What follows belongs to an exercise in optimizing a design on an open flow for small area; a production flow would make more cautious choices.
Where RTL was checked, it was by simulation tests only, not by an equivalence proof against the original.
The series may have gaps, and a smaller design here may also do less where the tests do not look.
No functional check of the RTL was part of run 5.
The clock port is modelled as an ideal driver; clocking choices that lean on that would not hold on a real chip.
Treat power and IR drop as tool artefacts here; the default activity estimate runs too high for this design.

**Run 1: ports around the boundary**

Pins as bars across the die edge, other pins in gray.
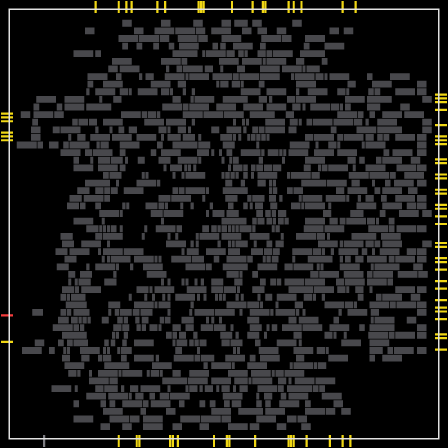
**Run 1: register map, names as in the netlist**

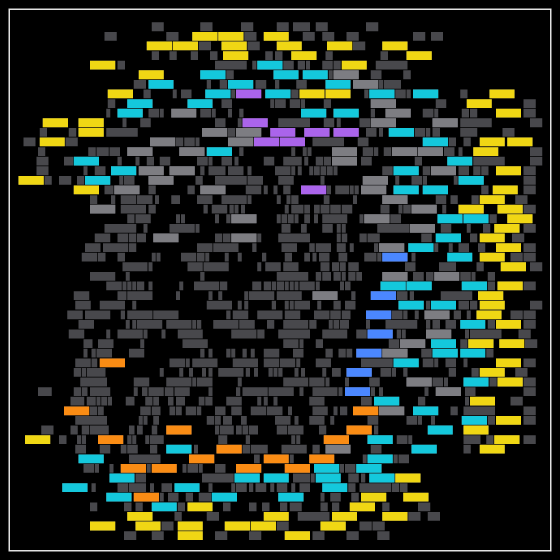
**Run 1: metal 4**

Cells faint in the background.
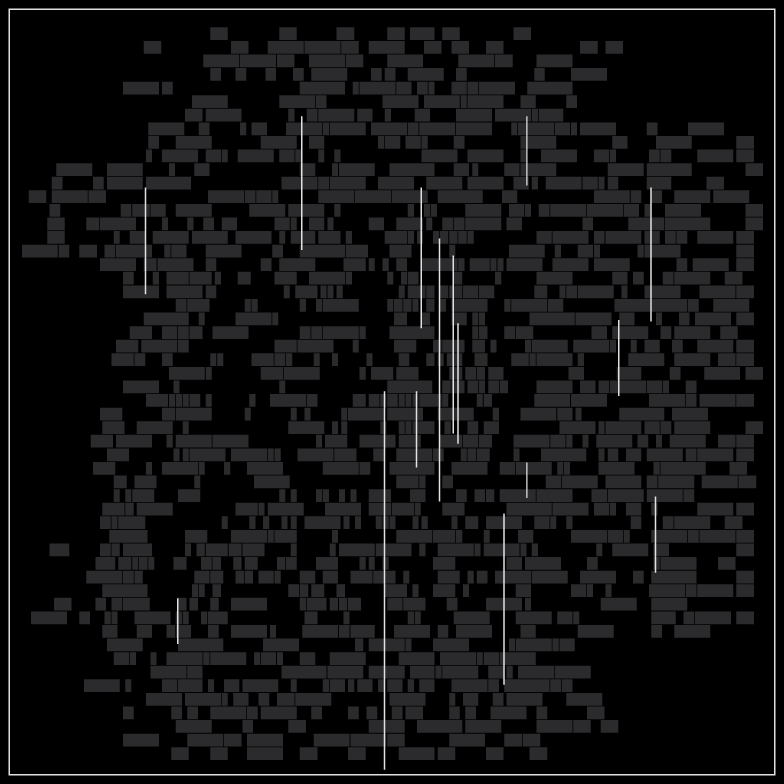
**Run 1: IR drop over the die**

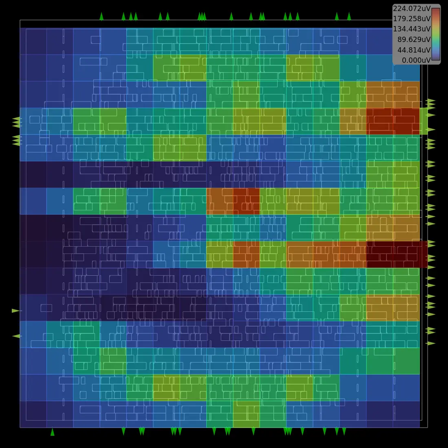
**flow/config.mk**
```make
export PLATFORM = sky130hd
export DESIGN_NAME = MISR_golden_sign
export DESIGN_NICKNAME = MISR_golden_sign
export VERILOG_FILES = /design/flow/design.v
export SDC_FILE = /design/flow/constraint.sdc
export NUM_CORES = 4
export LEC_CHECK = 0
export CAP_MARGIN = 20
export CORE_MARGIN = 2
export CORE_UTILIZATION = 40
export SLEW_MARGIN = 20
```
**flow/constraint.sdc**
```tcl
create_clock -name core_clock -period 5.5 [get_ports {clk}]
set_input_delay 1.1000 -clock core_clock [delete_from_list [all_inputs] [get_ports {clk}]]
set_output_delay 1.1000 -clock core_clock [all_outputs]
set_load 0.01 [all_outputs]
```
**flow/design.v**
```verilog
`timescale 1ns / 1ps
module LFSR_input(
    input wire clk,
	 input wire reset,
	 output reg [7:0] q
	 );
	 always@(posedge clk)begin
	 if(reset)
	    q<=8'd1;
	 else begin
	 q[0]<=q[7];
	 q[1]<=q[0]^q[7];
	 q[2]<=q[1];
	 q[3]<=q[2];
	 q[4]<=q[3]^q[7];
	 q[5]<=q[4]^q[7];
	 q[6]<=q[5];
	 q[7]<=q[6];
	 end
	 end
endmodule
`timescale 1ns / 1ps
module CUT_ALU(
    input wire clk,
	 input wire reset,
	 output reg [7:0]sum,
	 output reg cout,
	 output reg [7:0]sub,
	 output reg borrow,
	 output reg [15:0] mul,
	 output reg [7:0] out_xor,
	 output reg [7:0] out_xnor,
	 output reg [7:0] out_NAND,
	 output reg [7:0] out_LL,
	 output reg [7:0] out_LR
    );
	  wire [7:0] w;
	 LFSR_input a0(.clk(clk),.reset(reset),.q(w));
	 reg [7:0] q,q_past;
	 always@(posedge clk)begin
	      if(reset)begin
	         sum<=8'd0;
				cout<=1'd0;
				sub<=8'd0;
				borrow<=1'd0;
				mul<=16'd0;
				out_xor<=8'd0;
				out_xnor<=8'd0;
				out_NAND<=8'd0;
				out_LL<=8'd0;
				out_LR<=8'd0;
				q<=8'd0;
				q_past<=8'd0;
			end
			else begin
			     q<=w;
			    {cout,sum}<=q+q_past;
				 {borrow,sub}<=q-q_past;
				 mul<=q*q_past;
				 out_xor<=q^q_past;
				 out_xnor<=~(q^q_past);
				 out_NAND<=~(q&q_past);
				 out_LL<=q<<2;
				 out_LR<=q>>2;
				 q_past<=q;
			end
	end
endmodule
`timescale 1ns / 1ps
module MISR_golden_sign(
    input clk,
	 input reset,
	 output reg[73:0] MISR
    );
	wire [7:0]sum;
   wire cout;
	wire [7:0]sub;
	wire borrow;
	wire [15:0] mul;
	wire [7:0] out_xor;
	wire [7:0] out_xnor;
	wire [7:0] out_NAND;
	wire [7:0] out_LL;
	wire [7:0] out_LR;
	CUT_ALU misr_in(.clk(clk),.reset(reset),
	         .sum(sum),
				.cout(cout),
				.sub(sub),
				.borrow(borrow),				
				.mul(mul),
				.out_xor(out_xor),
				.out_xnor(out_xnor),
				.out_NAND(out_NAND),
				.out_LL(out_LL),
				.out_LR(out_LR)
				);
				wire [73:0] MISR_in;
				assign MISR_in={sum,cout,sub,borrow,mul,out_xor,out_xnor,out_NAND,out_LL,out_LR};
	  wire [73:0] w1;
	  shifter_2 s0(.a(MISR_in[0]),.b(w1[73]),.c(w1[0]),.clk(clk),.reset(reset));
	  genvar i;
	  generate
	  for(i=1;i<=73;i=i+1) begin: gen_loop
	          if(i==69||i==70||i==73) begin:fb_loop
				 shifter_3 s3(.a(MISR_in[i]),.b(w1[i-1]),.fb(w1[73]),.c(w1[i]),.clk(clk),.reset(reset));
				 end
	         else begin:norm_loop
	           shifter_2 s1(.a(MISR_in[i]),.b(w1[i-1]),.c(w1[i]),.clk(clk),.reset(reset));
				  end
	  end
	  endgenerate
	  always@(posedge clk)begin
			  if(reset)
			  MISR<=74'd0;
			  else 
			  MISR<=w1;
			end
endmodule
module shifter_2(
    input a,
	 input b,
	 input clk,
	 input reset,
	 output reg c
	 );
	 always@(posedge clk)begin
	 if(reset)
	    c<=1'b0;
		 else
	 c<=a^b;
	 end
endmodule
module shifter_3(
    input a,
	 input b,
	 input fb,
	 input reset,
	 input clk,
	 output reg c
	 );
	 always@(posedge clk)begin
	 if(reset)
	    c<=1'b0;
		 else
	 c<=a^b^fb;
	 end
endmodule
```
**flow/run.sh**
```bash
#!/bin/bash
# synth_recipe.tcl (not shown) runs the flow's synth.tcl, then flattens the netlist and writes it again
# the make line also repeats each setting of config.mk as NAME=value (left out here)
make -C /OpenROAD-flow-scripts/flow DESIGN_CONFIG=/design/flow/config.mk WORK_HOME=/design/flow/orfs CLKGATE_MAP_FILE= SYNTH_SCRIPT=/design/flow/synth_recipe.tcl finish
```
==> flow_summary.json, run 1 <==
{
  "outcome": "complete, no violations",
  "drv_cap": 0,
  "rows": 54,
  "grt_overflow_total": 0,
  "postCtsResizedCells": 0,
  "tightest_slew_ns": 0.7490,
  "seq_area_frac_synth": 0.4870,
  "root_buffer": "clkbuf_16",
  "reg2reg_to": "misr_in.mul[13]$_SDFF_PP0_",
  "layout_min_cycle_time_ns": 4.815,
  "fin_util": 0.4852,
  "start_kind": "flop",
  "clk_pin_slew_worst_paths_ns": 0.06,
  "crit_path_start": "misr_in.out_LR[0]$_SDFF_PP0_",
  "clk_path_buf_depth": 3,
  "synth_top_cell_area_share": 0.4870,
  "cp-endpoint": "misr_in.mul[13]$_SDFF_PP0_",
  "grt_pass1_vias": 5444,
  "diodes": 0,
  "crit_required_ns": 5.88,
  "wl_met3_um": 632,
  "fin_worst_skew_ns": 0.02105,
  "setup-tns-final_ns": 0,
  "endpoint_kind": "flop",
  "synth_area_sq_um": 8879,
  "clkLatencyLatePin_ns": 0.50,
  "die_y_um": 153.0,
  "synth_top_flop_cell": "dfxtp_1",
  "maxSlewHeadroom": 0.5007,
  "wl_per_cell_um": 13.21,
  "numCtsBuffers": 23,
  "layout-drive-gt1-share": 0.06025,
  "critPathArrivalTime_ns": 5.19,
  "grt_max_degree": 79,
  "min_to": "misr_in.a0.q[2]$_SDFF_PP0_",
  "synthTopCellsByArea": "dfxtp_1 49%, fa_1 8.3%, xnor2_1 7.5%, ha_1 7.5%, nor2b_1 6.8%",
  "routabilityCongestion": 0.8363,
  "nFillCells": 2069,
  "final-hold-violation-count": 0,
  "cts-htree-levels": 1,
  "synthesis.instances": 861,
  "syn_nets": 953,
  "syn_to_final_growth_pct": 19.26,
  "worstReg2RegStart": "misr_in.out_LR[0]$_SDFF_PP0_",
  "ant_nets": 0,
  "hp-class": "flop to flop",
  "cts_tree": "done",
  "pin_count": 76,
  "cts_sinks": 216,
  "core_sq_um": 21820,
  "dp_worst_setup_slack_ns": 0.7375,
  "first_pass_iters": 5,
  "dpl.hpwl_mm": 11.52,
  "remaining_drc_errors": 0,
  "synth-async-reset-ratio": 0,
  "rrSetupSlack_ns": 0.68,
  "vias_per_cell": 4.509
}
Notes on 'ports around the boundary' above:
| color | port | pins | direction | edge |
|---|---|---|---|---|
| red | reset | 1 | input | left |
| yellow | MISR | 74 | output | 32 right, 18 top, 17 bottom, 7 left |

Notes on 'register map, names as in the netlist' above:
| color | name in the netlist | sequential cells |
|---|---|---|
| blue | misr_in.sub | 7 |
| purple | misr_in.out_NAND | 8 |
| cyan | gen_loop.norm_loop.s1.c | 66 |
| yellow | MISR | 74 |
| orange | misr_in.mul | 16 |

Notes on 'metal 4' above:
main direction: vertical
share of all routed wire: 2.5%
DR vias: 5528
final WL: 16.20 mm

Notes on 'IR drop over the die' above:

==> run 1: critical path, cell delays in order, from the launching register on <==
cell	delay, ns
dfxtp_1	0.63
inv_1	0.27
nor2_1	0.30
fa_1	0.49
fa_1	0.55
inv_1	0.05
fa_1	0.51
fa_1	0.54
inv_1	0.04
ha_1	0.37
a211oi_2	0.09
nor2_1	0.29
nor3_1	0.08
a21boi_1	0.14
mux2_1	0.32
==> run 1: placed cells by master (no fill, tap or decap), drive strengths merged, types with 19 or more instances in the layout <==
cell           instances
nor2                 141
and2                  19
clkdlybuf4s50         74
nor2b                 98
clkbuf                34
fa                    37
ha                    53
dfxtp                216
inv                   74
xnor2                 76
==> run 1: per-layer routing <==
layer,GRT usage,vias to the layer above
met5,0,-
met4,0.04409,0
met3,0.02155,34
met2,0.2298,95
met1,0.1942,2587
li1,-,2812
==> run 1: registers in the layout (all words and copies together) (netlist names), 8 cells and up <==
name,cells
MISR,74
gen_loop.norm_loop.s1.c,66
misr_in.mul,16
misr_in.out_NAND,8
misr_in.out_xnor,8
misr_in.out_xor,8
==> run 1: stage by stage <==
step,instances,cell area [sq um],hold slack (ns)
5_1_grt,1226,10590,0.4642
4_1_cts,1226,10590,0.4367
6_report,1226,10590,0.4356
2_1_floorplan,861,8879,0.4138
3_5_place_dp,1187,9851,0.4223
3_3_place_gp,1187,9851,0.4179
==> run 1: final cells by class <==
cell class	count	area [sq um]	share of cell area
repair buffers	80	789.5	0.07456
clock inverters	5	41.29	0.003899
clock buffers	34	696.9	0.06582
flip-flops and latches	216	4324	0.4084
inverters	73	274.0	0.02588
well taps	280	350.3	0.03309
multi-input cells	538	4113	0.3884
==> run 1: cell families (layout without fill, tap and decap cells) <==
kind of cell | after synthesis | after routing | synth area share
fa+ha+maj | 90 | 90 | 0.1581
compound gates | 62 | 62 | 0.04876
mux | 7 | 7 | 0.009442
buf+inv | 107 | 192 | 0.04975
flops | 216 | 216 | 0.4870
simple gates | 297 | 297 | 0.1660
xor+xnor | 82 | 82 | 0.08089
**Run 1: clock wires, drivers and flops**

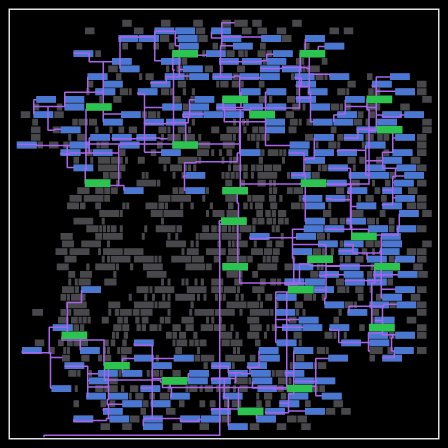

## Run 2: what changed since run 1
==> flow/design.v (replaced) <==
module MISR_golden_sign(
    input clk,
    input reset,
    output reg [73:0] MISR
    );
    reg [7:0] x;
    reg [4:1] t;
    wire inj = t[2] & ~t[3];
    wire m = x[0] & t[4];
    wire [7:0] a = x;
    wire [7:0] b = {m, x[7], x[6], x[5] ^ m, x[4] ^ m, x[3], x[2], x[1] ^ m};
    wire [8:0] s = {1'b0, a} + {1'b0, b};    
    wire [8:0] d = {1'b0, a} - {1'b0, b};    
    wire [15:0] p = a * b;
    wire [7:0] xr = a ^ b;
    wire [7:0] xn = ~xr & {8{t[2]}};
    wire [7:0] nd = ~(a & b) & {8{t[2]}};
    wire [7:0] ll = a << 2;
    wire [7:0] lr = a >> 2;
    wire [73:0] r = {s[7:0], s[8], d[7:0], d[8], p, xr, xn, nd, ll, lr};
    wire fb = MISR[73];
    wire [73:0] nxt = {MISR[72:0], fb} ^ r ^ {fb, 2'b00, fb, fb, 69'd0};
    always @(posedge clk) begin
        if (reset) begin
            MISR <= 74'd0;
            x <= 8'd0;
            t <= 4'd0;
        end else begin
            MISR <= nxt;
            x <= {x[6], x[5], x[4] ^ x[7], x[3] ^ x[7], x[2], x[1], x[0] ^ x[7], x[7] | inj};
            t <= {t[3:1], 1'b1};
        end
    end
endmodule
==> flow/flow/run.sh (new file) <==
#!/bin/bash
# Standard ORFS layout with smaller port buffers and no CTS dummy loads.
set -uo pipefail
bash standard.sh \
  "BUFFER_PORTS_ARGS=-buffer_cell sky130_fd_sc_hd__buf_1" \
  "CTS_ARGS=-sink_clustering_enable -repair_clock_nets -dont_use_dummy_load" \
  finish > standard.log 2>&1
==> flow/standard.sh (new file) <==
#!/bin/bash
# synth_recipe.tcl (not shown) runs the flow's synth.tcl, then flattens the netlist and writes it again
# the make line also repeats each setting of config.mk as NAME=value (left out here)
make -C /OpenROAD-flow-scripts/flow DESIGN_CONFIG=/design/flow/config.mk WORK_HOME=/design/flow/orfs CLKGATE_MAP_FILE= SYNTH_SCRIPT=/design/flow/synth_recipe.tcl "${@:-finish}"
removed: flow/run.sh
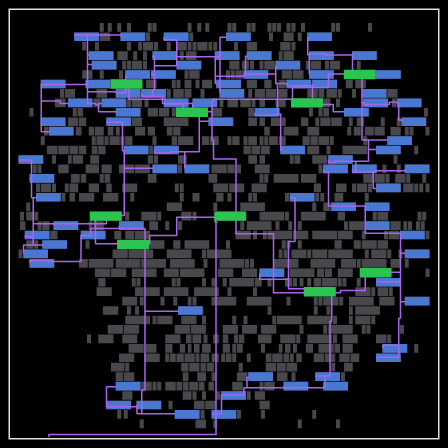
**Above:** run 2 (clock wires, drivers and flops).
[blue] flip-flops | count: 86
[green] clock-net drivers | count: 9
[purple] clock wires | length: 1270 um
flops lie: spread over the die

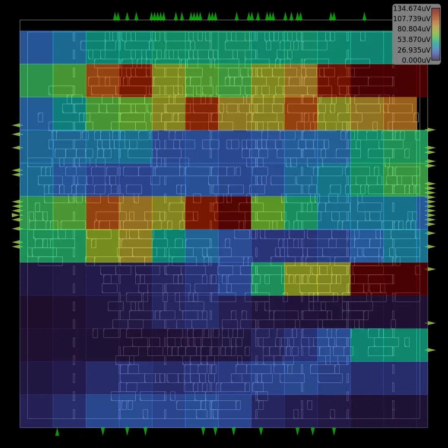
**Above:** run 2 (IR drop over the die).

==> flow_summary.json, run 2 <==
{
  "outcome": "complete, no violations",
  "layout_common_cells": "96 x nor2_1, 86 x dfxtp_1, 76 x inv_1",
  "core_sq_um": 13880,
  "cts-htree-levels": 3,
  "ys_types": 46,
  "slowest_stage": "fa_1",
  "pin_count": 76,
  "remaining_drc_errors": 0,
  "synth-async-reset-ratio": 0,
  "wl_per_cell_um": 15.55,
  "endpoint_kind": "flop",
  "multi_input_area_sq_um": 3560,
  "ant_nets": 0,
  "maxSlewHeadroom": 0.5424,
  "critPathMaxStageDelay_ns": 0.53,
  "vias_per_cell": 4.915,
  "die_w_um": 123.3,
  "diodes": 0,
  "worstSetupPathType": "flop to flop",
  "synthTopCellsByArea": "dfxtp_1 30%, ha_1 13%, fa_1 13%, xnor2_1 10%, nor2_1 6.3%",
  "ys_warn_count": 1,
  "grt_overflow_total": 0,
  "nNetsFinal": 795,
  "grt_pass1_vias": 4266,
  "rsz0062_at_grt": "false",
  "track_usage": 0.1884,
  "use_met1": 0.2601,
  "totalWireLength_mm": 13.59,
  "seq_area_frac_synth": 0.3024,
  "regMostFlops": "MISR",
  "clk_path_buf_depth": 2,
  "grt_max_degree": 67,
  "placed_area_sq_um": 6138,
  "synth_top_cell_area_share": 0.3024,
  "grtUsageMet3": 0.03137,
  "cts_tree": "done",
  "top_regs": "MISR (74), x (8), t (4)",
  "synthTopCellsByCount": "96 x nor2_1, 86 x dfxtp_1, 76 x inv_1",
  "fin_worst_skew_ns": 0.01286,
  "slew_violations": 0,
  "setup-tns-final_ns": 0,
  "syn_to_final_growth_pct": 11.76,
  "crit_required_ns": 5.77,
  "grt_pass1_wl_mm": 21.65,
  "first_pass_iters": 4,
  "clk_pin_slew_worst_paths_ns": 0.06,
  "met2_usage": 0.3036,
  "tightest_slew_ns": 0.6864,
  "finalInstanceArea_sq_um": 6364,
  "final-hold-violation-count": 0,
  "largest_reg_flops": 74,
  "drv_cap": 0,
  "layout_commonest_cell": "nor2_1",
  "cts_setup_buffers": 0,
  "instances_no_fill": 874,
  "fmax_mhz": 194.2,
  "numCtsBuffers": 9,
  "rrSetupSlack_ns": 0.35,
  "cts_sinks": 86,
  "clkLatencyLatePin_ns": 0.35,
  "postCtsResizedCells": 0,
  "dpl.cell_count": 865,
  "critPathArrivalTime_ns": 5.42,
  "dpl.hpwl_mm": 10.40,
  "routabilityCongestion": 0.9005,
  "die-area_sq_um": 15210,
  "cp_max_fo": 8,
  "syn_nets": 728,
  "vias": 4296,
  "synth_seq_cells": 86,
  "antenna_found_initial": 0,
  "rows": 43,
  "synth_largest_area_cell": "dfxtp_1",
  "layout_min_cycle_time_ns": 5.148,
  "synth_edf_count": 0,
  "nFillCells": 1380,
  "layout-drive-gt1-share": 0.03026,
  "start_kind": "flop",
  "grt-busiest-layer": "met2",
  "hp-class": "flop to flop",
  "die_y_um": 123.3,
  "cp_common_cell": "inv_1",
  "synth_area_sq_um": 5694,
  "root_buffer": "clkbuf_16",
  "synth_top_flop_cell": "dfxtp_1",
  "crit_chain": "nand2_1, ha_1, inv_1, ha_1, inv_1, fa_1, fa_1, inv_1, fa_1, inv_1, fa_1, inv_1, ha_1, and3_4, a211oi_2, a21oi_1, or4_1, o21ai_1",
  "synthesis.instances": 629,
  "yosysMostFrequentCell": "nor2_1",
  "regArea_sq_um": 1722
}
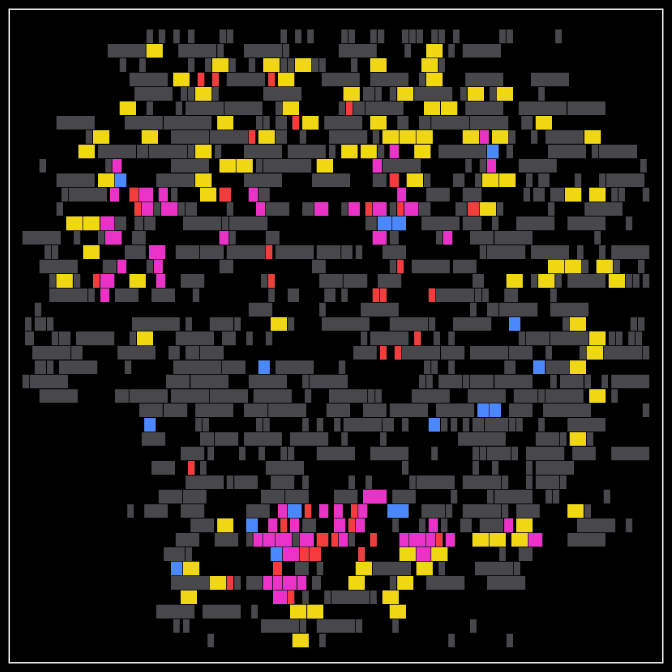
**Above:** run 2 (gate families picked out).
| color | family | cells | most used |
|---|---|---|---|
| yellow | xor and xnor cells | 88 | xnor2_1 |
| red | nand cells | 38 | nand2_1 |
| blue | and/or cells | 16 | and2_1 |
| magenta | aoi and oai cells | 56 | a21oi_1 |

## run 2: cell types whose count changed in the layout (fill, tap and decap cells not counted), moves of 17 or more
| cell | previous run | this run |
|---|---|---|
| nor2_1 | 141 | 96 |
| buf_1 | 0 | 74 |
| xor2_1 | 6 | 23 |
| dfxtp_1 | 216 | 86 |
| nor2b_1 | 97 | 32 |
| clkdlybuf4s50_1 | 74 | 0 |
## run 2: metal layers
metal | routed length (um) | share of wire | vias to the layer above
met5 | 0 | 0 | -
li1 | - | - | 2106
met4 | 81 | 0.0060 | 0
met1 | 6491 | 0.48 | 2098
met3 | 509 | 0.037 | 6
met2 | 6506 | 0.48 | 86
## run 2: final timing paths
check / from / to / depth (start not counted)
worst max-delay path: x[0]$_SDFF_PP0_ / MISR[55]$_SDFF_PP0_ / 18
worst min-delay path: t[1]$_DFF_P_ / t[2]$_SDFF_PP0_ / 1
worst max register to register: x[0]$_SDFF_PP0_ / MISR[55]$_SDFF_PP0_ / 18
worst min register to register: t[1]$_DFF_P_ / t[2]$_SDFF_PP0_ / 1
## run 2: cell families (layout without fill, tap and decap cells)
logic type,Yosys count,count (layout),synth area share
adders and majority gates,97,97,0.2619
xor gates and xnor gates,88,88,0.1354
DFF,86,86,0.3024
AOI/OAI and AO/OA,66,66,0.07559
buffers and inverters,104,169,0.07251
muxes,1,1,0.001977
and+or+nand+nor,187,187,0.1503
## run 2: through the flow
stage	util	worst slack, ns	hold WS, ns
global route	0.4584	0.02942	0.4695
global placement	0.4422	0.5263	0.4170
CTS	0.4584	0.3352	0.4347
finish	0.4584	0.3518	0.4351
floorplan	-	0.4245	0.4138
detailed placement	0.4422	0.3701	0.4204
## run 2: critical path: cells and delay by family, from the launching register on
family	cells	cell delay [ns]
adders and majority gates	7	3.02
buffers and inverters	5	0.34
DFF	1	0.32
AOI/OAI and AO/OA	3	0.48
and+or+nand+nor	3	0.89
## run 2: final cells by class
type	instances	area share
clock buffer	9	0.03539
inverter	77	0.04542
multi-input combinational	439	0.5594
sequential	86	0.2705
tap	180	0.03539
timing repair buffer	83	0.05387
**Run 2: register map, names as in the netlist**

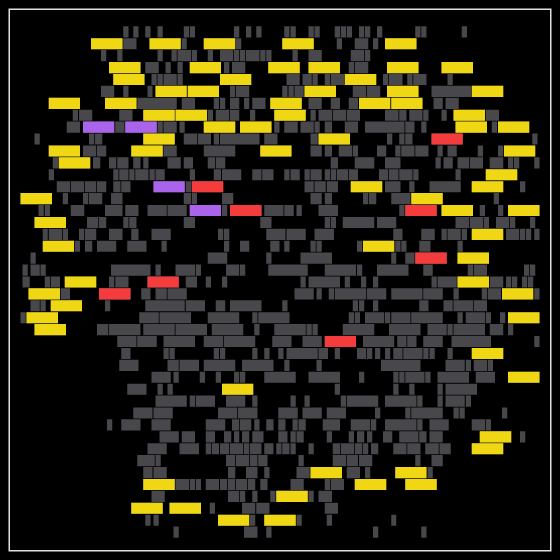

## Run 3: what changed since run 2
==> flow/run.sh (new file) <==
#!/bin/bash
# synth_recipe.tcl (not shown) runs the flow's synth.tcl, then flattens the netlist and writes it again
# the make line also repeats each setting of config.mk as NAME=value (left out here)
make -C /OpenROAD-flow-scripts/flow DESIGN_CONFIG=/design/flow/config.mk WORK_HOME=/design/flow/orfs CLKGATE_MAP_FILE= SYNTH_SCRIPT=/design/flow/synth_recipe.tcl finish
removed: flow/flow/run.sh
removed: flow/standard.sh
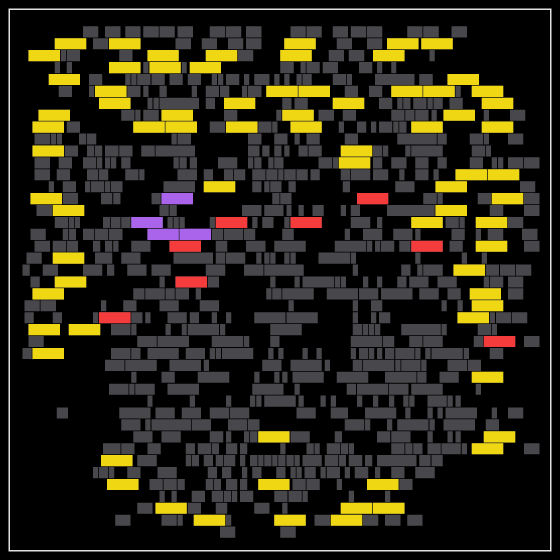
**Above:** run 3 (register map, names as in the netlist).
| color | name in the netlist | sequential cells |
|---|---|---|
| red | x | 8 |
| yellow | MISR | 74 |
| purple | t | 4 |

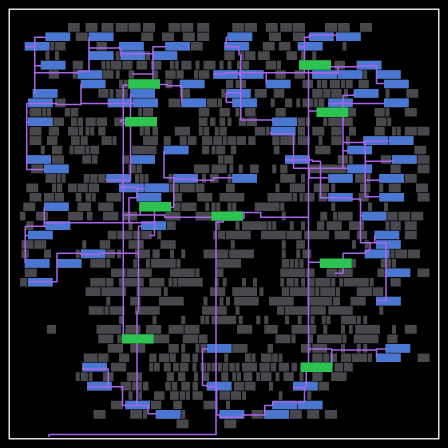
**Above:** run 3 (clock wires, drivers and flops).
[green] clock-net drivers | count: 9
[blue] flip-flops | count: 86
[purple] clock wires | length: 1290 um
routed clock nets: 10
flops lie: spread over the die
Final Skew: 0.006612 ns
clock insertion delay at the later pin of the skew report: 0.35 ns

==> flow_summary.json, run 3 <==
{
  "critPathArrivalTime_ns": 5.35,
  "syn_to_final_growth_pct": 21.93,
  "multi_input_area_sq_um": 3560,
  "min_to": "t[4]$_SDFF_PP0_",
  "layout_min_cycle_time_ns": 5.059,
  "track_usage": 0.1934,
  "clk_pin_slew_worst_paths_ns": 0.07,
  "die-area_sq_um": 15210,
  "grt_pass1_vias": 4323,
  "synthTopCellsByArea": "dfxtp_1 30%, ha_1 13%, fa_1 13%, xnor2_1 10%, nor2_1 6.3%",
  "synthTopCellsByCount": "96 x nor2_1, 86 x dfxtp_1, 76 x inv_1",
  "cts_sinks": 86,
  "nNetsFinal": 800,
  "postCtsResizedCells": 0,
  "ys_types": 46,
  "final-hold-violation-count": 0,
  "synth_seq_cells": 86,
  "regMostFlops": "MISR",
  "worstSetupPathType": "flop to flop",
  "synth_area_sq_um": 5694,
  "cts-htree-levels": 3,
  "ys_warn_count": 1,
  "outcome": "complete, no violations",
  "layout_commonest_cell": "nor2_1",
  "layout_setup_ws_ns": 0.4410,
  "cts_setup_buffers": 0,
  "rows": 43,
  "regArea_sq_um": 1722,
  "maxSlewHeadroom": 0.5393,
  "tightest_slew_ns": 0.6911,
  "synth_top_cell_area_share": 0.3024,
  "cts_tree": "done",
  "synth-async-reset-ratio": 0,
  "drt_iter0_drc": 201,
  "seq_area_frac_synth": 0.3024,
  "core_sq_um": 13880,
  "nFillCells": 1320,
  "grt_max_degree": 68,
  "synth_largest_area_cell": "dfxtp_1",
  "layout_common_cells": "96 x nor2_1, 86 x dfxtp_1, 76 x inv_1",
  "min_path_cells": 2,
  "synth_edf_count": 0,
  "initial_core_util": 0.4102,
  "largest_reg_flops": 74,
  "instances_no_fill": 886,
  "grt_overflow_total": 0,
  "vias_per_cell": 4.859,
  "grt_pass1_wl_mm": 22.28,
  "routabilityCongestion": 0.8753,
  "min_period_over_period": 0.9198,
  "drv_cap": 0,
  "slew_violations": 0,
  "syn_nets": 728,
  "cp_max_fo": 6,
  "rsz0062_at_grt": "false",
  "reg2reg_to": "MISR[55]$_SDFF_PP0_",
  "hold_slack_ns": 0.4376,
  "endpoint_kind": "flop",
  "min_from": "t[3]$_SDFF_PP0_",
  "first_pass_iters": 4,
  "fmax_mhz": 197.7,
  "dp_worst_setup_slack_ns": 0.4656,
  "start_kind": "flop",
  "diodes": 0,
  "pin_count": 76,
  "totalWireLength_mm": 13.56,
  "synth_top_flop_cell": "dfxtp_1",
  "synthesis.instances": 629,
  "cts_hold_buf": 0,
  "layout-drive-gt1-share": 0.04674,
  "root_buffer": "clkbuf_16",
  "dpl.cell_count": 870,
  "rrSetupSlack_ns": 0.44,
  "worstReg2RegStart": "t[4]$_SDFF_PP0_",
  "finalSetupViolations": 0,
  "vias": 4305,
  "syn_avg_cell_area_sq_um": 9.053,
  "hp-class": "flop to flop",
  "top_regs": "MISR (74), x (8), t (4)",
  "wl_per_cell_um": 15.31,
  "yosysMostFrequentCell": "nor2_1",
  "dpl.hpwl_mm": 10.50,
  "crit_required_ns": 5.79,
  "antenna_found_initial": 0,
  "clk_path_buf_depth": 2,
  "remaining_drc_errors": 0,
  "setup-tns-final_ns": 0,
  "numCtsBuffers": 9,
  "ant_nets": 0,
  "reg2regPathDepth": 16
}
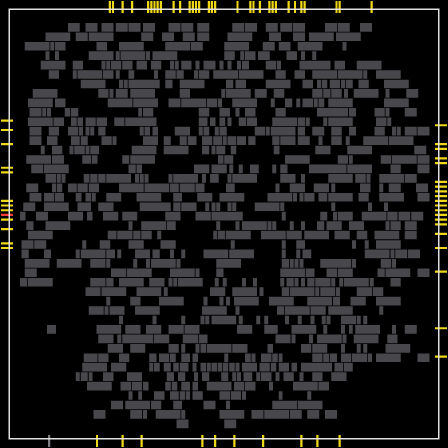
**Above:** run 3 (ports around the boundary).
Pins as bars across the die edge, other pins in gray.
| color | port | pins | direction | edge |
|---|---|---|---|---|
| red | reset | 1 | input | left |
| yellow | MISR | 74 | output | 32 top, 20 right, 12 left, 10 bottom |
all pins by edge: 32 top, 20 right, 13 left, 11 bottom
port bufs: 75
Chip Height: 123.3 um
die width: 123.3 um

-- run 3: cell counts after synthesis --
No cell type changed its count.
-- run 3: final cells by class --
class,count,area share
multi-input cells,439,0.5127
flip-flops and latches,86,0.2480
repair buffers,88,0.1215
inverters,77,0.04163
clock buffers,9,0.03244
well taps,180,0.03244
clock inverters,7,0.01135
-- run 3: cell families after synthesis --
logic type                 after synthesis  synth area share
and+or+nand+nor                        187            0.1503
buffers and inverters                  104           0.07251
adders and majority gates               97            0.2619
xor gates and xnor gates                88            0.1354
DFF                                     86            0.3024
AOI/OAI and AO/OA                       66           0.07559
muxes                                    1          0.001977
-- run 3: worst max path at each step --
| stage | start | endpoint | slack, ns |
|---|---|---|---|
| after floorplan | x[0]$_SDFF_PP0_ | MISR[55]$_SDFF_PP0_ | 0.42 |
| after global placement | t[4]$_SDFF_PP0_ | MISR[55]$_SDFF_PP0_ | 0.62 |
| after detailed placement | t[4]$_SDFF_PP0_ | MISR[55]$_SDFF_PP0_ | 0.47 |
| after CTS | t[4]$_SDFF_PP0_ | MISR[55]$_SDFF_PP0_ | 0.46 |
| after global routing | t[4]$_SDFF_PP0_ | MISR[55]$_SDFF_PP0_ | 0.18 |
| final | t[4]$_SDFF_PP0_ | MISR[55]$_SDFF_PP0_ | 0.44 |
-- run 3: through the flow --
stage,cell area (sq um),utilization
after global placement,6639,0.4783
final,6943,0.5002
after CTS,6943,0.5002
after global routing,6943,0.5002
after floorplan,5694,-
after detailed placement,6639,0.4783
-- run 3: critical path: stages, from the launching register on --
cell and delay, ns:
dfxtp_1 0.35, nand2_1 0.13, ha_1 0.43, inv_1 0.11
ha_1 0.28, fa_1 0.52, fa_1 0.45, fa_1 0.54
inv_1 0.05, fa_1 0.53, inv_1 0.04, ha_1 0.38
and3_4 0.22, a211oi_2 0.25, a21oi_1 0.13, or4_1 0.51
o21ai_1 0.08
-- run 3: metal layers --
metal	GRT usage	part of all wire	vias up
met5	0	0	-
met4	0.06818	0.016	0
met3	0.02675	0.034	11
met2	0.2970	0.46	78
met1	0.2777	0.48	2095
li1	-	-	2121
**Run 3: IR drop over the die**

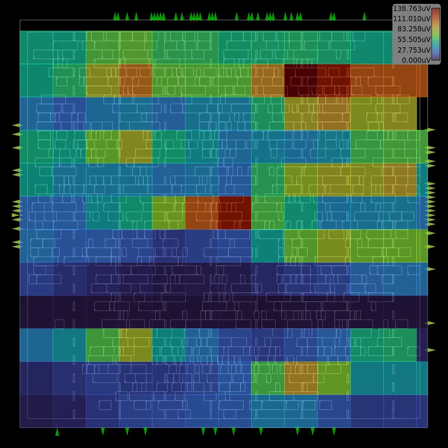

## Run 4: what changed since run 3
==> flow/flow/run.sh (new file) <==
#!/bin/bash
# Standard ORFS layout with smaller port buffers, a lighter clock tree and no CTS dummy loads.
set -uo pipefail
bash standard.sh \
  "BUFFER_PORTS_ARGS=-buffer_cell sky130_fd_sc_hd__buf_1" \
  "CTS_ARGS=-sink_clustering_enable -repair_clock_nets -dont_use_dummy_load -buf_list sky130_fd_sc_hd__clkbuf_8 -root_buf sky130_fd_sc_hd__clkbuf_8" \
  finish > standard.log 2>&1
==> flow/standard.sh (new file) <==
#!/bin/bash
# synth_recipe.tcl (not shown) runs the flow's synth.tcl, then flattens the netlist and writes it again
# the make line also repeats each setting of config.mk as NAME=value (left out here)
make -C /OpenROAD-flow-scripts/flow DESIGN_CONFIG=/design/flow/config.mk WORK_HOME=/design/flow/orfs CLKGATE_MAP_FILE= SYNTH_SCRIPT=/design/flow/synth_recipe.tcl "${@:-finish}"
--- a/flow/config.mk
+++ b/flow/config.mk
@@ -7,5 +7,5 @@
 export LEC_CHECK = 0
 export CAP_MARGIN = 20
 export CORE_MARGIN = 2
-export CORE_UTILIZATION = 40
+export CORE_UTILIZATION = 70
 export SLEW_MARGIN = 20
removed: flow/run.sh
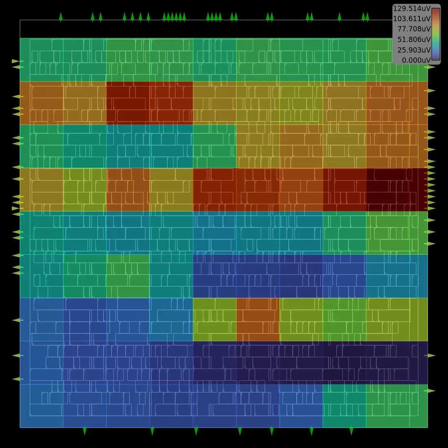
**Above:** run 4 (IR drop over the die).

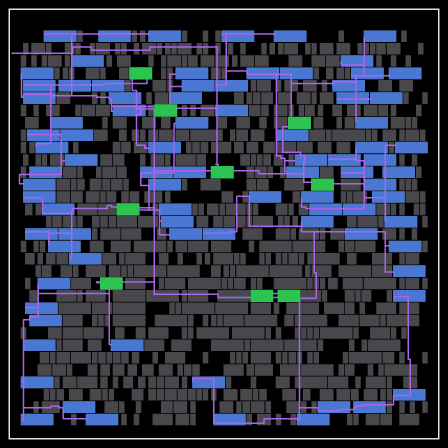
**Above:** run 4 (clock wires, drivers and flops).
[blue] flip-flops | count: 86
[green] clock-net drivers | count: 9
[purple] clock wires | length: 1040 um
routed clock nets: 10
flops lie: spread over the die
clock insertion delay at the later pin of the skew report: 0.36 ns
Final Skew: 0.02922 ns

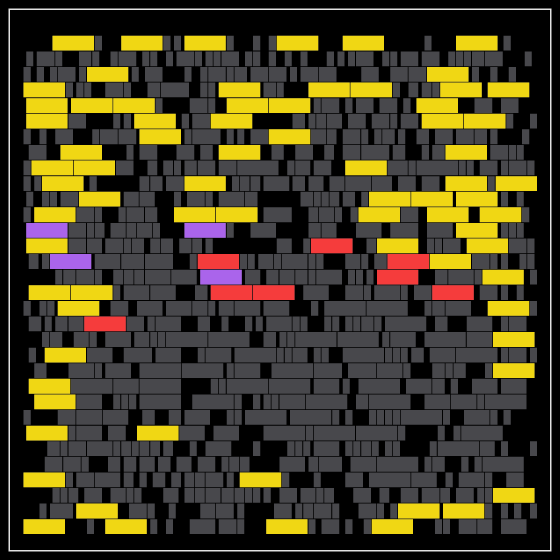
**Above:** run 4 (register map, names as in the netlist).
| color | name in the netlist | sequential cells |
|---|---|---|
| yellow | MISR | 74 |
| purple | t | 4 |
| red | x | 8 |

==> flow_summary.json, run 4 <==
{
  "grt_overflow_total": 0,
  "wl_per_cell_um": 15.74,
  "seq_area_frac_synth": 0.3024,
  "pin_count": 76,
  "cts-htree-levels": 3,
  "path_buf_inv": 5,
  "die_y_um": 94.19,
  "track_usage": 0.3026,
  "cts_setup_buffers": 0,
  "rsz0062_at_grt": "false",
  "synth-async-reset-ratio": 0,
  "worstReg2RegStart": "t[4]$_SDFF_PP0_",
  "grt_pass1_vias": 4363,
  "synth_area_sq_um": 5694,
  "syn_nets": 728,
  "clk_pin_slew_worst_paths_ns": 0.08,
  "antenna_found_initial": 0,
  "worstSetupPathType": "flop to flop",
  "vias": 4404,
  "rrSetupSlack_ns": 0.38,
  "ant_nets": 0,
  "totalWireLength_mm": 12.56,
  "path_delay_family": "adder cells",
  "ys_types": 46,
  "synth_largest_area_cell": "dfxtp_1",
  "rows": 32,
  "hp-class": "flop to flop",
  "clk_path_buf_depth": 2,
  "drt_iter0_drc": 219,
  "endpoint_kind": "flop",
  "min_period_over_period": 0.9318,
  "grt_max_degree": 66,
  "first_pass_iters": 5,
  "cts_tree": "done",
  "synth_top_flop_cell": "dfxtp_1",
  "synth_top_cell_area_share": 0.3024,
  "final-hold-violation-count": 0,
  "layout_common_cells": "96 x nor2_1, 86 x dfxtp_1, 76 x inv_1",
  "remaining_drc_errors": 0,
  "cp_common_cell": "inv_1",
  "ys_warn_count": 1,
  "die_w_um": 94.19,
  "routabilityCongestion": 0.9887,
  "layout-drive-gt1-share": 0.03305,
  "setup-tns-final_ns": 0,
  "core_sq_um": 7807,
  "layout_commonest_cell": "nor2_1",
  "finalSetupViolations": 0,
  "crit_required_ns": 5.77,
  "port_buffers": 75,
  "syn_avg_cell_area_sq_um": 9.053,
  "outcome": "complete, no violations",
  "crit_chain": "nand2_1, ha_1, inv_1, ha_1, inv_1, fa_1, fa_1, inv_1, fa_1, inv_1, fa_1, inv_1, ha_1, and3_4, a211oi_2, a21oi_1, or4_1, o21ai_1",
  "top_regs": "MISR (74), x (8), t (4)",
  "crit_path_start": "t[4]$_SDFF_PP0_",
  "cp-endpoint": "MISR[55]$_SDFF_PP0_",
  "die-area_sq_um": 8872,
  "critPathMaxStageDelay_ns": 0.52,
  "synthesis.instances": 629,
  "numCtsBuffers": 9,
  "synth_seq_cells": 86,
  "drv_cap": 0,
  "layout_min_cycle_time_ns": 5.125,
  "syn_to_final_growth_pct": 8.526,
  "cp_num_cells": 18,
  "tightest_slew_ns": 0.6535,
  "slowest_stage": "fa_1",
  "reg2regPathDepth": 18,
  "regMostFlops": "MISR",
  "start_kind": "flop",
  "fmax_mhz": 195.1,
  "synth_edf_count": 0,
  "largest_reg_flops": 74,
  "reg2reg_to": "MISR[55]$_SDFF_PP0_",
  "cts_hold_buf": 0,
  "initial_core_util": 0.7293,
  "postCtsResizedCells": 0,
  "dpl.hpwl_mm": 9.589
}
==> run 4: cell count changes in the layout (fill, tap and decap cells not counted), sizes merged <==
cell	previous run	this run
bufinv	1	0
inv	80	77
clkinv	3	0
buf	14	84
clkdlybuf4s50	74	0
clkbuf	9	10
==> run 4: worst min path at each step <==
stage               cells past startpoint       startpoint         endpoint  slack (ns)
global route                            1     t[1]$_DFF_P_  t[2]$_SDFF_PP0_        0.45
floorplan                               1     t[1]$_DFF_P_  t[2]$_SDFF_PP0_        0.41
finish                                  1     t[1]$_DFF_P_  t[2]$_SDFF_PP0_        0.44
global placement                        1     t[1]$_DFF_P_  t[2]$_SDFF_PP0_        0.42
CTS                                     2  t[3]$_SDFF_PP0_  t[4]$_SDFF_PP0_        0.44
detailed placement                      2  t[3]$_SDFF_PP0_  t[4]$_SDFF_PP0_        0.43
==> run 4: cells by family after synthesis <==
logic type                 share of synthesized area
and+or+nand+nor                               0.1503
buffers and inverters                        0.07251
adders and majority gates                     0.2619
xor gates and xnor gates                      0.1354
DFF                                           0.3024
AOI/OAI and AO/OA                            0.07559
muxes                                       0.001977
==> run 4: through the flow <==
step                hold slack [ns]  instance area [sq um]  instances  setup WS, ns    util
global placement             0.4233                   6056        789        0.5816  0.7756
CTS                          0.4449                   6180        798        0.4037  0.7915
global route                 0.4534                   6180        798        0.1208  0.7915
floorplan                    0.4138                   5694        629        0.4245       -
detailed placement           0.4332                   6056        789        0.4271  0.7756
finish                       0.4377                   6180        798        0.3752  0.7915
==> run 4: layer usage <==
metal | up-vias | wire (um) | global-route usage
li1 | 2103 | - | -
met1 | 2094 | 5589 | 0.4112
met2 | 188 | 5922 | 0.4940
met3 | 19 | 896 | 0.06421
met4 | 0 | 150 | 0.07609
met5 | - | 0 | 0
==> run 4: cell type report <==
class / count / area, sq um
clock buffer: 9 / 123.9
inverter: 77 / 289.0
timing repair buffer: 85 / 357.8
sequential: 86 / 1722
fill: 560 / 1628
multi-input combinational: 439 / 3560
tap: 102 / 127.6
**Run 4: metal 4**

Cells faint in the background.
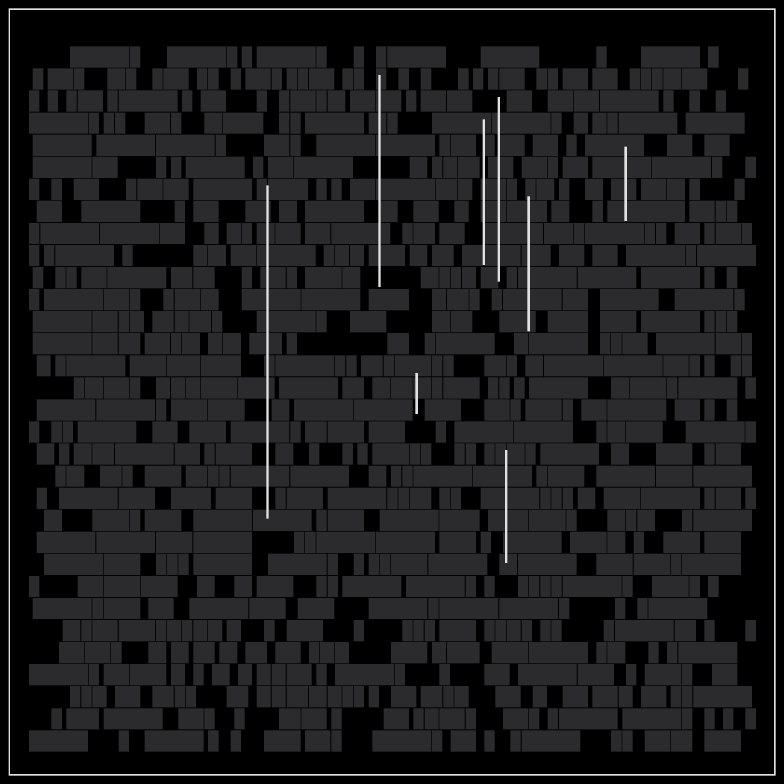

## Run 5: files that changed since run 4, shown whole
removed: flow/flow/run.sh
removed: flow/standard.sh
==> flow/design.v <==
module bist_fa(input x, input y, input z, output s, output c);
    assign {c, s} = {1'b0, x} + {1'b0, y} + {1'b0, z};
endmodule
module bist_ha(input x, input y, output s, output c);
    assign {c, s} = {1'b0, x} + {1'b0, y};
endmodule
module MISR_golden_sign(
    input clk,
    input reset,
    output reg [73:0] MISR
    );
    reg [7:0] x;
    reg [4:1] t;
    wire inj = t[2] & ~t[3];
    wire m = x[0] & t[4];
    wire [7:0] a = x;
    wire [7:0] b = {m, x[7], x[6], x[5] ^ m, x[4] ^ m, x[3], x[2], x[1] ^ m};
    wire [8:0] cs;
    wire [7:0] s;
    assign cs[0] = 1'b0;
    wire [8:0] cd;
    wire [7:0] d;
    assign cd[0] = 1'b1;
    genvar i;
    generate
        for (i = 0; i < 8; i = i + 1) begin : rc
            assign s[i] = a[i] ^ b[i] ^ cs[i];
            assign cs[i+1] = (a[i] & b[i]) | (a[i] & cs[i]) | (b[i] & cs[i]);
            assign d[i] = a[i] ^ ~b[i] ^ cd[i];
            assign cd[i+1] = (a[i] & ~b[i]) | (a[i] & cd[i]) | (~b[i] & cd[i]);
        end
    endgenerate
    wire pp1 = a[0] & b[0];
    wire pp2 = a[0] & b[3];
    wire pp3 = a[0] & b[4];
    wire pp4 = a[0] & b[7];
    wire pp5 = a[1] & b[0];
    wire pp6 = a[1] & b[3];
    wire pp7 = a[1] & b[4];
    wire pp8 = a[1] & b[7];
    wire pp9 = a[2] & b[0];
    wire pp10 = a[2] & b[3];
    wire pp11 = a[2] & b[4];
    wire pp12 = a[2] & b[7];
    wire pp13 = a[3] & b[0];
    wire pp14 = a[3] & b[3];
    wire pp15 = a[3] & b[4];
    wire pp16 = a[3] & b[7];
    wire pp17 = a[4] & b[0];
    wire pp18 = a[4] & b[3];
    wire pp19 = a[4] & b[4];
    wire pp20 = a[4] & b[7];
    wire pp21 = a[5] & b[0];
    wire pp22 = a[5] & b[3];
    wire pp23 = a[5] & b[4];
    wire pp24 = a[5] & b[7];
    wire pp25 = a[6] & b[0];
    wire pp26 = a[6] & b[3];
    wire pp27 = a[6] & b[4];
    wire pp28 = a[6] & b[7];
    wire pp29 = a[7] & b[0];
    wire pp30 = a[7] & b[3];
    wire pp31 = a[7] & b[4];
    wire pp32 = a[7] & b[7];
    wire pp33 = a[0] & a[2];
    wire pp34 = a[0] & a[3];
    wire pp35 = a[0] & a[6];
    wire pp36 = a[0] & a[7];
    wire pp37 = a[1] & a[2];
    wire pp38 = a[1] & a[3];
    wire pp39 = a[1] & a[6];
    wire pp40 = a[1] & a[7];
    wire pp41 = a[2];
    wire pp42 = a[2] & a[3];
    wire pp43 = a[2] & a[6];
    wire pp44 = a[2] & a[7];
    wire pp45 = a[3];
    wire pp46 = a[3] & a[6];
    wire pp47 = a[3] & a[7];
    wire pp48 = a[2] & a[4];
    wire pp49 = a[3] & a[4];
    wire pp50 = a[4] & a[6];
    wire pp51 = a[4] & a[7];
    wire pp52 = a[2] & a[5];
    wire pp53 = a[3] & a[5];
    wire pp54 = a[5] & a[6];
    wire pp55 = a[5] & a[7];
    wire pp56 = a[6];
    wire pp57 = a[6] & a[7];
    wire pp58 = a[7];
    wire s59, c60;
    bist_ha us59 (.x(pp33), .y(pp5), .s(s59), .c(c60));
    wire s61, c62;
    bist_fa us61 (.x(pp34), .y(pp37), .z(pp9), .s(s61), .c(c62));
    wire s63, c64;
    bist_ha us63 (.x(c60), .y(s61), .s(s63), .c(c64));
    wire s65, c66;
    bist_fa us65 (.x(pp41), .y(pp38), .z(pp13), .s(s65), .c(c66));
    wire s67, c68;
    bist_fa us67 (.x(pp2), .y(c62), .z(s65), .s(s67), .c(c68));
    wire s69, c70;
    bist_ha us69 (.x(c64), .y(s67), .s(s69), .c(c70));
    wire s71, c72;
    bist_fa us71 (.x(pp17), .y(pp3), .z(pp6), .s(s71), .c(c72));
    wire s73, c74;
    bist_fa us73 (.x(c66), .y(s71), .z(c68), .s(s73), .c(c74));
    wire s75, c76;
    bist_ha us75 (.x(c70), .y(s73), .s(s75), .c(c76));
    wire s77, c78;
    bist_fa us77 (.x(pp45), .y(pp35), .z(pp42), .s(s77), .c(c78));
    wire s79, c80;
    bist_fa us79 (.x(pp48), .y(pp10), .z(pp21), .s(s79), .c(c80));
    wire s81, c82;
    bist_fa us81 (.x(pp7), .y(s77), .z(c72), .s(s81), .c(c82));
    wire s83, c84;
    bist_fa us83 (.x(s79), .y(s81), .z(c74), .s(s83), .c(c84));
    wire s85, c86;
    bist_ha us85 (.x(c76), .y(s83), .s(s85), .c(c86));
    wire s87, c88;
    bist_fa us87 (.x(pp36), .y(pp39), .z(pp49), .s(s87), .c(c88));
    wire s89, c90;
    bist_fa us89 (.x(pp52), .y(pp11), .z(pp14), .s(s89), .c(c90));
    wire s91, c92;
    bist_fa us91 (.x(pp25), .y(c78), .z(s87), .s(s91), .c(c92));
    wire s93, c94;
    bist_fa us93 (.x(c80), .y(s89), .z(s91), .s(s93), .c(c94));
    wire s95, c96;
    bist_fa us95 (.x(c82), .y(s93), .z(c84), .s(s95), .c(c96));
    wire s97, c98;
    bist_ha us97 (.x(c86), .y(s95), .s(s97), .c(c98));
    wire s99, c100;
    bist_fa us99 (.x(pp40), .y(pp53), .z(pp15), .s(s99), .c(c100));
    wire s101, c102;
    bist_fa us101 (.x(pp18), .y(pp29), .z(pp4), .s(s101), .c(c102));
    wire s103, c104;
    bist_fa us103 (.x(c88), .y(c90), .z(s101), .s(s103), .c(c104));
    wire s105, c106;
    bist_fa us105 (.x(s99), .y(c92), .z(s103), .s(s105), .c(c106));
    wire s107, c108;
    bist_fa us107 (.x(c94), .y(s105), .z(c96), .s(s107), .c(c108));
    wire s109, c110;
    bist_ha us109 (.x(c98), .y(s107), .s(s109), .c(c110));
    wire s111, c112;
    bist_fa us111 (.x(pp43), .y(pp19), .z(pp22), .s(s111), .c(c112));
    wire s113, c114;
    bist_fa us113 (.x(pp8), .y(c100), .z(c102), .s(s113), .c(c114));
    wire s115, c116;
    bist_fa us115 (.x(s111), .y(c104), .z(s113), .s(s115), .c(c116));
    wire s117, c118;
    bist_fa us117 (.x(c106), .y(s115), .z(c108), .s(s117), .c(c118));
    wire s119, c120;
    bist_ha us119 (.x(c110), .y(s117), .s(s119), .c(c120));
    wire s121, c122;
    bist_fa us121 (.x(pp44), .y(pp46), .z(pp50), .s(s121), .c(c122));
    wire s123, c124;
    bist_fa us123 (.x(pp12), .y(pp23), .z(pp26), .s(s123), .c(c124));
    wire s125, c126;
    bist_fa us125 (.x(s121), .y(c112), .z(s123), .s(s125), .c(c126));
    wire s127, c128;
    bist_fa us127 (.x(c114), .y(s125), .z(c116), .s(s127), .c(c128));
    wire s129, c130;
    bist_fa us129 (.x(s127), .y(c118), .z(c120), .s(s129), .c(c130));
    wire s131, c132;
    bist_fa us131 (.x(pp47), .y(pp51), .z(pp54), .s(s131), .c(c132));
    wire s133, c134;
    bist_fa us133 (.x(pp16), .y(pp27), .z(pp30), .s(s133), .c(c134));
    wire s135, c136;
    bist_fa us135 (.x(c122), .y(s131), .z(c124), .s(s135), .c(c136));
    wire s137, c138;
    bist_fa us137 (.x(s133), .y(c126), .z(s135), .s(s137), .c(c138));
    wire s139, c140;
    bist_fa us139 (.x(s137), .y(c128), .z(c130), .s(s139), .c(c140));
    wire s141, c142;
    bist_fa us141 (.x(pp56), .y(pp55), .z(pp20), .s(s141), .c(c142));
    wire s143, c144;
    bist_fa us143 (.x(pp31), .y(c132), .z(c134), .s(s143), .c(c144));
    wire s145, c146;
    bist_fa us145 (.x(s141), .y(c136), .z(s143), .s(s145), .c(c146));
    wire s147, c148;
    bist_fa us147 (.x(c138), .y(s145), .z(c140), .s(s147), .c(c148));
    wire s149, c150;
    bist_fa us149 (.x(pp24), .y(c142), .z(c144), .s(s149), .c(c150));
    wire s151, c152;
    bist_fa us151 (.x(c146), .y(s149), .z(c148), .s(s151), .c(c152));
    wire s153, c154;
    bist_fa us153 (.x(pp58), .y(pp57), .z(pp28), .s(s153), .c(c154));
    wire s155, c156;
    bist_fa us155 (.x(s153), .y(c150), .z(c152), .s(s155), .c(c156));
    wire s157, c158;
    bist_fa us157 (.x(pp32), .y(c154), .z(c156), .s(s157), .c(c158));
    wire [15:0] p = {c158, s157, s155, s151, s147, s139, s129, s119, s109, s97, s85, s75, s69, s63, s59, pp1};
    wire [7:0] xr = a ^ b;
    wire [7:0] xn = ~xr & {8{t[2]}};
    wire [7:0] nd = ~(a & b) & {8{t[2]}};
    wire [7:0] ll = a << 2;
    wire [7:0] lr = a >> 2;
    wire [73:0] r = {s, cs[8], d, ~cd[8], p, xr, xn, nd, ll, lr};
    wire fb = MISR[73];
    wire [73:0] nxt = {MISR[72:0], fb} ^ r ^ {fb, 2'b00, fb, fb, 69'd0};
    always @(posedge clk) begin
        if (reset) begin
            MISR <= 74'd0;
            x <= 8'd0;
            t <= 4'd0;
        end else begin
            MISR <= nxt;
            x <= {x[6], x[5], x[4] ^ x[7], x[3] ^ x[7], x[2], x[1], x[0] ^ x[7], x[7] | inj};
            t <= {t[3:1], 1'b1};
        end
    end
endmodule
==> flow/run.sh <==
#!/bin/bash
# synth_recipe.tcl (not shown) runs the flow's synth.tcl, then flattens the netlist and writes it again
# the make line also repeats each setting of config.mk as NAME=value (left out here)
make -C /OpenROAD-flow-scripts/flow DESIGN_CONFIG=/design/flow/config.mk WORK_HOME=/design/flow/orfs CLKGATE_MAP_FILE= SYNTH_SCRIPT=/design/flow/synth_recipe.tcl finish
==> flow/config.mk <==
export PLATFORM = sky130hd
export DESIGN_NAME = MISR_golden_sign
export DESIGN_NICKNAME = MISR_golden_sign
export VERILOG_FILES = /design/flow/design.v
export SDC_FILE = /design/flow/constraint.sdc
export NUM_CORES = 4
export LEC_CHECK = 0
export CAP_MARGIN = 20
export CORE_MARGIN = 2
export CORE_UTILIZATION = 40
export SLEW_MARGIN = 20
export SYNTH_HIERARCHICAL = 1
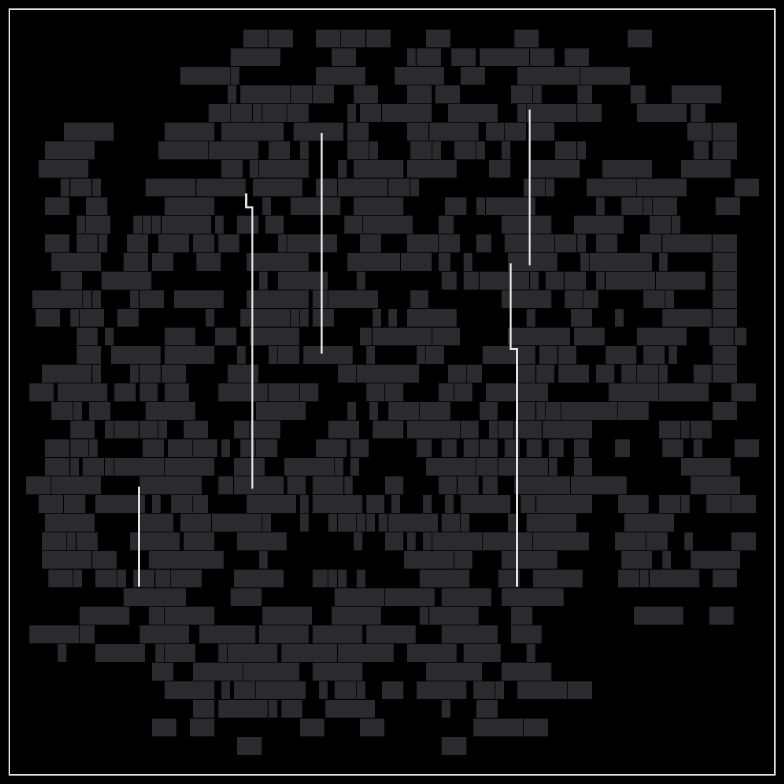
**Above:** run 5 (metal 4).
Cells faint in the background.
main direction: vertical
wire length on this layer: 160 um
nets with wire on the layer: 2
DR vias: 2969
final WL: 10.20 mm

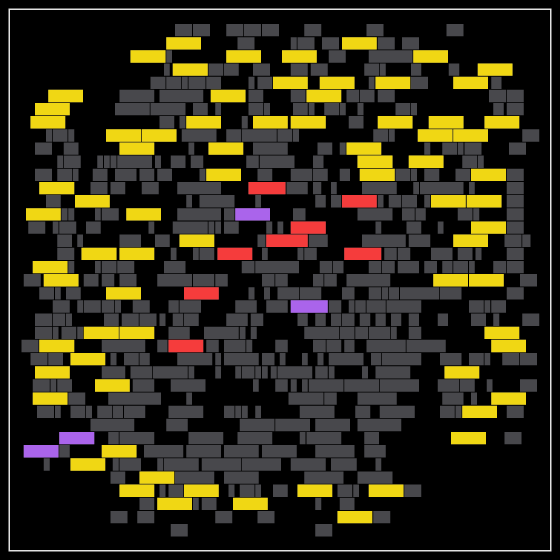
**Above:** run 5 (register map, names as in the netlist).
| color | name in the netlist | sequential cells |
|---|---|---|
| yellow | MISR | 74 |
| red | x | 8 |
| purple | t | 4 |

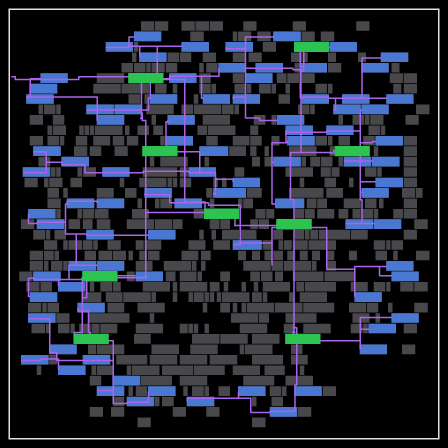
**Above:** run 5 (clock wires, drivers and flops).
[green] clock-net drivers | count: 9
[blue] flip-flops | count: 86
[purple] clock wires | length: 1170 um
flops lie: spread over the die
Final Skew: 0.003763 ns
clock insertion delay at the later pin of the skew report: 0.34 ns

==> flow_summary.json, run 5 <==
{
  "syn_avg_cell_area_sq_um": 11.13,
  "instances_no_fill": 667,
  "hp-class": "flop to flop",
  "check.faults": "negative setup slack",
  "grt_max_degree": 87,
  "outcome": "failed layout checks",
  "finalInstanceArea_sq_um": 6092,
  "regMostFlops": "MISR",
  "die-area_sq_um": 12460,
  "largest_reg_flops": 74,
  "rsz0062_at_grt": "true",
  "min_period_over_period": 1.115,
  "routabilityCongestion": 0.8506,
  "synth_largest_area_cell": "dfxtp_1",
  "synth-compound-area-share": 0.002161,
  "dpl.hpwl_mm": 7.642,
  "syn_nets": 503,
  "tightest_slew_ns": 0.8700,
  "remaining_drc_errors": 0,
  "initial_core_util": 0.4074,
  "cts_tree": "done",
  "clk_path_buf_depth": 2,
  "core_sq_um": 11370,
  "synthesis.instances": 416,
  "pin_count": 76,
  "antenna_found_initial": 0,
  "die_y_um": 111.6,
  "synthAdderAreaFrac": 0.3187,
  "layout_setup_ws_ns": -0.6347,
  "first_pass_iters": 4,
  "layout_min_cycle_time_ns": 6.135,
  "synth_top_flop_cell": "dfxtp_1",
  "synth_simple_gate_area_share": 0.1343,
  "grt_pass1_vias": 3290,
  "ant_nets": 0,
  "fin_util": 0.5358,
  "min_path_cells": 1,
  "syn_to_final_growth_pct": 31.52,
  "hold_slack_ns": 0.4367,
  "finalSetupViolations": 3,
  "synth_top_family_by_area": "adder cells",
  "wl_met2_mm": 4.878,
  "top_layer": "met4",
  "die_w_um": 111.6,
  "final-hold-violation-count": 0,
  "clk_pin_slew_worst_paths_ns": 0.06,
  "layout_commonest_cell": "nor2_1",
  "muxShareOfSynthArea": 0,
  "layout-drive-gt1-share": 0.1336,
  "cts-htree-levels": 3
}
-- run 5: changes by cell type in the layout (fill, tap and decap cells not counted), moves of 9 or more --
cell | before | now
buf_1 | 74 | 0
clkdlybuf4s50_1 | 0 | 74
inv_1 | 76 | 11
ha_1 | 60 | 28
nand2_1 | 30 | 5
buf_4 | 10 | 34
a21oi_1 | 17 | 2
fa_2 | 0 | 12
clkbuf_16 | 0 | 10
nor2b_1 | 32 | 22
o21ai_1 | 10 | 0
xnor2_1 | 65 | 56
-- run 5: worst paths after layout --
kind                   startpoint             endpoint  slack [ns]
hold reg to reg      t[1]$_DFF_P_      t[2]$_SDFF_PP0_        0.44
setup reg to reg  x[0]$_SDFF_PP0_  MISR[54]$_SDFF_PP0_       -0.63
hold / removal       t[1]$_DFF_P_      t[2]$_SDFF_PP0_        0.44
setup / recovery  x[0]$_SDFF_PP0_  MISR[54]$_SDFF_PP0_       -0.63
-- run 5: critical path, stage by stage, from the launching register on --
cell and delay, ns:
dfxtp_4 0.35, nand2_4 0.07, ha_4 0.29, nor2_4 0.03
fa_1 0.48, fa_2 0.38, fa_2 0.35, fa_2 0.34
fa_2 0.35, fa_2 0.34, fa_1 0.44, ha_2 0.19
fa_2 0.34, fa_2 0.34, fa_2 0.34, fa_2 0.34
fa_2 0.34, fa_1 0.51, xnor2_1 0.12, nor2_1 0.05
-- run 5: per-module statistics from Yosys (local to each module, per instance) --
| module | area (sq um) | times used |
|---|---|---|
| MISR_golden_sign | 3691 | 1 |
| bist_fa | 20.02 | 42 |
| bist_ha | 12.51 | 8 |
-- run 5: area by class of cell --
type / count / area [sq um] / share of cell area
timing repair buffer: 109 / 1001 / 0.1643
clock inverter: 3 / 47.55 / 0.007804
inverter: 13 / 48.80 / 0.008010
clock buffer: 12 / 267.8 / 0.04395
tap: 143 / 178.9 / 0.02937
multi-input combinational: 301 / 2819 / 0.4627
sequential: 86 / 1729 / 0.2838
-- run 5: what timing repair did --
item                       4_1_cts  5_1_grt
setup endpoints to repair        4        4
buffers inserted                 0        0
hold buffers                     0        0
pin swaps                        4        1
resized for setup                5        0
hold endpoints to repair         0        0
-- run 5: per-layer routing --
metal,track usage,vias up
li1,-,1462
met1,0.2319,1419
met2,0.2870,75
met3,0.04627,13
met4,0.06420,0
met5,0,-
**Run 5: IR drop over the die**

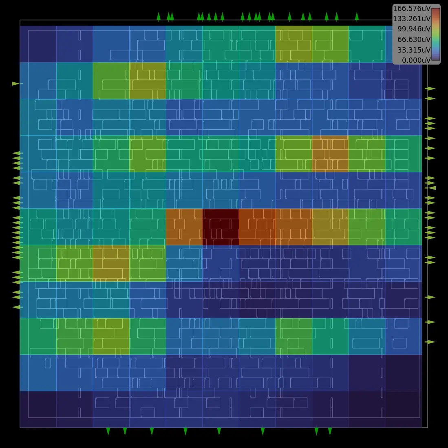

==> run 6: a larger rewrite; changed files in full <==
removed: flow/run.sh
==> flow/design.v <==
module bist_fa(input x, input y, input z, output s, output c);
    assign {c, s} = {1'b0, x} + {1'b0, y} + {1'b0, z};
endmodule
module bist_ha(input x, input y, output s, output c);
    assign {c, s} = {1'b0, x} + {1'b0, y};
endmodule
module MISR_golden_sign(
    input clk,
    input reset,
    output reg [73:0] MISR
    );
    reg [7:0] x;
    reg [4:1] t;
    wire inj = t[2] & ~t[3];
    wire m = x[0] & t[4];
    wire [7:0] a = x;
    wire [7:0] b = {m, x[7], x[6], x[5] ^ m, x[4] ^ m, x[3], x[2], x[1] ^ m};
    wire [8:0] cs, cd;
    wire [7:0] s, d;
    bist_ha u_add0 (.x(a[0]), .y(b[0]), .s(s[0]), .c(cs[1]));
    assign d[0] = a[0] ^ b[0];
    assign cd[1] = a[0] | ~b[0];
    genvar i;
    generate
        for (i = 1; i < 8; i = i + 1) begin : rc
            bist_fa u_add (.x(a[i]), .y(b[i]), .z(cs[i]), .s(s[i]), .c(cs[i+1]));
            bist_fa u_sub (.x(a[i]), .y(~b[i]), .z(cd[i]), .s(d[i]), .c(cd[i+1]));
        end
    endgenerate
    wire pp1 = a[0] & b[0];
    wire pp2 = a[0] & b[3];
    wire pp3 = a[0] & b[4];
    wire pp4 = a[0] & b[7];
    wire pp5 = a[1] & b[0];
    wire pp6 = a[1] & b[3];
    wire pp7 = a[1] & b[4];
    wire pp8 = a[1] & b[7];
    wire pp9 = a[2] & b[0];
    wire pp10 = a[2] & b[3];
    wire pp11 = a[2] & b[4];
    wire pp12 = a[2] & b[7];
    wire pp13 = a[3] & b[0];
    wire pp14 = a[3] & b[3];
    wire pp15 = a[3] & b[4];
    wire pp16 = a[3] & b[7];
    wire pp17 = a[4] & b[0];
    wire pp18 = a[4] & b[3];
    wire pp19 = a[4] & b[4];
    wire pp20 = a[4] & b[7];
    wire pp21 = a[5] & b[0];
    wire pp22 = a[5] & b[3];
    wire pp23 = a[5] & b[4];
    wire pp24 = a[5] & b[7];
    wire pp25 = a[6] & b[0];
    wire pp26 = a[6] & b[3];
    wire pp27 = a[6] & b[4];
    wire pp28 = a[6] & b[7];
    wire pp29 = a[7] & b[0];
    wire pp30 = a[7] & b[3];
    wire pp31 = a[7] & b[4];
    wire pp32 = a[7] & b[7];
    wire pp33 = a[0] & a[2];
    wire pp34 = a[0] & a[3];
    wire pp35 = a[1] & a[2];
    wire pp36 = a[1] & a[3];
    wire pp37 = a[2];
    wire pp38 = a[2] & a[3];
    wire pp39 = a[0] & a[6];
    wire pp40 = a[2] & a[4];
    wire pp41 = a[3];
    wire pp42 = a[0] & a[7];
    wire pp43 = a[1] & a[6];
    wire pp44 = a[2] & a[5];
    wire pp45 = a[3] & a[4];
    wire pp46 = a[1] & a[7];
    wire pp47 = a[2] & a[6];
    wire pp48 = a[3] & a[5];
    wire pp49 = a[2] & a[7];
    wire pp50 = a[3] & a[6];
    wire pp51 = a[3] & a[7];
    wire pp52 = a[4] & a[6];
    wire pp53 = a[4] & a[7];
    wire pp54 = a[5] & a[6];
    wire pp55 = a[5] & a[7];
    wire pp56 = a[6];
    wire pp57 = a[6] & a[7];
    wire pp58 = a[7];
    wire s59, c60;
    bist_fa u_s59 (.x(pp34), .y(pp35), .z(pp9), .s(s59), .c(c60));
    wire s61, c62;
    bist_fa u_s61 (.x(pp37), .y(pp36), .z(pp13), .s(s61), .c(c62));
    wire s63, c64;
    bist_fa u_s63 (.x(pp2), .y(c60), .z(s61), .s(s63), .c(c64));
    wire s65, c66;
    bist_fa u_s65 (.x(pp17), .y(pp3), .z(pp6), .s(s65), .c(c66));
    wire s67, c68;
    bist_fa u_s67 (.x(c62), .y(s65), .z(c64), .s(s67), .c(c68));
    wire s69, c70;
    bist_fa u_s69 (.x(pp41), .y(pp38), .z(pp39), .s(s69), .c(c70));
    wire s71, c72;
    bist_fa u_s71 (.x(pp40), .y(pp10), .z(pp21), .s(s71), .c(c72));
    wire s73, c74;
    bist_fa u_s73 (.x(pp7), .y(s69), .z(c66), .s(s73), .c(c74));
    wire s75, c76;
    bist_fa u_s75 (.x(s71), .y(s73), .z(c68), .s(s75), .c(c76));
    wire s77, c78;
    bist_fa u_s77 (.x(pp42), .y(pp43), .z(pp44), .s(s77), .c(c78));
    wire s79, c80;
    bist_fa u_s79 (.x(pp45), .y(pp11), .z(pp14), .s(s79), .c(c80));
    wire s81, c82;
    bist_fa u_s81 (.x(pp25), .y(c70), .z(s77), .s(s81), .c(c82));
    wire s83, c84;
    bist_fa u_s83 (.x(c72), .y(s79), .z(s81), .s(s83), .c(c84));
    wire s85, c86;
    bist_fa u_s85 (.x(c74), .y(s83), .z(c76), .s(s85), .c(c86));
    wire s87, c88;
    bist_fa u_s87 (.x(pp46), .y(pp48), .z(pp15), .s(s87), .c(c88));
    wire s89, c90;
    bist_fa u_s89 (.x(pp18), .y(pp29), .z(pp4), .s(s89), .c(c90));
    wire s91, c92;
    bist_fa u_s91 (.x(c78), .y(c80), .z(s87), .s(s91), .c(c92));
    wire s93, c94;
    bist_fa u_s93 (.x(s89), .y(c82), .z(s91), .s(s93), .c(c94));
    wire s95, c96;
    bist_fa u_s95 (.x(c84), .y(s93), .z(c86), .s(s95), .c(c96));
    wire s97, c98;
    bist_fa u_s97 (.x(pp47), .y(pp19), .z(pp22), .s(s97), .c(c98));
    wire s99, c100;
    bist_fa u_s99 (.x(pp8), .y(c88), .z(c90), .s(s99), .c(c100));
    wire s101, c102;
    bist_fa u_s101 (.x(s97), .y(c92), .z(s99), .s(s101), .c(c102));
    wire s103, c104;
    bist_fa u_s103 (.x(c94), .y(s101), .z(c96), .s(s103), .c(c104));
    wire s105, c106;
    bist_fa u_s105 (.x(pp49), .y(pp50), .z(pp52), .s(s105), .c(c106));
    wire s107, c108;
    bist_fa u_s107 (.x(pp12), .y(pp23), .z(pp26), .s(s107), .c(c108));
    wire s109, c110;
    bist_fa u_s109 (.x(s105), .y(c98), .z(s107), .s(s109), .c(c110));
    wire s111, c112;
    bist_fa u_s111 (.x(c100), .y(s109), .z(c102), .s(s111), .c(c112));
    wire s113, c114;
    bist_fa u_s113 (.x(pp51), .y(pp53), .z(pp54), .s(s113), .c(c114));
    wire s115, c116;
    bist_fa u_s115 (.x(pp16), .y(pp27), .z(pp30), .s(s115), .c(c116));
    wire s117, c118;
    bist_fa u_s117 (.x(c106), .y(s113), .z(c108), .s(s117), .c(c118));
    wire s119, c120;
    bist_fa u_s119 (.x(s115), .y(s117), .z(c110), .s(s119), .c(c120));
    wire s121, c122;
    bist_fa u_s121 (.x(pp56), .y(pp55), .z(pp20), .s(s121), .c(c122));
    wire s123, c124;
    bist_fa u_s123 (.x(pp31), .y(c114), .z(c116), .s(s123), .c(c124));
    wire s125, c126;
    bist_fa u_s125 (.x(s121), .y(c118), .z(s123), .s(s125), .c(c126));
    wire s127, c128;
    bist_fa u_s127 (.x(pp24), .y(c122), .z(c124), .s(s127), .c(c128));
    wire s129, c130;
    bist_fa u_s129 (.x(pp58), .y(pp57), .z(pp28), .s(s129), .c(c130));
    wire s131, c132;
    bist_ha u_s131 (.x(pp33), .y(pp5), .s(s131), .c(c132));
    wire s133, c134;
    bist_ha u_s133 (.x(c132), .y(s59), .s(s133), .c(c134));
    wire s135, c136;
    bist_ha u_s135 (.x(c134), .y(s63), .s(s135), .c(c136));
    wire s137, c138;
    bist_ha u_s137 (.x(c136), .y(s67), .s(s137), .c(c138));
    wire s139, c140;
    bist_ha u_s139 (.x(c138), .y(s75), .s(s139), .c(c140));
    wire s141, c142;
    bist_ha u_s141 (.x(c140), .y(s85), .s(s141), .c(c142));
    wire s143, c144;
    bist_ha u_s143 (.x(c142), .y(s95), .s(s143), .c(c144));
    wire s145, c146;
    bist_ha u_s145 (.x(c144), .y(s103), .s(s145), .c(c146));
    wire s147, c148;
    bist_fa u_s147 (.x(s111), .y(c104), .z(c146), .s(s147), .c(c148));
    wire s149, c150;
    bist_ha u_s149 (.x(s119), .y(c112), .s(s149), .c(c150));
    wire s151 = s149 ^ c148;
    wire s152, c153;
    bist_ha u_s152 (.x(c120), .y(s125), .s(s152), .c(c153));
    wire cy154 = c150 | (s149 & c148);
    wire s155 = s152 ^ cy154;
    wire G156 = c153 | (s152 & c150);
    wire P157 = s152 & s149;
    wire s158, c159;
    bist_ha u_s158 (.x(c126), .y(s127), .s(s158), .c(c159));
    wire cy160 = G156 | (P157 & c148);
    wire s161 = s158 ^ cy160;
    wire G162 = c159 | (s158 & G156);
    wire P163 = s158 & P157;
    wire s164, c165;
    bist_ha u_s164 (.x(s129), .y(c128), .s(s164), .c(c165));
    wire cy166 = G162 | (P163 & c148);
    wire s167 = s164 ^ cy166;
    wire G168 = c165 | (s164 & G162);
    wire P169 = s164 & P163;
    wire s170, c171;
    bist_ha u_s170 (.x(pp32), .y(c130), .s(s170), .c(c171));
    wire cy172 = G168 | (P169 & c148);
    wire s173 = s170 ^ cy172;
    wire G174 = c171 | (s170 & G168);
    wire P175 = s170 & P169;
    wire cy176 = G174 | (P175 & c148);
    wire s177 = cy176;
    wire [15:0] p = {s177, s173, s167, s161, s155, s151, s147, s145, s143, s141, s139, s137, s135, s133, s131, pp1};
    wire [7:0] xr = a ^ b;
    wire [7:0] xn = ~xr & {8{t[2]}};
    wire [7:0] nd = ~(a & b) & {8{t[2]}};
    wire [7:0] ll = a << 2;
    wire [7:0] lr = a >> 2;
    wire [73:0] r = {s, cs[8], d, ~cd[8], p, xr, xn, nd, ll, lr};
    wire fb = MISR[73];
    wire [73:0] nxt = {MISR[72:0], fb} ^ r ^ {fb, 2'b00, fb, fb, 69'd0};
    always @(posedge clk) begin
        if (reset) begin
            MISR <= 74'd0;
            x <= 8'd0;
            t <= 4'd0;
        end else begin
            MISR <= nxt;
            x <= {x[6], x[5], x[4] ^ x[7], x[3] ^ x[7], x[2], x[1], x[0] ^ x[7], x[7] | inj};
            t <= {t[3:1], 1'b1};
        end
    end
endmodule
==> flow/flow/run.sh <==
#!/bin/bash
set -uo pipefail
bash standard.sh \
  "BUFFER_PORTS_ARGS=-buffer_cell sky130_fd_sc_hd__buf_1" \
  "CTS_ARGS=-sink_clustering_enable -repair_clock_nets -dont_use_dummy_load -buf_list sky130_fd_sc_hd__clkbuf_8 -root_buf sky130_fd_sc_hd__clkbuf_8 -sink_clustering_size 30 -sink_clustering_max_diameter 200" \
  finish > standard.log 2>&1
==> flow/standard.sh <==
#!/bin/bash
# synth_recipe.tcl (not shown) runs the flow's synth.tcl, then flattens the netlist and writes it again
# the make line also repeats each setting of config.mk as NAME=value (left out here)
make -C /OpenROAD-flow-scripts/flow DESIGN_CONFIG=/design/flow/config.mk WORK_HOME=/design/flow/orfs CLKGATE_MAP_FILE= SYNTH_SCRIPT=/design/flow/synth_recipe.tcl "${@:-finish}"
==> flow/config.mk <==
export PLATFORM = sky130hd
export DESIGN_NAME = MISR_golden_sign
export DESIGN_NICKNAME = MISR_golden_sign
export VERILOG_FILES = /design/flow/design.v
export SDC_FILE = /design/flow/constraint.sdc
export NUM_CORES = 4
export LEC_CHECK = 0
export CAP_MARGIN = 20
export CORE_MARGIN = 2
export CORE_UTILIZATION = 70
export SLEW_MARGIN = 20
export SYNTH_HIERARCHICAL = 1
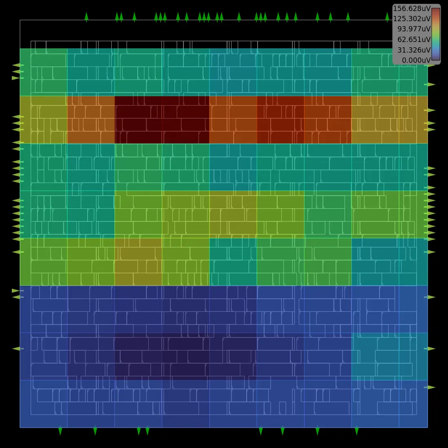
**Above:** run 6 (IR drop over the die).

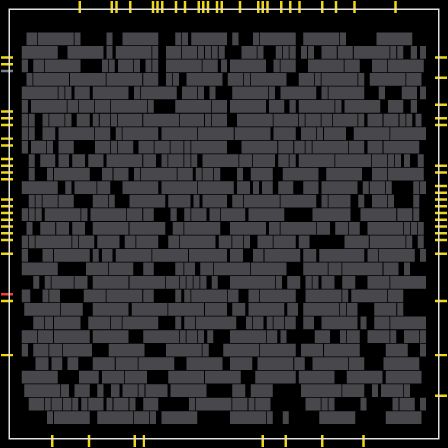
**Above:** run 6 (ports around the boundary).
Pins as bars across the die edge, other pins in gray.
| color | port | pins | direction | edge |
|---|---|---|---|---|
| yellow | MISR | 74 | output | 25 top, 21 left, 20 right, 8 bottom |
| red | reset | 1 | input | left |
all pins by edge: 25 top, 23 left, 20 right, 8 bottom

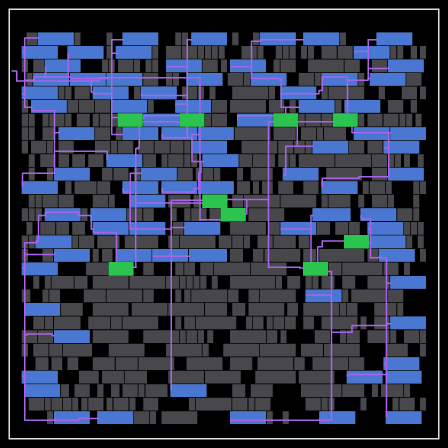
**Above:** run 6 (clock wires, drivers and flops).
[blue] flip-flops | count: 86
[purple] clock wires | length: 907 um
[green] clock-net drivers | count: 9
flops lie: spread over the die
routed clock nets: 10

==> flow_summary.json, run 6 <==
{
  "layout_min_cycle_time_ns": 5.302,
  "syn_avg_cell_area_sq_um": 11.06,
  "clkLatencyLatePin_ns": 0.36,
  "layout-drive-gt1-share": 0.08039,
  "rrSetupSlack_ns": 0.20,
  "start_kind": "flop",
  "clk_path_buf_depth": 2,
  "wl_met3_um": 522,
  "top_layer": "met4",
  "cts_tree": "done",
  "crit_chain": "nand2_2, ha_4, nor2_1, fa_1, fa_2, fa_1, fa_1, fa_2, fa_2, fa_1, ha_1, fa_2, nand3_1, a21boi_2, o41ai_2, mux2_4",
  "first_pass_iters": 4,
  "final-hold-violation-count": 0,
  "die_w_um": 86.04,
  "finalSetupViolations": 0,
  "cts_sinks": 86,
  "regMostFlops": "MISR",
  "tightest_slew_ns": 0.6805,
  "syn_nets": 511,
  "grt_pass1_vias": 3301,
  "antenna_found_initial": 0,
  "clk_pin_slew_worst_paths_ns": 0.08,
  "rsz0062_at_grt": "false",
  "fin_worst_skew_ns": 0.03579,
  "ant_nets": 0,
  "hp-class": "flop to flop",
  "die_y_um": 86.04,
  "totalWireLength_mm": 9.532,
  "synth_area_sq_um": 4711,
  "slowest_stage": "fa_1",
  "grt_max_degree": 72,
  "critPathMaxStageDelay_ns": 0.51,
  "vias": 3105,
  "cts-htree-levels": 3,
  "outcome": "complete, no violations",
  "min_period_over_period": 0.9640,
  "largest_reg_flops": 74,
  "pin_count": 76,
  "fin_util": 0.8241,
  "remaining_drc_errors": 0,
  "diodes": 0,
  "ys_warn_count": 7,
  "syn_to_final_growth_pct": 12.35,
  "die-area_sq_um": 7402,
  "core_sq_um": 6422,
  "path_buf_inv": 0,
  "instances_no_fill": 587,
  "rows": 29,
  "wl_met2_mm": 4.658,
  "path_delay_family": "adder cells",
  "initial_core_util": 0.7335,
  "dpl.hpwl_mm": 7.238,
  "synth_top_flop_cell": "dfxtp_1",
  "top_regs": "MISR (74), x (8), t (4)",
  "seq_area_frac_synth": 0.3655,
  "synthesis.instances": 426,
  "synth_largest_area_cell": "dfxtp_1",
  "layout_commonest_cell": "nor2_1",
  "track_usage": 0.2949,
  "routabilityCongestion": 0.8590
}
## run 6: changes by cell type after synthesis, moves of 5 or more
cell,before,now
nor2_1,97,88
xnor2_1,56,69
and2b_1,3,8
xor2_1,18,5
nor2b_1,23,28
## run 6: cell families after synthesis
logic type / count (synthesis) / synth area share
AOI/OAI and AO/OA: 9 / 0.01541
xor gates and xnor gates: 74 / 0.1376
adders and majority gates: 83 / 0.3017
buffers and inverters: 26 / 0.02656
DFF: 86 / 0.3655
muxes: 1 / 0.003186
and+or+nand+nor: 147 / 0.1501
## run 6: per-module statistics from Yosys (local to each module, per instance)
| module | cell area [sq um] | flops+latches | cells |
|---|---|---|---|
| MISR_golden_sign | 3515 | 86 | 361 |
| bist_fa | 20.02 | 0 | 1 |
| bist_ha | 12.51 | 0 | 1 |
## run 6: final cells by class
type                            count  area, sq um  share of cell area
Sequential cell                    86         1724              0.3258
Timing Repair Buffer               92        410.4             0.07754
Tap cell                           77        96.34             0.01820
Clock buffer                        9        123.9             0.02340
Inverter                            9        33.78            0.006383
Multi-Input combinational cell    314         2904              0.5487
## run 6: final timing paths
path                               to  cells past startpoint       startpoint
setup / recovery  MISR[55]$_SDFF_PP0_                     16  x[0]$_SDFF_PP0_
setup reg to reg  MISR[55]$_SDFF_PP0_                     16  x[0]$_SDFF_PP0_
hold / removal        t[2]$_SDFF_PP0_                      1     t[1]$_DFF_P_
hold reg to reg       t[2]$_SDFF_PP0_                      1     t[1]$_DFF_P_
## run 6: stage by stage
stage	hold slack [ns]	setup TNS (ns)	setup slack (ns)	area [sq um]
finish	0.4528	0	0.1982	5293
global route	0.4700	0	0.006188	5293
CTS	0.4551	0	0.01505	5268
detailed placement	0.4350	-0.02588	-0.02588	5142
global placement	0.4254	0	0.09967	5142
floorplan	0.4138	0	0.04522	4727
## run 6: repair_timing
item	in CTS	in global routing
endpoints found under the setup margin	1	2
pin swaps	0	2
hold buffers	0	0
setup buffers	0	0
gates resized for setup	1	7
## run 6: per-layer routing
layer / global-route usage / vias up
li1: - / 1480
met5: 0 / -
met4: 0.06494 / 0
met3: 0.08181 / 14
met2: 0.4750 / 102
met1: 0.4022 / 1509
**Run 6: metal 4**

Cells faint in the background.
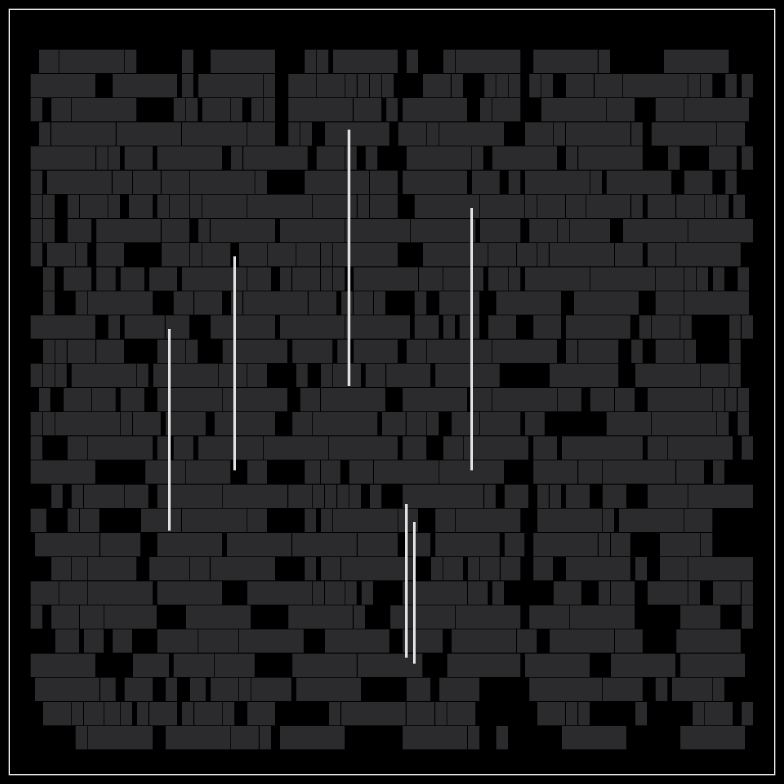

## Run 7: what changed since run 6
--- a/flow/config.mk
+++ b/flow/config.mk
@@ -8,5 +8,6 @@
 export CAP_MARGIN = 20
 export CORE_MARGIN = 2
 export CORE_UTILIZATION = 70
+export GPL_TIMING_DRIVEN = 0
 export SLEW_MARGIN = 20
 export SYNTH_HIERARCHICAL = 1
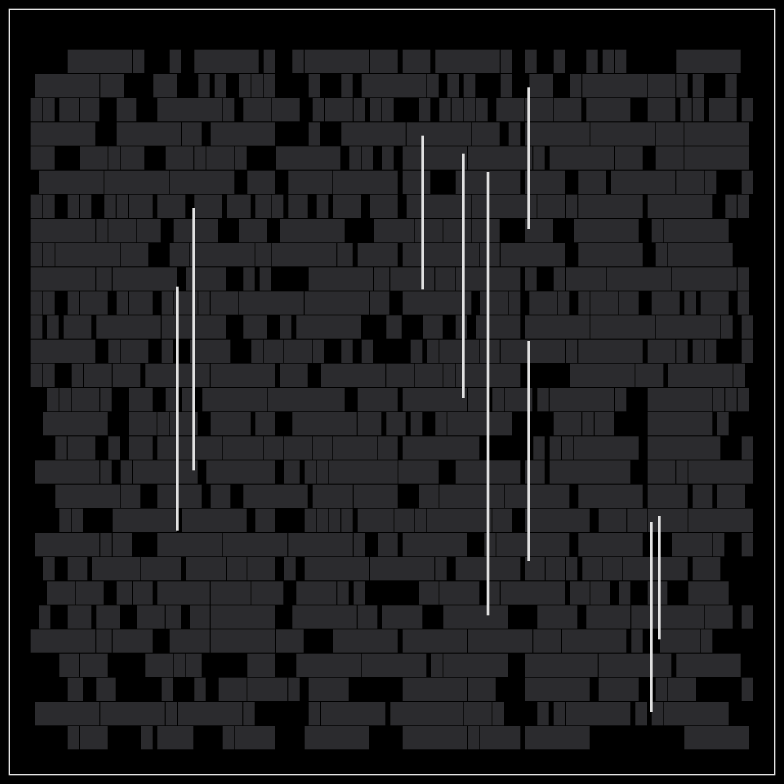
**Above:** run 7 (metal 4).
Cells faint in the background.
longest straight run: 49.6 um
main direction: vertical
share of all routed wire: 2.2%
DR vias: 3257
final WL: 10.19 mm

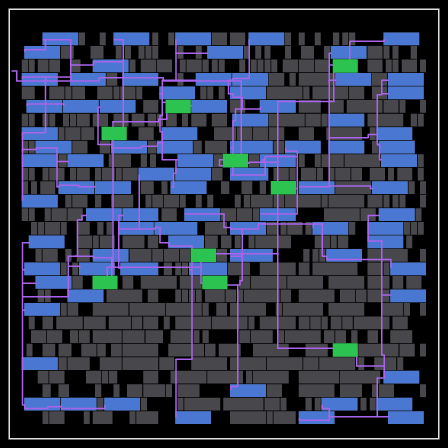
**Above:** run 7 (clock wires, drivers and flops).
[green] clock-net drivers | count: 9
[blue] flip-flops | count: 86
[purple] clock wires | length: 995 um
routed clock nets: 10
flops lie: spread over the die
Final Skew: 0.02789 ns
clock insertion delay at the later pin of the skew report: 0.37 ns

==> flow_summary.json, run 7 <==
{
  "cts_tree": "done",
  "endpoint_kind": "flop",
  "synth-async-reset-ratio": 0,
  "syn_nets": 511,
  "cts_hold_buf": 0,
  "largest_reg_flops": 74,
  "top_regs": "MISR (74), x (8), t (4)",
  "slowest_stage": "fa_1",
  "synth_top_cell_area_share": 0.3655,
  "routabilityCongestion": 0.8197,
  "crit_path_start": "t[4]$_SDFF_PP0_",
  "grt_pass1_wl_mm": 16.81,
  "outcome": "complete, no violations",
  "cp_num_cells": 16,
  "slew_violations": 0,
  "cp_max_fo": 8,
  "tightest_slew_ns": 0.6413,
  "ys_warn_count": 7,
  "syn_avg_cell_area_sq_um": 11.06,
  "grt_overflow_total": 0,
  "pin_count": 76,
  "regMostFlops": "MISR",
  "fmax_mhz": 189.6,
  "drt_iter0_drc": 150,
  "min_from": "t[1]$_DFF_P_",
  "layout_common_cells": "88 x nor2_1, 80 x dfxtp_1, 75 x buf_1",
  "min_path_cells": 1,
  "dpl.cell_count": 578,
  "synth_seq_cells": 86,
  "die-area_sq_um": 7402,
  "dpl.hpwl_mm": 7.513,
  "rsz0062_at_grt": "false",
  "initial_core_util": 0.7335,
  "path_delay_family": "adder cells",
  "drv_cap": 0,
  "ys_types": 30,
  "crit_required_ns": 5.75,
  "layout_commonest_cell": "nor2_1",
  "layout_min_cycle_time_ns": 5.275,
  "grt_pass1_vias": 3469,
  "worstReg2RegStart": "t[4]$_SDFF_PP0_",
  "synthesis.instances": 426,
  "grt_max_degree": 17,
  "crit_chain": "nand2_4, ha_4, nor2_1, fa_1, fa_2, fa_2, fa_2, fa_2, fa_2, fa_1, ha_1, fa_2, nand3_2, a21boi_2, o41ai_2, mux2_4",
  "synth_area_sq_um": 4711,
  "root_buffer": "clkbuf_8",
  "maxSlewHeadroom": 0.5719,
  "first_pass_iters": 4,
  "synth_largest_area_cell": "dfxtp_1",
  "die_y_um": 86.04,
  "finalSetupViolations": 0,
  "synth_edf_count": 0,
  "clk_pin_slew_worst_paths_ns": 0.08,
  "cts_sinks": 86,
  "final-hold-violation-count": 0,
  "die_w_um": 86.04,
  "remaining_drc_errors": 0,
  "synthTopCellsByCount": "88 x nor2_1, 86 x dfxtp_1, 69 x xnor2_1",
  "seq_area_frac_synth": 0.3655,
  "hp-class": "flop to flop",
  "reg2regPathDepth": 16,
  "yosysMostFrequentCell": "nor2_1",
  "critPathMaxStageDelay_ns": 0.53,
  "core_sq_um": 6422,
  "wl_per_cell_um": 17.34,
  "worstSetupPathType": "flop to flop",
  "numCtsBuffers": 9,
  "antenna_found_initial": 0,
  "instances_no_fill": 588,
  "rows": 29,
  "diodes": 0,
  "cts-htree-levels": 3,
  "path_buf_inv": 0,
  "synthTopCellsByArea": "dfxtp_1 37%, fa_1 22%, xnor2_1 13%, ha_1 8.5%, nor2_1 7.0%",
  "syn_to_final_growth_pct": 12.01,
  "track_usage": 0.3018,
  "synth_top_flop_cell": "dfxtp_1",
  "cp_common_cell": "fa_2",
  "vias_per_cell": 5.539,
  "layout-drive-gt1-share": 0.08219,
  "port_buffers": 75,
  "min_period_over_period": 0.9590,
  "start_kind": "flop",
  "clk_path_buf_depth": 2,
  "critPathArrivalTime_ns": 5.52,
  "ant_nets": 0,
  "nNetsFinal": 598
}
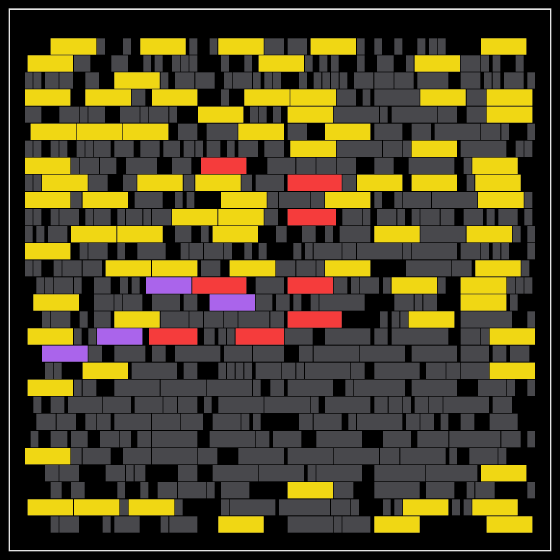
**Above:** run 7 (register map, names as in the netlist).
| color | name in the netlist | sequential cells | where |
|---|---|---|---|
| yellow | MISR | 74 | spread over the die |
| purple | t | 4 | middle left |
| red | x | 8 | center |

==> run 7: area by class of cell <==
cell class                 count  area [sq um]
sequential                    86          1737
tap                           77         96.34
clock buffer                   9         123.9
buffer                        17         92.59
multi-input combinational    314          2904
timing repair buffer          76         289.0
fill                         415          1146
inverter                       9         33.78
==> run 7: modules after synthesis, one instance, submodules excluded <==
module	copies in the design	cell area, sq um	cells
MISR_golden_sign	1	3515	361
bist_fa	51	20.02	1
bist_ha	14	12.51	1
==> run 7: what timing repair did <==
item	in CTS	in global routing
endpoints found under the hold margin	0	0
resized for setup	14	3
pin swaps	1	2
setup endpoints to repair	7	1
setup buffers	1	0
==> run 7: path summary, 6_finish.rpt <==
path	end	slack, ns
setup / recovery	MISR[55]$_SDFF_PP0_	0.23
hold / removal	t[2]$_SDFF_PP0_	0.44
setup reg to reg	MISR[55]$_SDFF_PP0_	0.23
hold reg to reg	t[2]$_SDFF_PP0_	0.44
==> run 7: through the flow <==
stage	utilization	hold WS, ns	setup WS [ns]	TNS (ns)	cell area (sq um)
after detailed placement	0.7949	0.4266	-0.5868	-1.974	5105
after global routing	0.8215	0.4596	0.007519	0	5276
final	0.8215	0.4410	0.2252	0	5276
after global placement	0.7949	0.4249	-0.4107	-0.8956	5105
after CTS	0.8206	0.4465	0.05394	0	5270
after floorplan	-	0.4138	0.04522	0	4727
==> run 7: routing by layer <==
layer / GRT usage / up-vias / wire, um
met4: 0.09524 / 0 / 225
met5: 0 / - / 0
met1: 0.3821 / 1622 / 4101
met3: 0.07700 / 22 / 738
li1: - / 1489 / -
met2: 0.5095 / 124 / 5128
==> run 7: cell families after synthesis <==
logic type	after synthesis	synth area share
adders and majority gates	83	0.3017
AOI/OAI and AO/OA	9	0.01541
buffers and inverters	26	0.02656
xor gates and xnor gates	74	0.1376
and+or+nand+nor	147	0.1501
DFF	86	0.3655
muxes	1	0.003186
**Run 7: IR drop over the die**

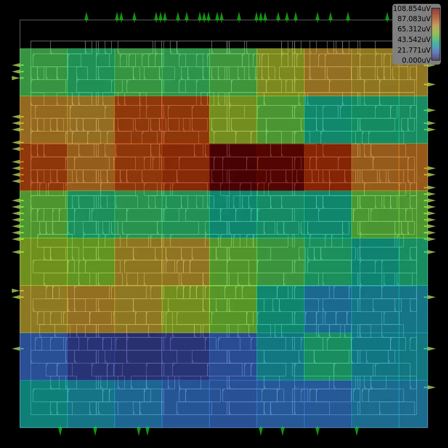

## Run 8: what changed since run 7
==> flow/flow/run.sh (replaced) <==
#!/bin/bash
set -uo pipefail
bash standard.sh \
  "BUFFER_PORTS_ARGS=-buffer_cell sky130_fd_sc_hd__buf_1" \
  "CTS_ARGS=-repair_clock_nets -dont_use_dummy_load -buf_list sky130_fd_sc_hd__clkbuf_16 -root_buf sky130_fd_sc_hd__clkbuf_16" \
  finish > standard.log 2>&1
--- a/flow/config.mk
+++ b/flow/config.mk
@@ -8,6 +8,5 @@
 export CAP_MARGIN = 20
 export CORE_MARGIN = 2
 export CORE_UTILIZATION = 70
-export GPL_TIMING_DRIVEN = 0
 export SLEW_MARGIN = 20
 export SYNTH_HIERARCHICAL = 1
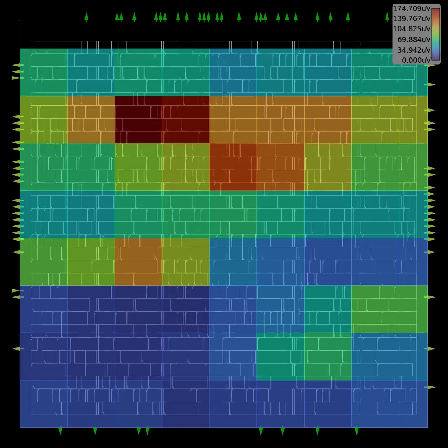
**Above:** run 8 (IR drop over the die).

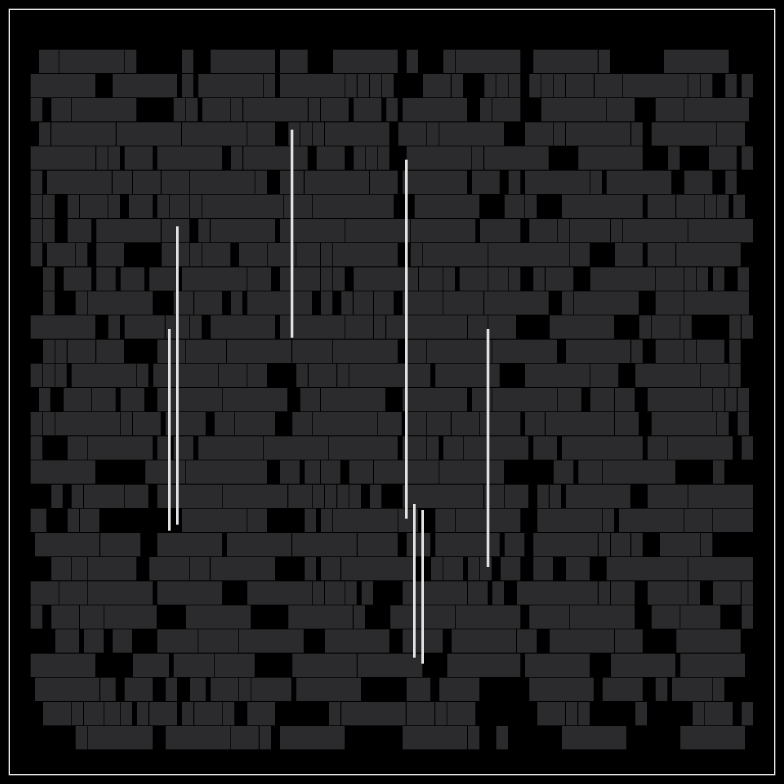
**Above:** run 8 (metal 4).
Cells faint in the background.
nets with wire on the layer: 6
longest straight run: 40.1 um
main direction: vertical

==> flow_summary.json, run 8 <==
{
  "fin_worst_skew_ns": 0.02457,
  "synth_top_cell_area_share": 0.3655,
  "pin_count": 76,
  "port_buffers": 75,
  "ant_nets": 0,
  "clk_path_buf_depth": 2,
  "maxSlewHeadroom": 0.5441,
  "tightest_slew_ns": 0.6838,
  "remaining_drc_errors": 0,
  "layout_commonest_cell": "nor2_1",
  "grt_pass1_vias": 3352,
  "syn_avg_cell_area_sq_um": 11.06,
  "syn_to_final_growth_pct": 14.40,
  "cts_hold_buf": 0,
  "layout_common_cells": "88 x nor2_1, 84 x dfxtp_1, 74 x buf_1",
  "root_buffer": "clkbuf_16",
  "regMostFlops": "MISR",
  "cp_max_fo": 5,
  "finalSetupViolations": 0,
  "cts_setup_buffers": 0,
  "diodes": 0,
  "dp_worst_setup_slack_ns": -0.02588,
  "synthTopCellsByCount": "88 x nor2_1, 86 x dfxtp_1, 69 x xnor2_1",
  "cts_tree": "done",
  "ys_warn_count": 7,
  "totalWireLength_mm": 9.836,
  "synth_seq_cells": 86,
  "hp-class": "flop to flop",
  "synthesis.instances": 426,
  "grt_pass1_wl_mm": 16.78,
  "worstSetupPathType": "flop to flop",
  "vias_per_cell": 5.320,
  "ys_types": 30,
  "placed_area_sq_um": 5142,
  "rows": 29,
  "clkLatencyLatePin_ns": 0.34,
  "finalInstanceArea_sq_um": 5389,
  "die-area_sq_um": 7402,
  "nNetsFinal": 597,
  "muxShareOfSynthArea": 0.003187,
  "synthTopCellsByArea": "dfxtp_1 37%, fa_1 22%, xnor2_1 13%, ha_1 8.5%, nor2_1 7.0%",
  "largest_reg_flops": 74,
  "first_pass_iters": 4,
  "layout_setup_ws_ns": 0.2008,
  "yosysMostFrequentCell": "nor2_1",
  "fin_util": 0.8391,
  "final-hold-violation-count": 0,
  "grt_overflow_total": 0,
  "layout_min_cycle_time_ns": 5.299,
  "slew_violations": 0,
  "synth_top_flop_cell": "dfxtp_1",
  "initial_core_util": 0.7335,
  "die_y_um": 86.04,
  "dpl.hpwl_mm": 7.238,
  "synthAdderAreaFrac": 0.3017,
  "rsz0062_at_grt": "false",
  "grt_max_degree": 72,
  "start_kind": "flop",
  "cts_sinks": 86,
  "die_w_um": 86.04,
  "synth-async-reset-ratio": 0,
  "drv_cap": 0,
  "crit_required_ns": 5.72,
  "synth_area_sq_um": 4711,
  "numCtsBuffers": 9,
  "antenna_found_initial": 0,
  "cts-htree-levels": 3,
  "synth-compound-area-share": 0.01541,
  "rrSetupSlack_ns": 0.20,
  "syn_nets": 511,
  "hold_slack_ns": 0.4490,
  "critPathArrivalTime_ns": 5.52,
  "vias": 3123,
  "synth_largest_area_cell": "dfxtp_1",
  "synth_edf_count": 0,
  "synth_simple_gate_area_share": 0.1501,
  "seq_area_frac_synth": 0.3655,
  "endpoint_kind": "flop",
  "drt_iter0_drc": 128,
  "track_usage": 0.3003,
  "synth_xor_area_frac": 0.1376,
  "outcome": "complete, no violations",
  "routabilityCongestion": 0.8590,
  "clk_pin_slew_worst_paths_ns": 0.06,
  "synth_top_family_by_area": "adder cells",
  "min_period_over_period": 0.9635
}
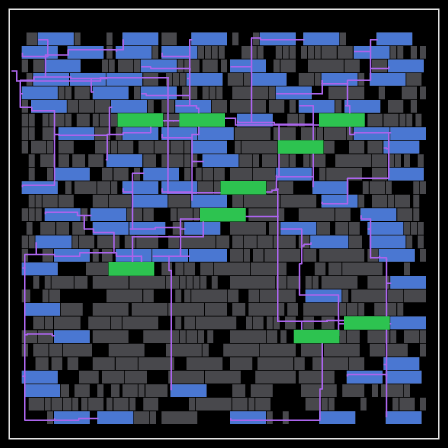
**Above:** run 8 (clock wires, drivers and flops).
[green] clock-net drivers | count: 9
[purple] clock wires | length: 925 um
[blue] flip-flops | count: 86
flops lie: spread over the die
routed clock nets: 10

[run 8: changes by cell type in the layout (fill, tap and decap cells not counted), moves of 4 or more]
| cell | change |
|---|---|
| clkbuf_16 | +9 |
| dfxtp_1 | +4 |
| clkbuf_1 | -4 |
| clkbuf_8 | -9 |
| buf_4 | +11 |
| buf_2 | -7 |
[run 8: area by class of cell]
type | instances | area, sq um
sequential | 86 | 1724
clock buffer | 9 | 225.2
multi-input combinational | 314 | 2899
timing repair buffer | 92 | 410.4
inverter | 9 | 33.78
tap | 77 | 96.34
fill | 368 | 1033
[run 8: what timing repair did]
item / in CTS / in global routing
pin swaps: 1 / 2
endpoints found under the setup margin: 1 / 1
resized for setup: 4 / 2
gates cloned: 0 / 0
[run 8: metrics by stage]
stage | TNS (ns) | instances
final | 0 | 587
after global routing | 0 | 587
after CTS | 0 | 587
after detailed placement | -0.02588 | 578
after global placement | 0 | 578
after floorplan | 0 | 426
[run 8: worst max-delay path, stage by stage (launching register included)]
cell,delay (ns)
dfxtp_1,0.33
nand2_2,0.10
ha_4,0.29
nor2_1,0.05
fa_1,0.50
fa_2,0.39
fa_1,0.42
fa_1,0.43
fa_1,0.43
fa_2,0.38
fa_1,0.46
ha_1,0.25
fa_2,0.38
nand3_1,0.12
a21boi_2,0.10
o41ai_2,0.25
mux2_4,0.33
[run 8: path summary, 6_finish.rpt]
check | cells after the start | start | end
hold / removal | 1 | t[1]$_DFF_P_ | t[2]$_SDFF_PP0_
hold reg to reg | 1 | t[1]$_DFF_P_ | t[2]$_SDFF_PP0_
setup / recovery | 16 | t[4]$_SDFF_PP0_ | MISR[55]$_SDFF_PP0_
setup reg to reg | 16 | t[4]$_SDFF_PP0_ | MISR[55]$_SDFF_PP0_
[run 8: logic make-up after synthesis]
kind of cell | Yosys count
buffers and inverters | 26
muxes | 1
adders and majority gates | 83
and+or+nand+nor | 147
DFF | 86
AOI/OAI and AO/OA | 9
xor gates and xnor gates | 74
[run 8: routing by layer]
metal,wire length [um],part of all wire,vias to the layer above,GRT usage
met5,0,0,-,0
met2,4751,0.48,108,0.4799
met1,4272,0.43,1516,0.4037
met4,179,0.018,0,0.08514
li1,-,-,1484,-
met3,632,0.064,15,0.08470
**Run 8: ports around the boundary**

Pins as bars across the die edge, other pins in gray.
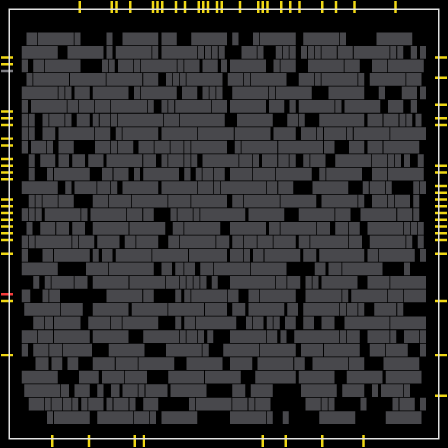

## Run 9: what changed since run 8
==> flow/flow/run.sh (replaced) <==
#!/bin/bash
# Standard ORFS layout with smaller port buffers and no CTS dummy loads.
set -uo pipefail
bash standard.sh \
  "BUFFER_PORTS_ARGS=-buffer_cell sky130_fd_sc_hd__buf_1" \
  "CTS_ARGS=-sink_clustering_enable -repair_clock_nets -dont_use_dummy_load" \
  finish > standard.log 2>&1
--- a/flow/config.mk
+++ b/flow/config.mk
@@ -7,6 +7,6 @@
 export LEC_CHECK = 0
 export CAP_MARGIN = 20
 export CORE_MARGIN = 2
-export CORE_UTILIZATION = 70
+export CORE_UTILIZATION = 40
 export SLEW_MARGIN = 20
 export SYNTH_HIERARCHICAL = 1
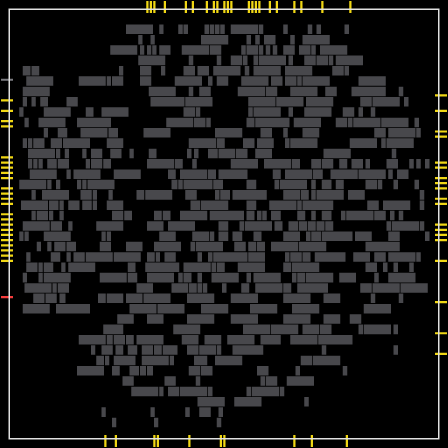
**Above:** run 9 (ports around the boundary).
Pins as bars across the die edge, other pins in gray.
| color | port | pins | direction | edge |
|---|---|---|---|---|
| red | reset | 1 | input | left |
| yellow | MISR | 74 | output | 23 left, 22 top, 19 right, 10 bottom |
all pins by edge: 25 left, 22 top, 19 right, 10 bottom

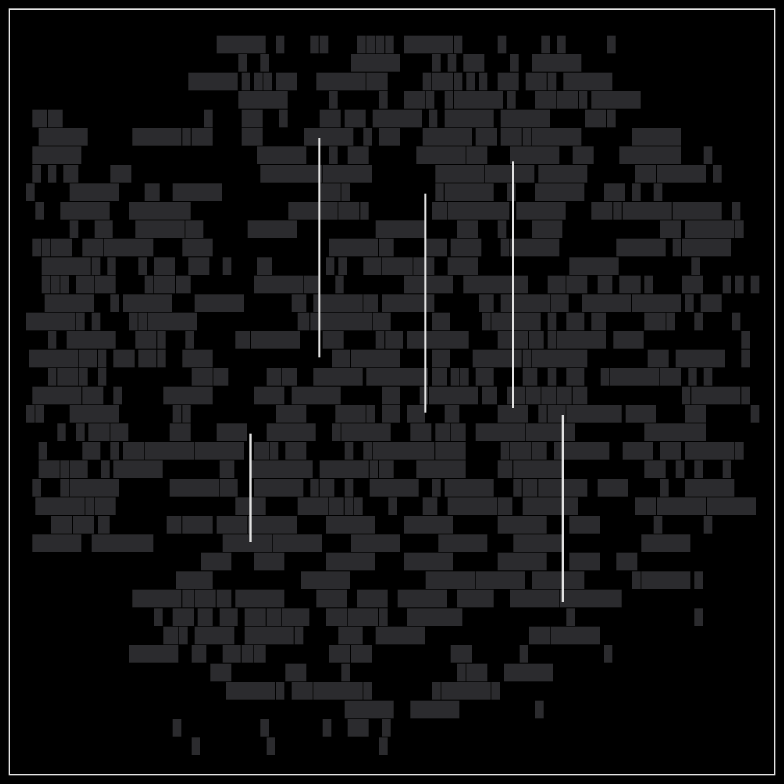
**Above:** run 9 (metal 4).
Cells faint in the background.
nets with wire on the layer: 3
share of all routed wire: 1.4%
longest straight run: 36.0 um
DR vias: 3080
final WL: 10.18 mm

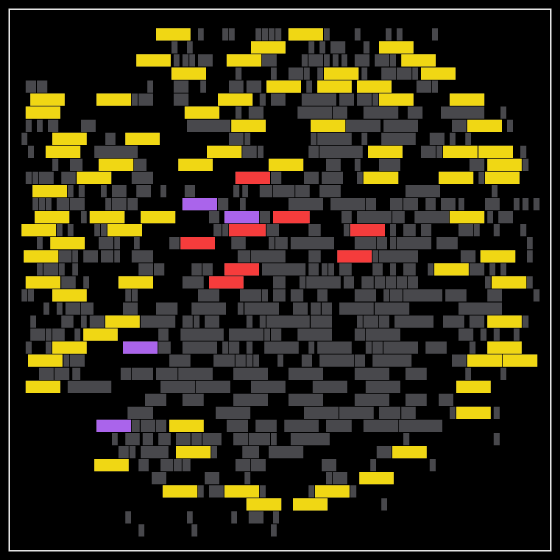
**Above:** run 9 (register map, names as in the netlist).
| color | name in the netlist | sequential cells |
|---|---|---|
| red | x | 8 |
| yellow | MISR | 74 |
| purple | t | 4 |

==> flow_summary.json, run 9 <==
{
  "outcome": "complete, no violations",
  "largest_reg_flops": 74,
  "tightest_slew_ns": 0.6821,
  "critPathArrivalTime_ns": 5.43,
  "layout_commonest_cell": "nor2_1",
  "pin_count": 76,
  "ant_nets": 0,
  "first_pass_iters": 4,
  "cp-endpoint": "MISR[55]$_SDFF_PP0_",
  "min_to": "t[2]$_SDFF_PP0_",
  "synth_edf_count": 0,
  "grt_pass1_vias": 3274,
  "grtUsageMet3": 0.06156,
  "grt_overflow_total": 0,
  "syn_nets": 511,
  "rrSetupSlack_ns": 0.30,
  "remaining_drc_errors": 0,
  "die_y_um": 112.5,
  "synth_seq_cells": 86,
  "fin_worst_skew_ns": 0.01272,
  "vias_per_cell": 4.717,
  "final-hold-violation-count": 0,
  "seq_area_frac_synth": 0.3655,
  "worstReg2RegStart": "x[0]$_SDFF_PP0_",
  "regArea_sq_um": 1724,
  "hp-class": "flop to flop",
  "clk_pin_slew_worst_paths_ns": 0.06,
  "syn_avg_cell_area_sq_um": 11.06,
  "crit_path_start": "x[0]$_SDFF_PP0_",
  "worstSetupPathType": "flop to flop",
  "use_met1": 0.2265,
  "met2_usage": 0.2747,
  "drv_cap": 0,
  "ys_warn_count": 7,
  "dp_worst_setup_slack_ns": 0.05616,
  "layout_setup_ws_ns": 0.2994,
  "synth_area_sq_um": 4711,
  "cp_max_fo": 7,
  "grt_pass1_wl_mm": 16.82,
  "die-area_sq_um": 12660,
  "dpl.hpwl_mm": 7.748,
  "regMostFlops": "MISR",
  "layout_min_cycle_time_ns": 5.201,
  "syn_to_final_growth_pct": 16.57,
  "reg2reg_to": "MISR[55]$_SDFF_PP0_",
  "setup-tns-final_ns": 0,
  "synthTopCellsByArea": "dfxtp_1 37%, fa_1 22%, xnor2_1 13%, ha_1 8.5%, nor2_1 7.0%",
  "ys_types": 30,
  "reg2regPathDepth": 16,
  "endpoint_kind": "flop",
  "clkLatencyLatePin_ns": 0.35,
  "cts-htree-levels": 3,
  "layout_common_cells": "87 x nor2_1, 84 x dfxtp_1, 74 x buf_1",
  "nFillCells": 1098,
  "track_usage": 0.1737,
  "crit_required_ns": 5.73,
  "rows": 39,
  "finalSetupViolations": 0,
  "root_buffer": "clkbuf_16",
  "drt_iter0_drc": 106,
  "start_kind": "flop",
  "synth-async-reset-ratio": 0,
  "multi_input_area_sq_um": 2919,
  "min_path_cells": 1,
  "clk_path_buf_depth": 2,
  "slew_violations": 0,
  "synth_top_flop_cell": "dfxtp_1",
  "diodes": 0,
  "port_buffers": 75,
  "maxSlewHeadroom": 0.5453,
  "min_period_over_period": 0.9456,
  "die_w_um": 112.5,
  "initial_core_util": 0.4108,
  "rsz0062_at_grt": "false",
  "synth_largest_area_cell": "dfxtp_1"
}
-- run 9: cell counts after synthesis --
No cell type changed its count.
-- run 9: layer usage --
layer | routed length [um] | vias up
li1 | - | 1488
met3 | 567 | 13
met4 | 142 | 0
met2 | 4753 | 68
met1 | 4715 | 1511
met5 | 0 | -
-- run 9: cell type report --
class,instances,share of cell area
flip-flops and latches,86,0.3140
inverters,9,0.006152
well taps,143,0.03258
multi-input cells,314,0.5316
clock buffers,9,0.04101
repair buffers,92,0.07473
-- run 9: timing repair --
item / in CTS / in global routing
gates resized for setup: 0 / 13
setup endpoints to repair: 0 / 2
buffers inserted: 0 / 0
hold buffers: 0 / 0
-- run 9: per-stage QoR --
stage          hold WS [ns]  cells  utilization  cell area (sq um)
6_report             0.4494    653       0.4789               5492
5_1_grt              0.4725    653       0.4789               5492
4_1_cts              0.4612    653       0.4753               5450
3_5_place_dp         0.4463    644       0.4556               5225
3_3_place_gp         0.4344    644       0.4556               5225
2_1_floorplan        0.4138    426            -               4727
-- run 9: critical path, stage by stage (launching register included) --
cell and delay [ns]:
dfxtp_2 0.33, nand2_2 0.07, ha_4 0.31, nor2_2 0.05
fa_1 0.48, fa_2 0.38, fa_2 0.37, fa_2 0.37
fa_1 0.42, fa_1 0.42, fa_1 0.47, ha_2 0.21
fa_2 0.37, nand3_2 0.10, a21boi_2 0.09, o41ai_2 0.33
mux2_4 0.33
-- run 9: cells by family after synthesis --
group                      after synthesis  synth area share
AOI/OAI and AO/OA                        9           0.01541
DFF                                     86            0.3655
adders and majority gates               83            0.3017
xor gates and xnor gates                74            0.1376
buffers and inverters                   26           0.02656
muxes                                    1          0.003186
and+or+nand+nor                        147            0.1501
-- run 9: per-module statistics from Yosys, one instance, submodules excluded --
module	flops+latches	area, sq um	cells	times used
MISR_golden_sign	86	3515	361	1
bist_fa	0	20.02	1	51
bist_ha	0	12.51	1	14
## Run 10: what changed since run 9
==> flow/flow/run.sh (replaced) <==
#!/bin/bash
# Standard ORFS layout with buf_1 port buffers and a one-buffer clock tree
# (flow/cts_manual.tcl). Logs: standard.log.
set -uo pipefail
bash standard.sh \
  "BUFFER_PORTS_ARGS=-buffer_cell sky130_fd_sc_hd__buf_1" \
  "PRE_CTS_TCL=$PWD/flow/cts_manual.tcl" \
  "MANUAL_CTS_BUF=sky130_fd_sc_hd__clkbuf_16" \
  finish > standard.log 2>&1
==> flow/flow/cts_manual.tcl (new file) <==
# Sourced by ORFS's cts.tcl before its clock tree synthesis (PRE_CTS_TCL).
# Replaces clock_tree_synthesis with a one-level clock tree: a single clock
# buffer, placed at the centroid of the flip-flops, drives every clock pin.
# The clock port then drives only that buffer.
rename clock_tree_synthesis orfs_clock_tree_synthesis
proc clock_tree_synthesis {args} {
  set block [ord::get_db_block]
  set net [$block findNet clk]
  set sx 0.0
  set sy 0.0
  set n 0
  foreach it [$net getITerms] {
    set box [[$it getInst] getBBox]
    set sx [expr {$sx + ([$box xMin] + [$box xMax]) / 2.0}]
    set sy [expr {$sy + ([$box yMin] + [$box yMax]) / 2.0}]
    incr n
  }
  set dbu [$block getDbUnitsPerMicron]
  set cx [expr {$sx / $n / $dbu}]
  set cy [expr {$sy / $n / $dbu}]
  puts "manual CTS: $n clock pins, buffer at ($cx, $cy)"
  insert_buffer -net clk -buffer_cell $::env(MANUAL_CTS_BUF) \
    -location [list $cx $cy] -buffer_name clkbuf_root -net_name clknet_root
  [$block findNet clknet_root] setSigType CLOCK
  set_propagated_clock [all_clocks]
}
--- a/flow/config.mk
+++ b/flow/config.mk
@@ -7,6 +7,6 @@
 export LEC_CHECK = 0
 export CAP_MARGIN = 20
 export CORE_MARGIN = 2
-export CORE_UTILIZATION = 40
+export CORE_UTILIZATION = 70
 export SLEW_MARGIN = 20
 export SYNTH_HIERARCHICAL = 1
==> flow_summary.json, run 10 <==
{
  "outcome": "aborted with a tool error",
  "haltStage": "clock tree synthesis",
  "toolErrorMsg": "Error: cts.tcl, 36 invalid command name \"NULL\"",
  "syn_avg_cell_area_sq_um": 11.06,
  "port_buffers": 75,
  "dpl.hpwl_mm": 7.238,
  "seq_area_frac_synth": 0.3655,
  "die_y_um": 86.04,
  "dp_worst_setup_slack_ns": -0.02588,
  "rows": 29,
  "synthTopCellsByCount": "88 x nor2_1, 86 x dfxtp_1, 69 x xnor2_1",
  "synth-async-reset-ratio": 0,
  "synth_largest_area_cell": "dfxtp_1",
  "ys_warn_count": 7,
  "yosysMostFrequentCell": "nor2_1",
  "synthTopCellsByArea": "dfxtp_1 37%, fa_1 22%, xnor2_1 13%, ha_1 8.5%, nor2_1 7.0%",
  "synth_top_cell_area_share": 0.3655,
  "synth_top_flop_cell": "dfxtp_1",
  "routabilityCongestion": 0.8590,
  "synth_area_sq_um": 4711,
  "ys_types": 30,
  "pin_count": 76,
  "syn_nets": 511,
  "die_w_um": 86.04,
  "synthesis.instances": 426,
  "synth_edf_count": 0,
  "initial_core_util": 0.7335,
  "synth_seq_cells": 86
}
==> run 10: cell counts after synthesis <==
Identical to the previous run, type by type.
==> run 10: per-module statistics from Yosys, one instance, submodules excluded <==
module | cell area [sq um] | flip-flops and latches
MISR_golden_sign | 3515 | 86
bist_fa | 20.02 | 0
bist_ha | 12.51 | 0
==> run 10: how the worst max path moves through the flow <==
stage | startpoint | end | cells past startpoint
detailed placement | x[1]$_SDFF_PP0_ | MISR[55]$_SDFF_PP0_ | 15
floorplan | x[1]$_SDFF_PP0_ | MISR[55]$_SDFF_PP0_ | 15
global placement | x[1]$_SDFF_PP0_ | MISR[55]$_SDFF_PP0_ | 15
==> run 10: kinds of logic after synthesis <==
logic type               count (synthesis)  synth area share
flip-flops                              86            0.3655
AO/OA/AOI/OAI                            9           0.01541
adder cells (fa/ha/maj)                 83            0.3017
XOR/XNOR                                74            0.1376
AND/OR/NAND/NOR                        147            0.1501
multiplexers                             1          0.003186
buffers and inverters                   26           0.02656
==> run 10: through the flow <==
step | instances | instance area [sq um] | TNS (ns)
global placement | 578 | 5142 | 0
detailed placement | 578 | 5142 | -0.02588
floorplan | 426 | 4727 | 0

==> gallery <==
Ports around the boundary.
Pins as bars across the die edge, other pins in gray.
(a)
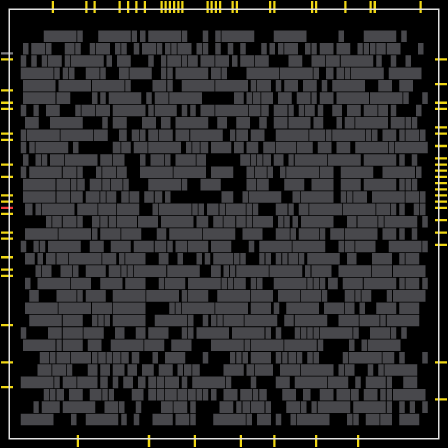
(b)
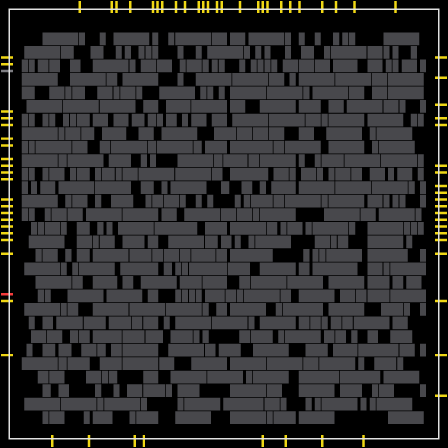
(c)
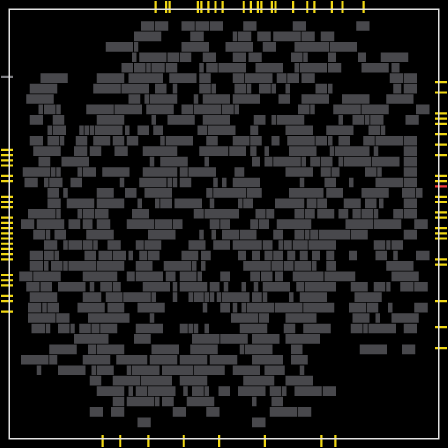
(d)
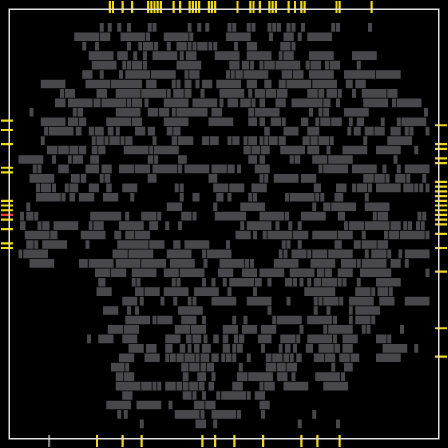
(b) is run 7.
(d) is run 2.
(a) is run 4.
(c) is run 5.

Key to (d):
| color | port | pins | direction | edge |
|---|---|---|---|---|
| red | reset | 1 | input | left |
| yellow | MISR | 74 | output | 32 top, 20 right, 12 left, 10 bottom |
all pins by edge: 32 top, 20 right, 13 left, 11 bottom

==> port drivers added, routing unchanged <==
No port has a modelled driver above. Below, the same layouts with a new extraction and two added sets of constraints. Step 1, drivers: a clkbuf_16 drives clk and a buf_2 each remaining input, both assumed. Step 2 times the ports against the registers' clock, not the clock port: input delays grow and output delays shrink by t, the midpoint of the rising clock arrivals with the driver on. Three values: ideal, step 1, step 2; two values: the first two.
run | t (ns) | setup WS [ns] | hold WS [ns]
run 1 | 0.536 | 0.685 / 0.685 / 0.685 | 0.436 / 0.436 / 0.436
run 2 | 0.379 | 0.352 / 0.352 / 0.352 | 0.435 / 0.435 / 0.435
run 3 | 0.391 | 0.441 / 0.441 / 0.441 | 0.438 / 0.438 / 0.438
run 4 | 0.380 | 0.375 / 0.375 / 0.375 | 0.438 / 0.438 / 0.438
run 5 | 0.377 | -0.635 / -0.635 / -0.635 | 0.437 / 0.437 / 0.437
run 6 | 0.372 | 0.198 / 0.198 / 0.198 | 0.453 / 0.453 / 0.453
run 7 | 0.383 | 0.225 / 0.225 / 0.225 | 0.441 / 0.441 / 0.441
run 8 | 0.359 | 0.201 / 0.201 / 0.201 | 0.449 / 0.449 / 0.449
run 9 | 0.377 | 0.299 / 0.299 / 0.299 | 0.449 / 0.449 / 0.449
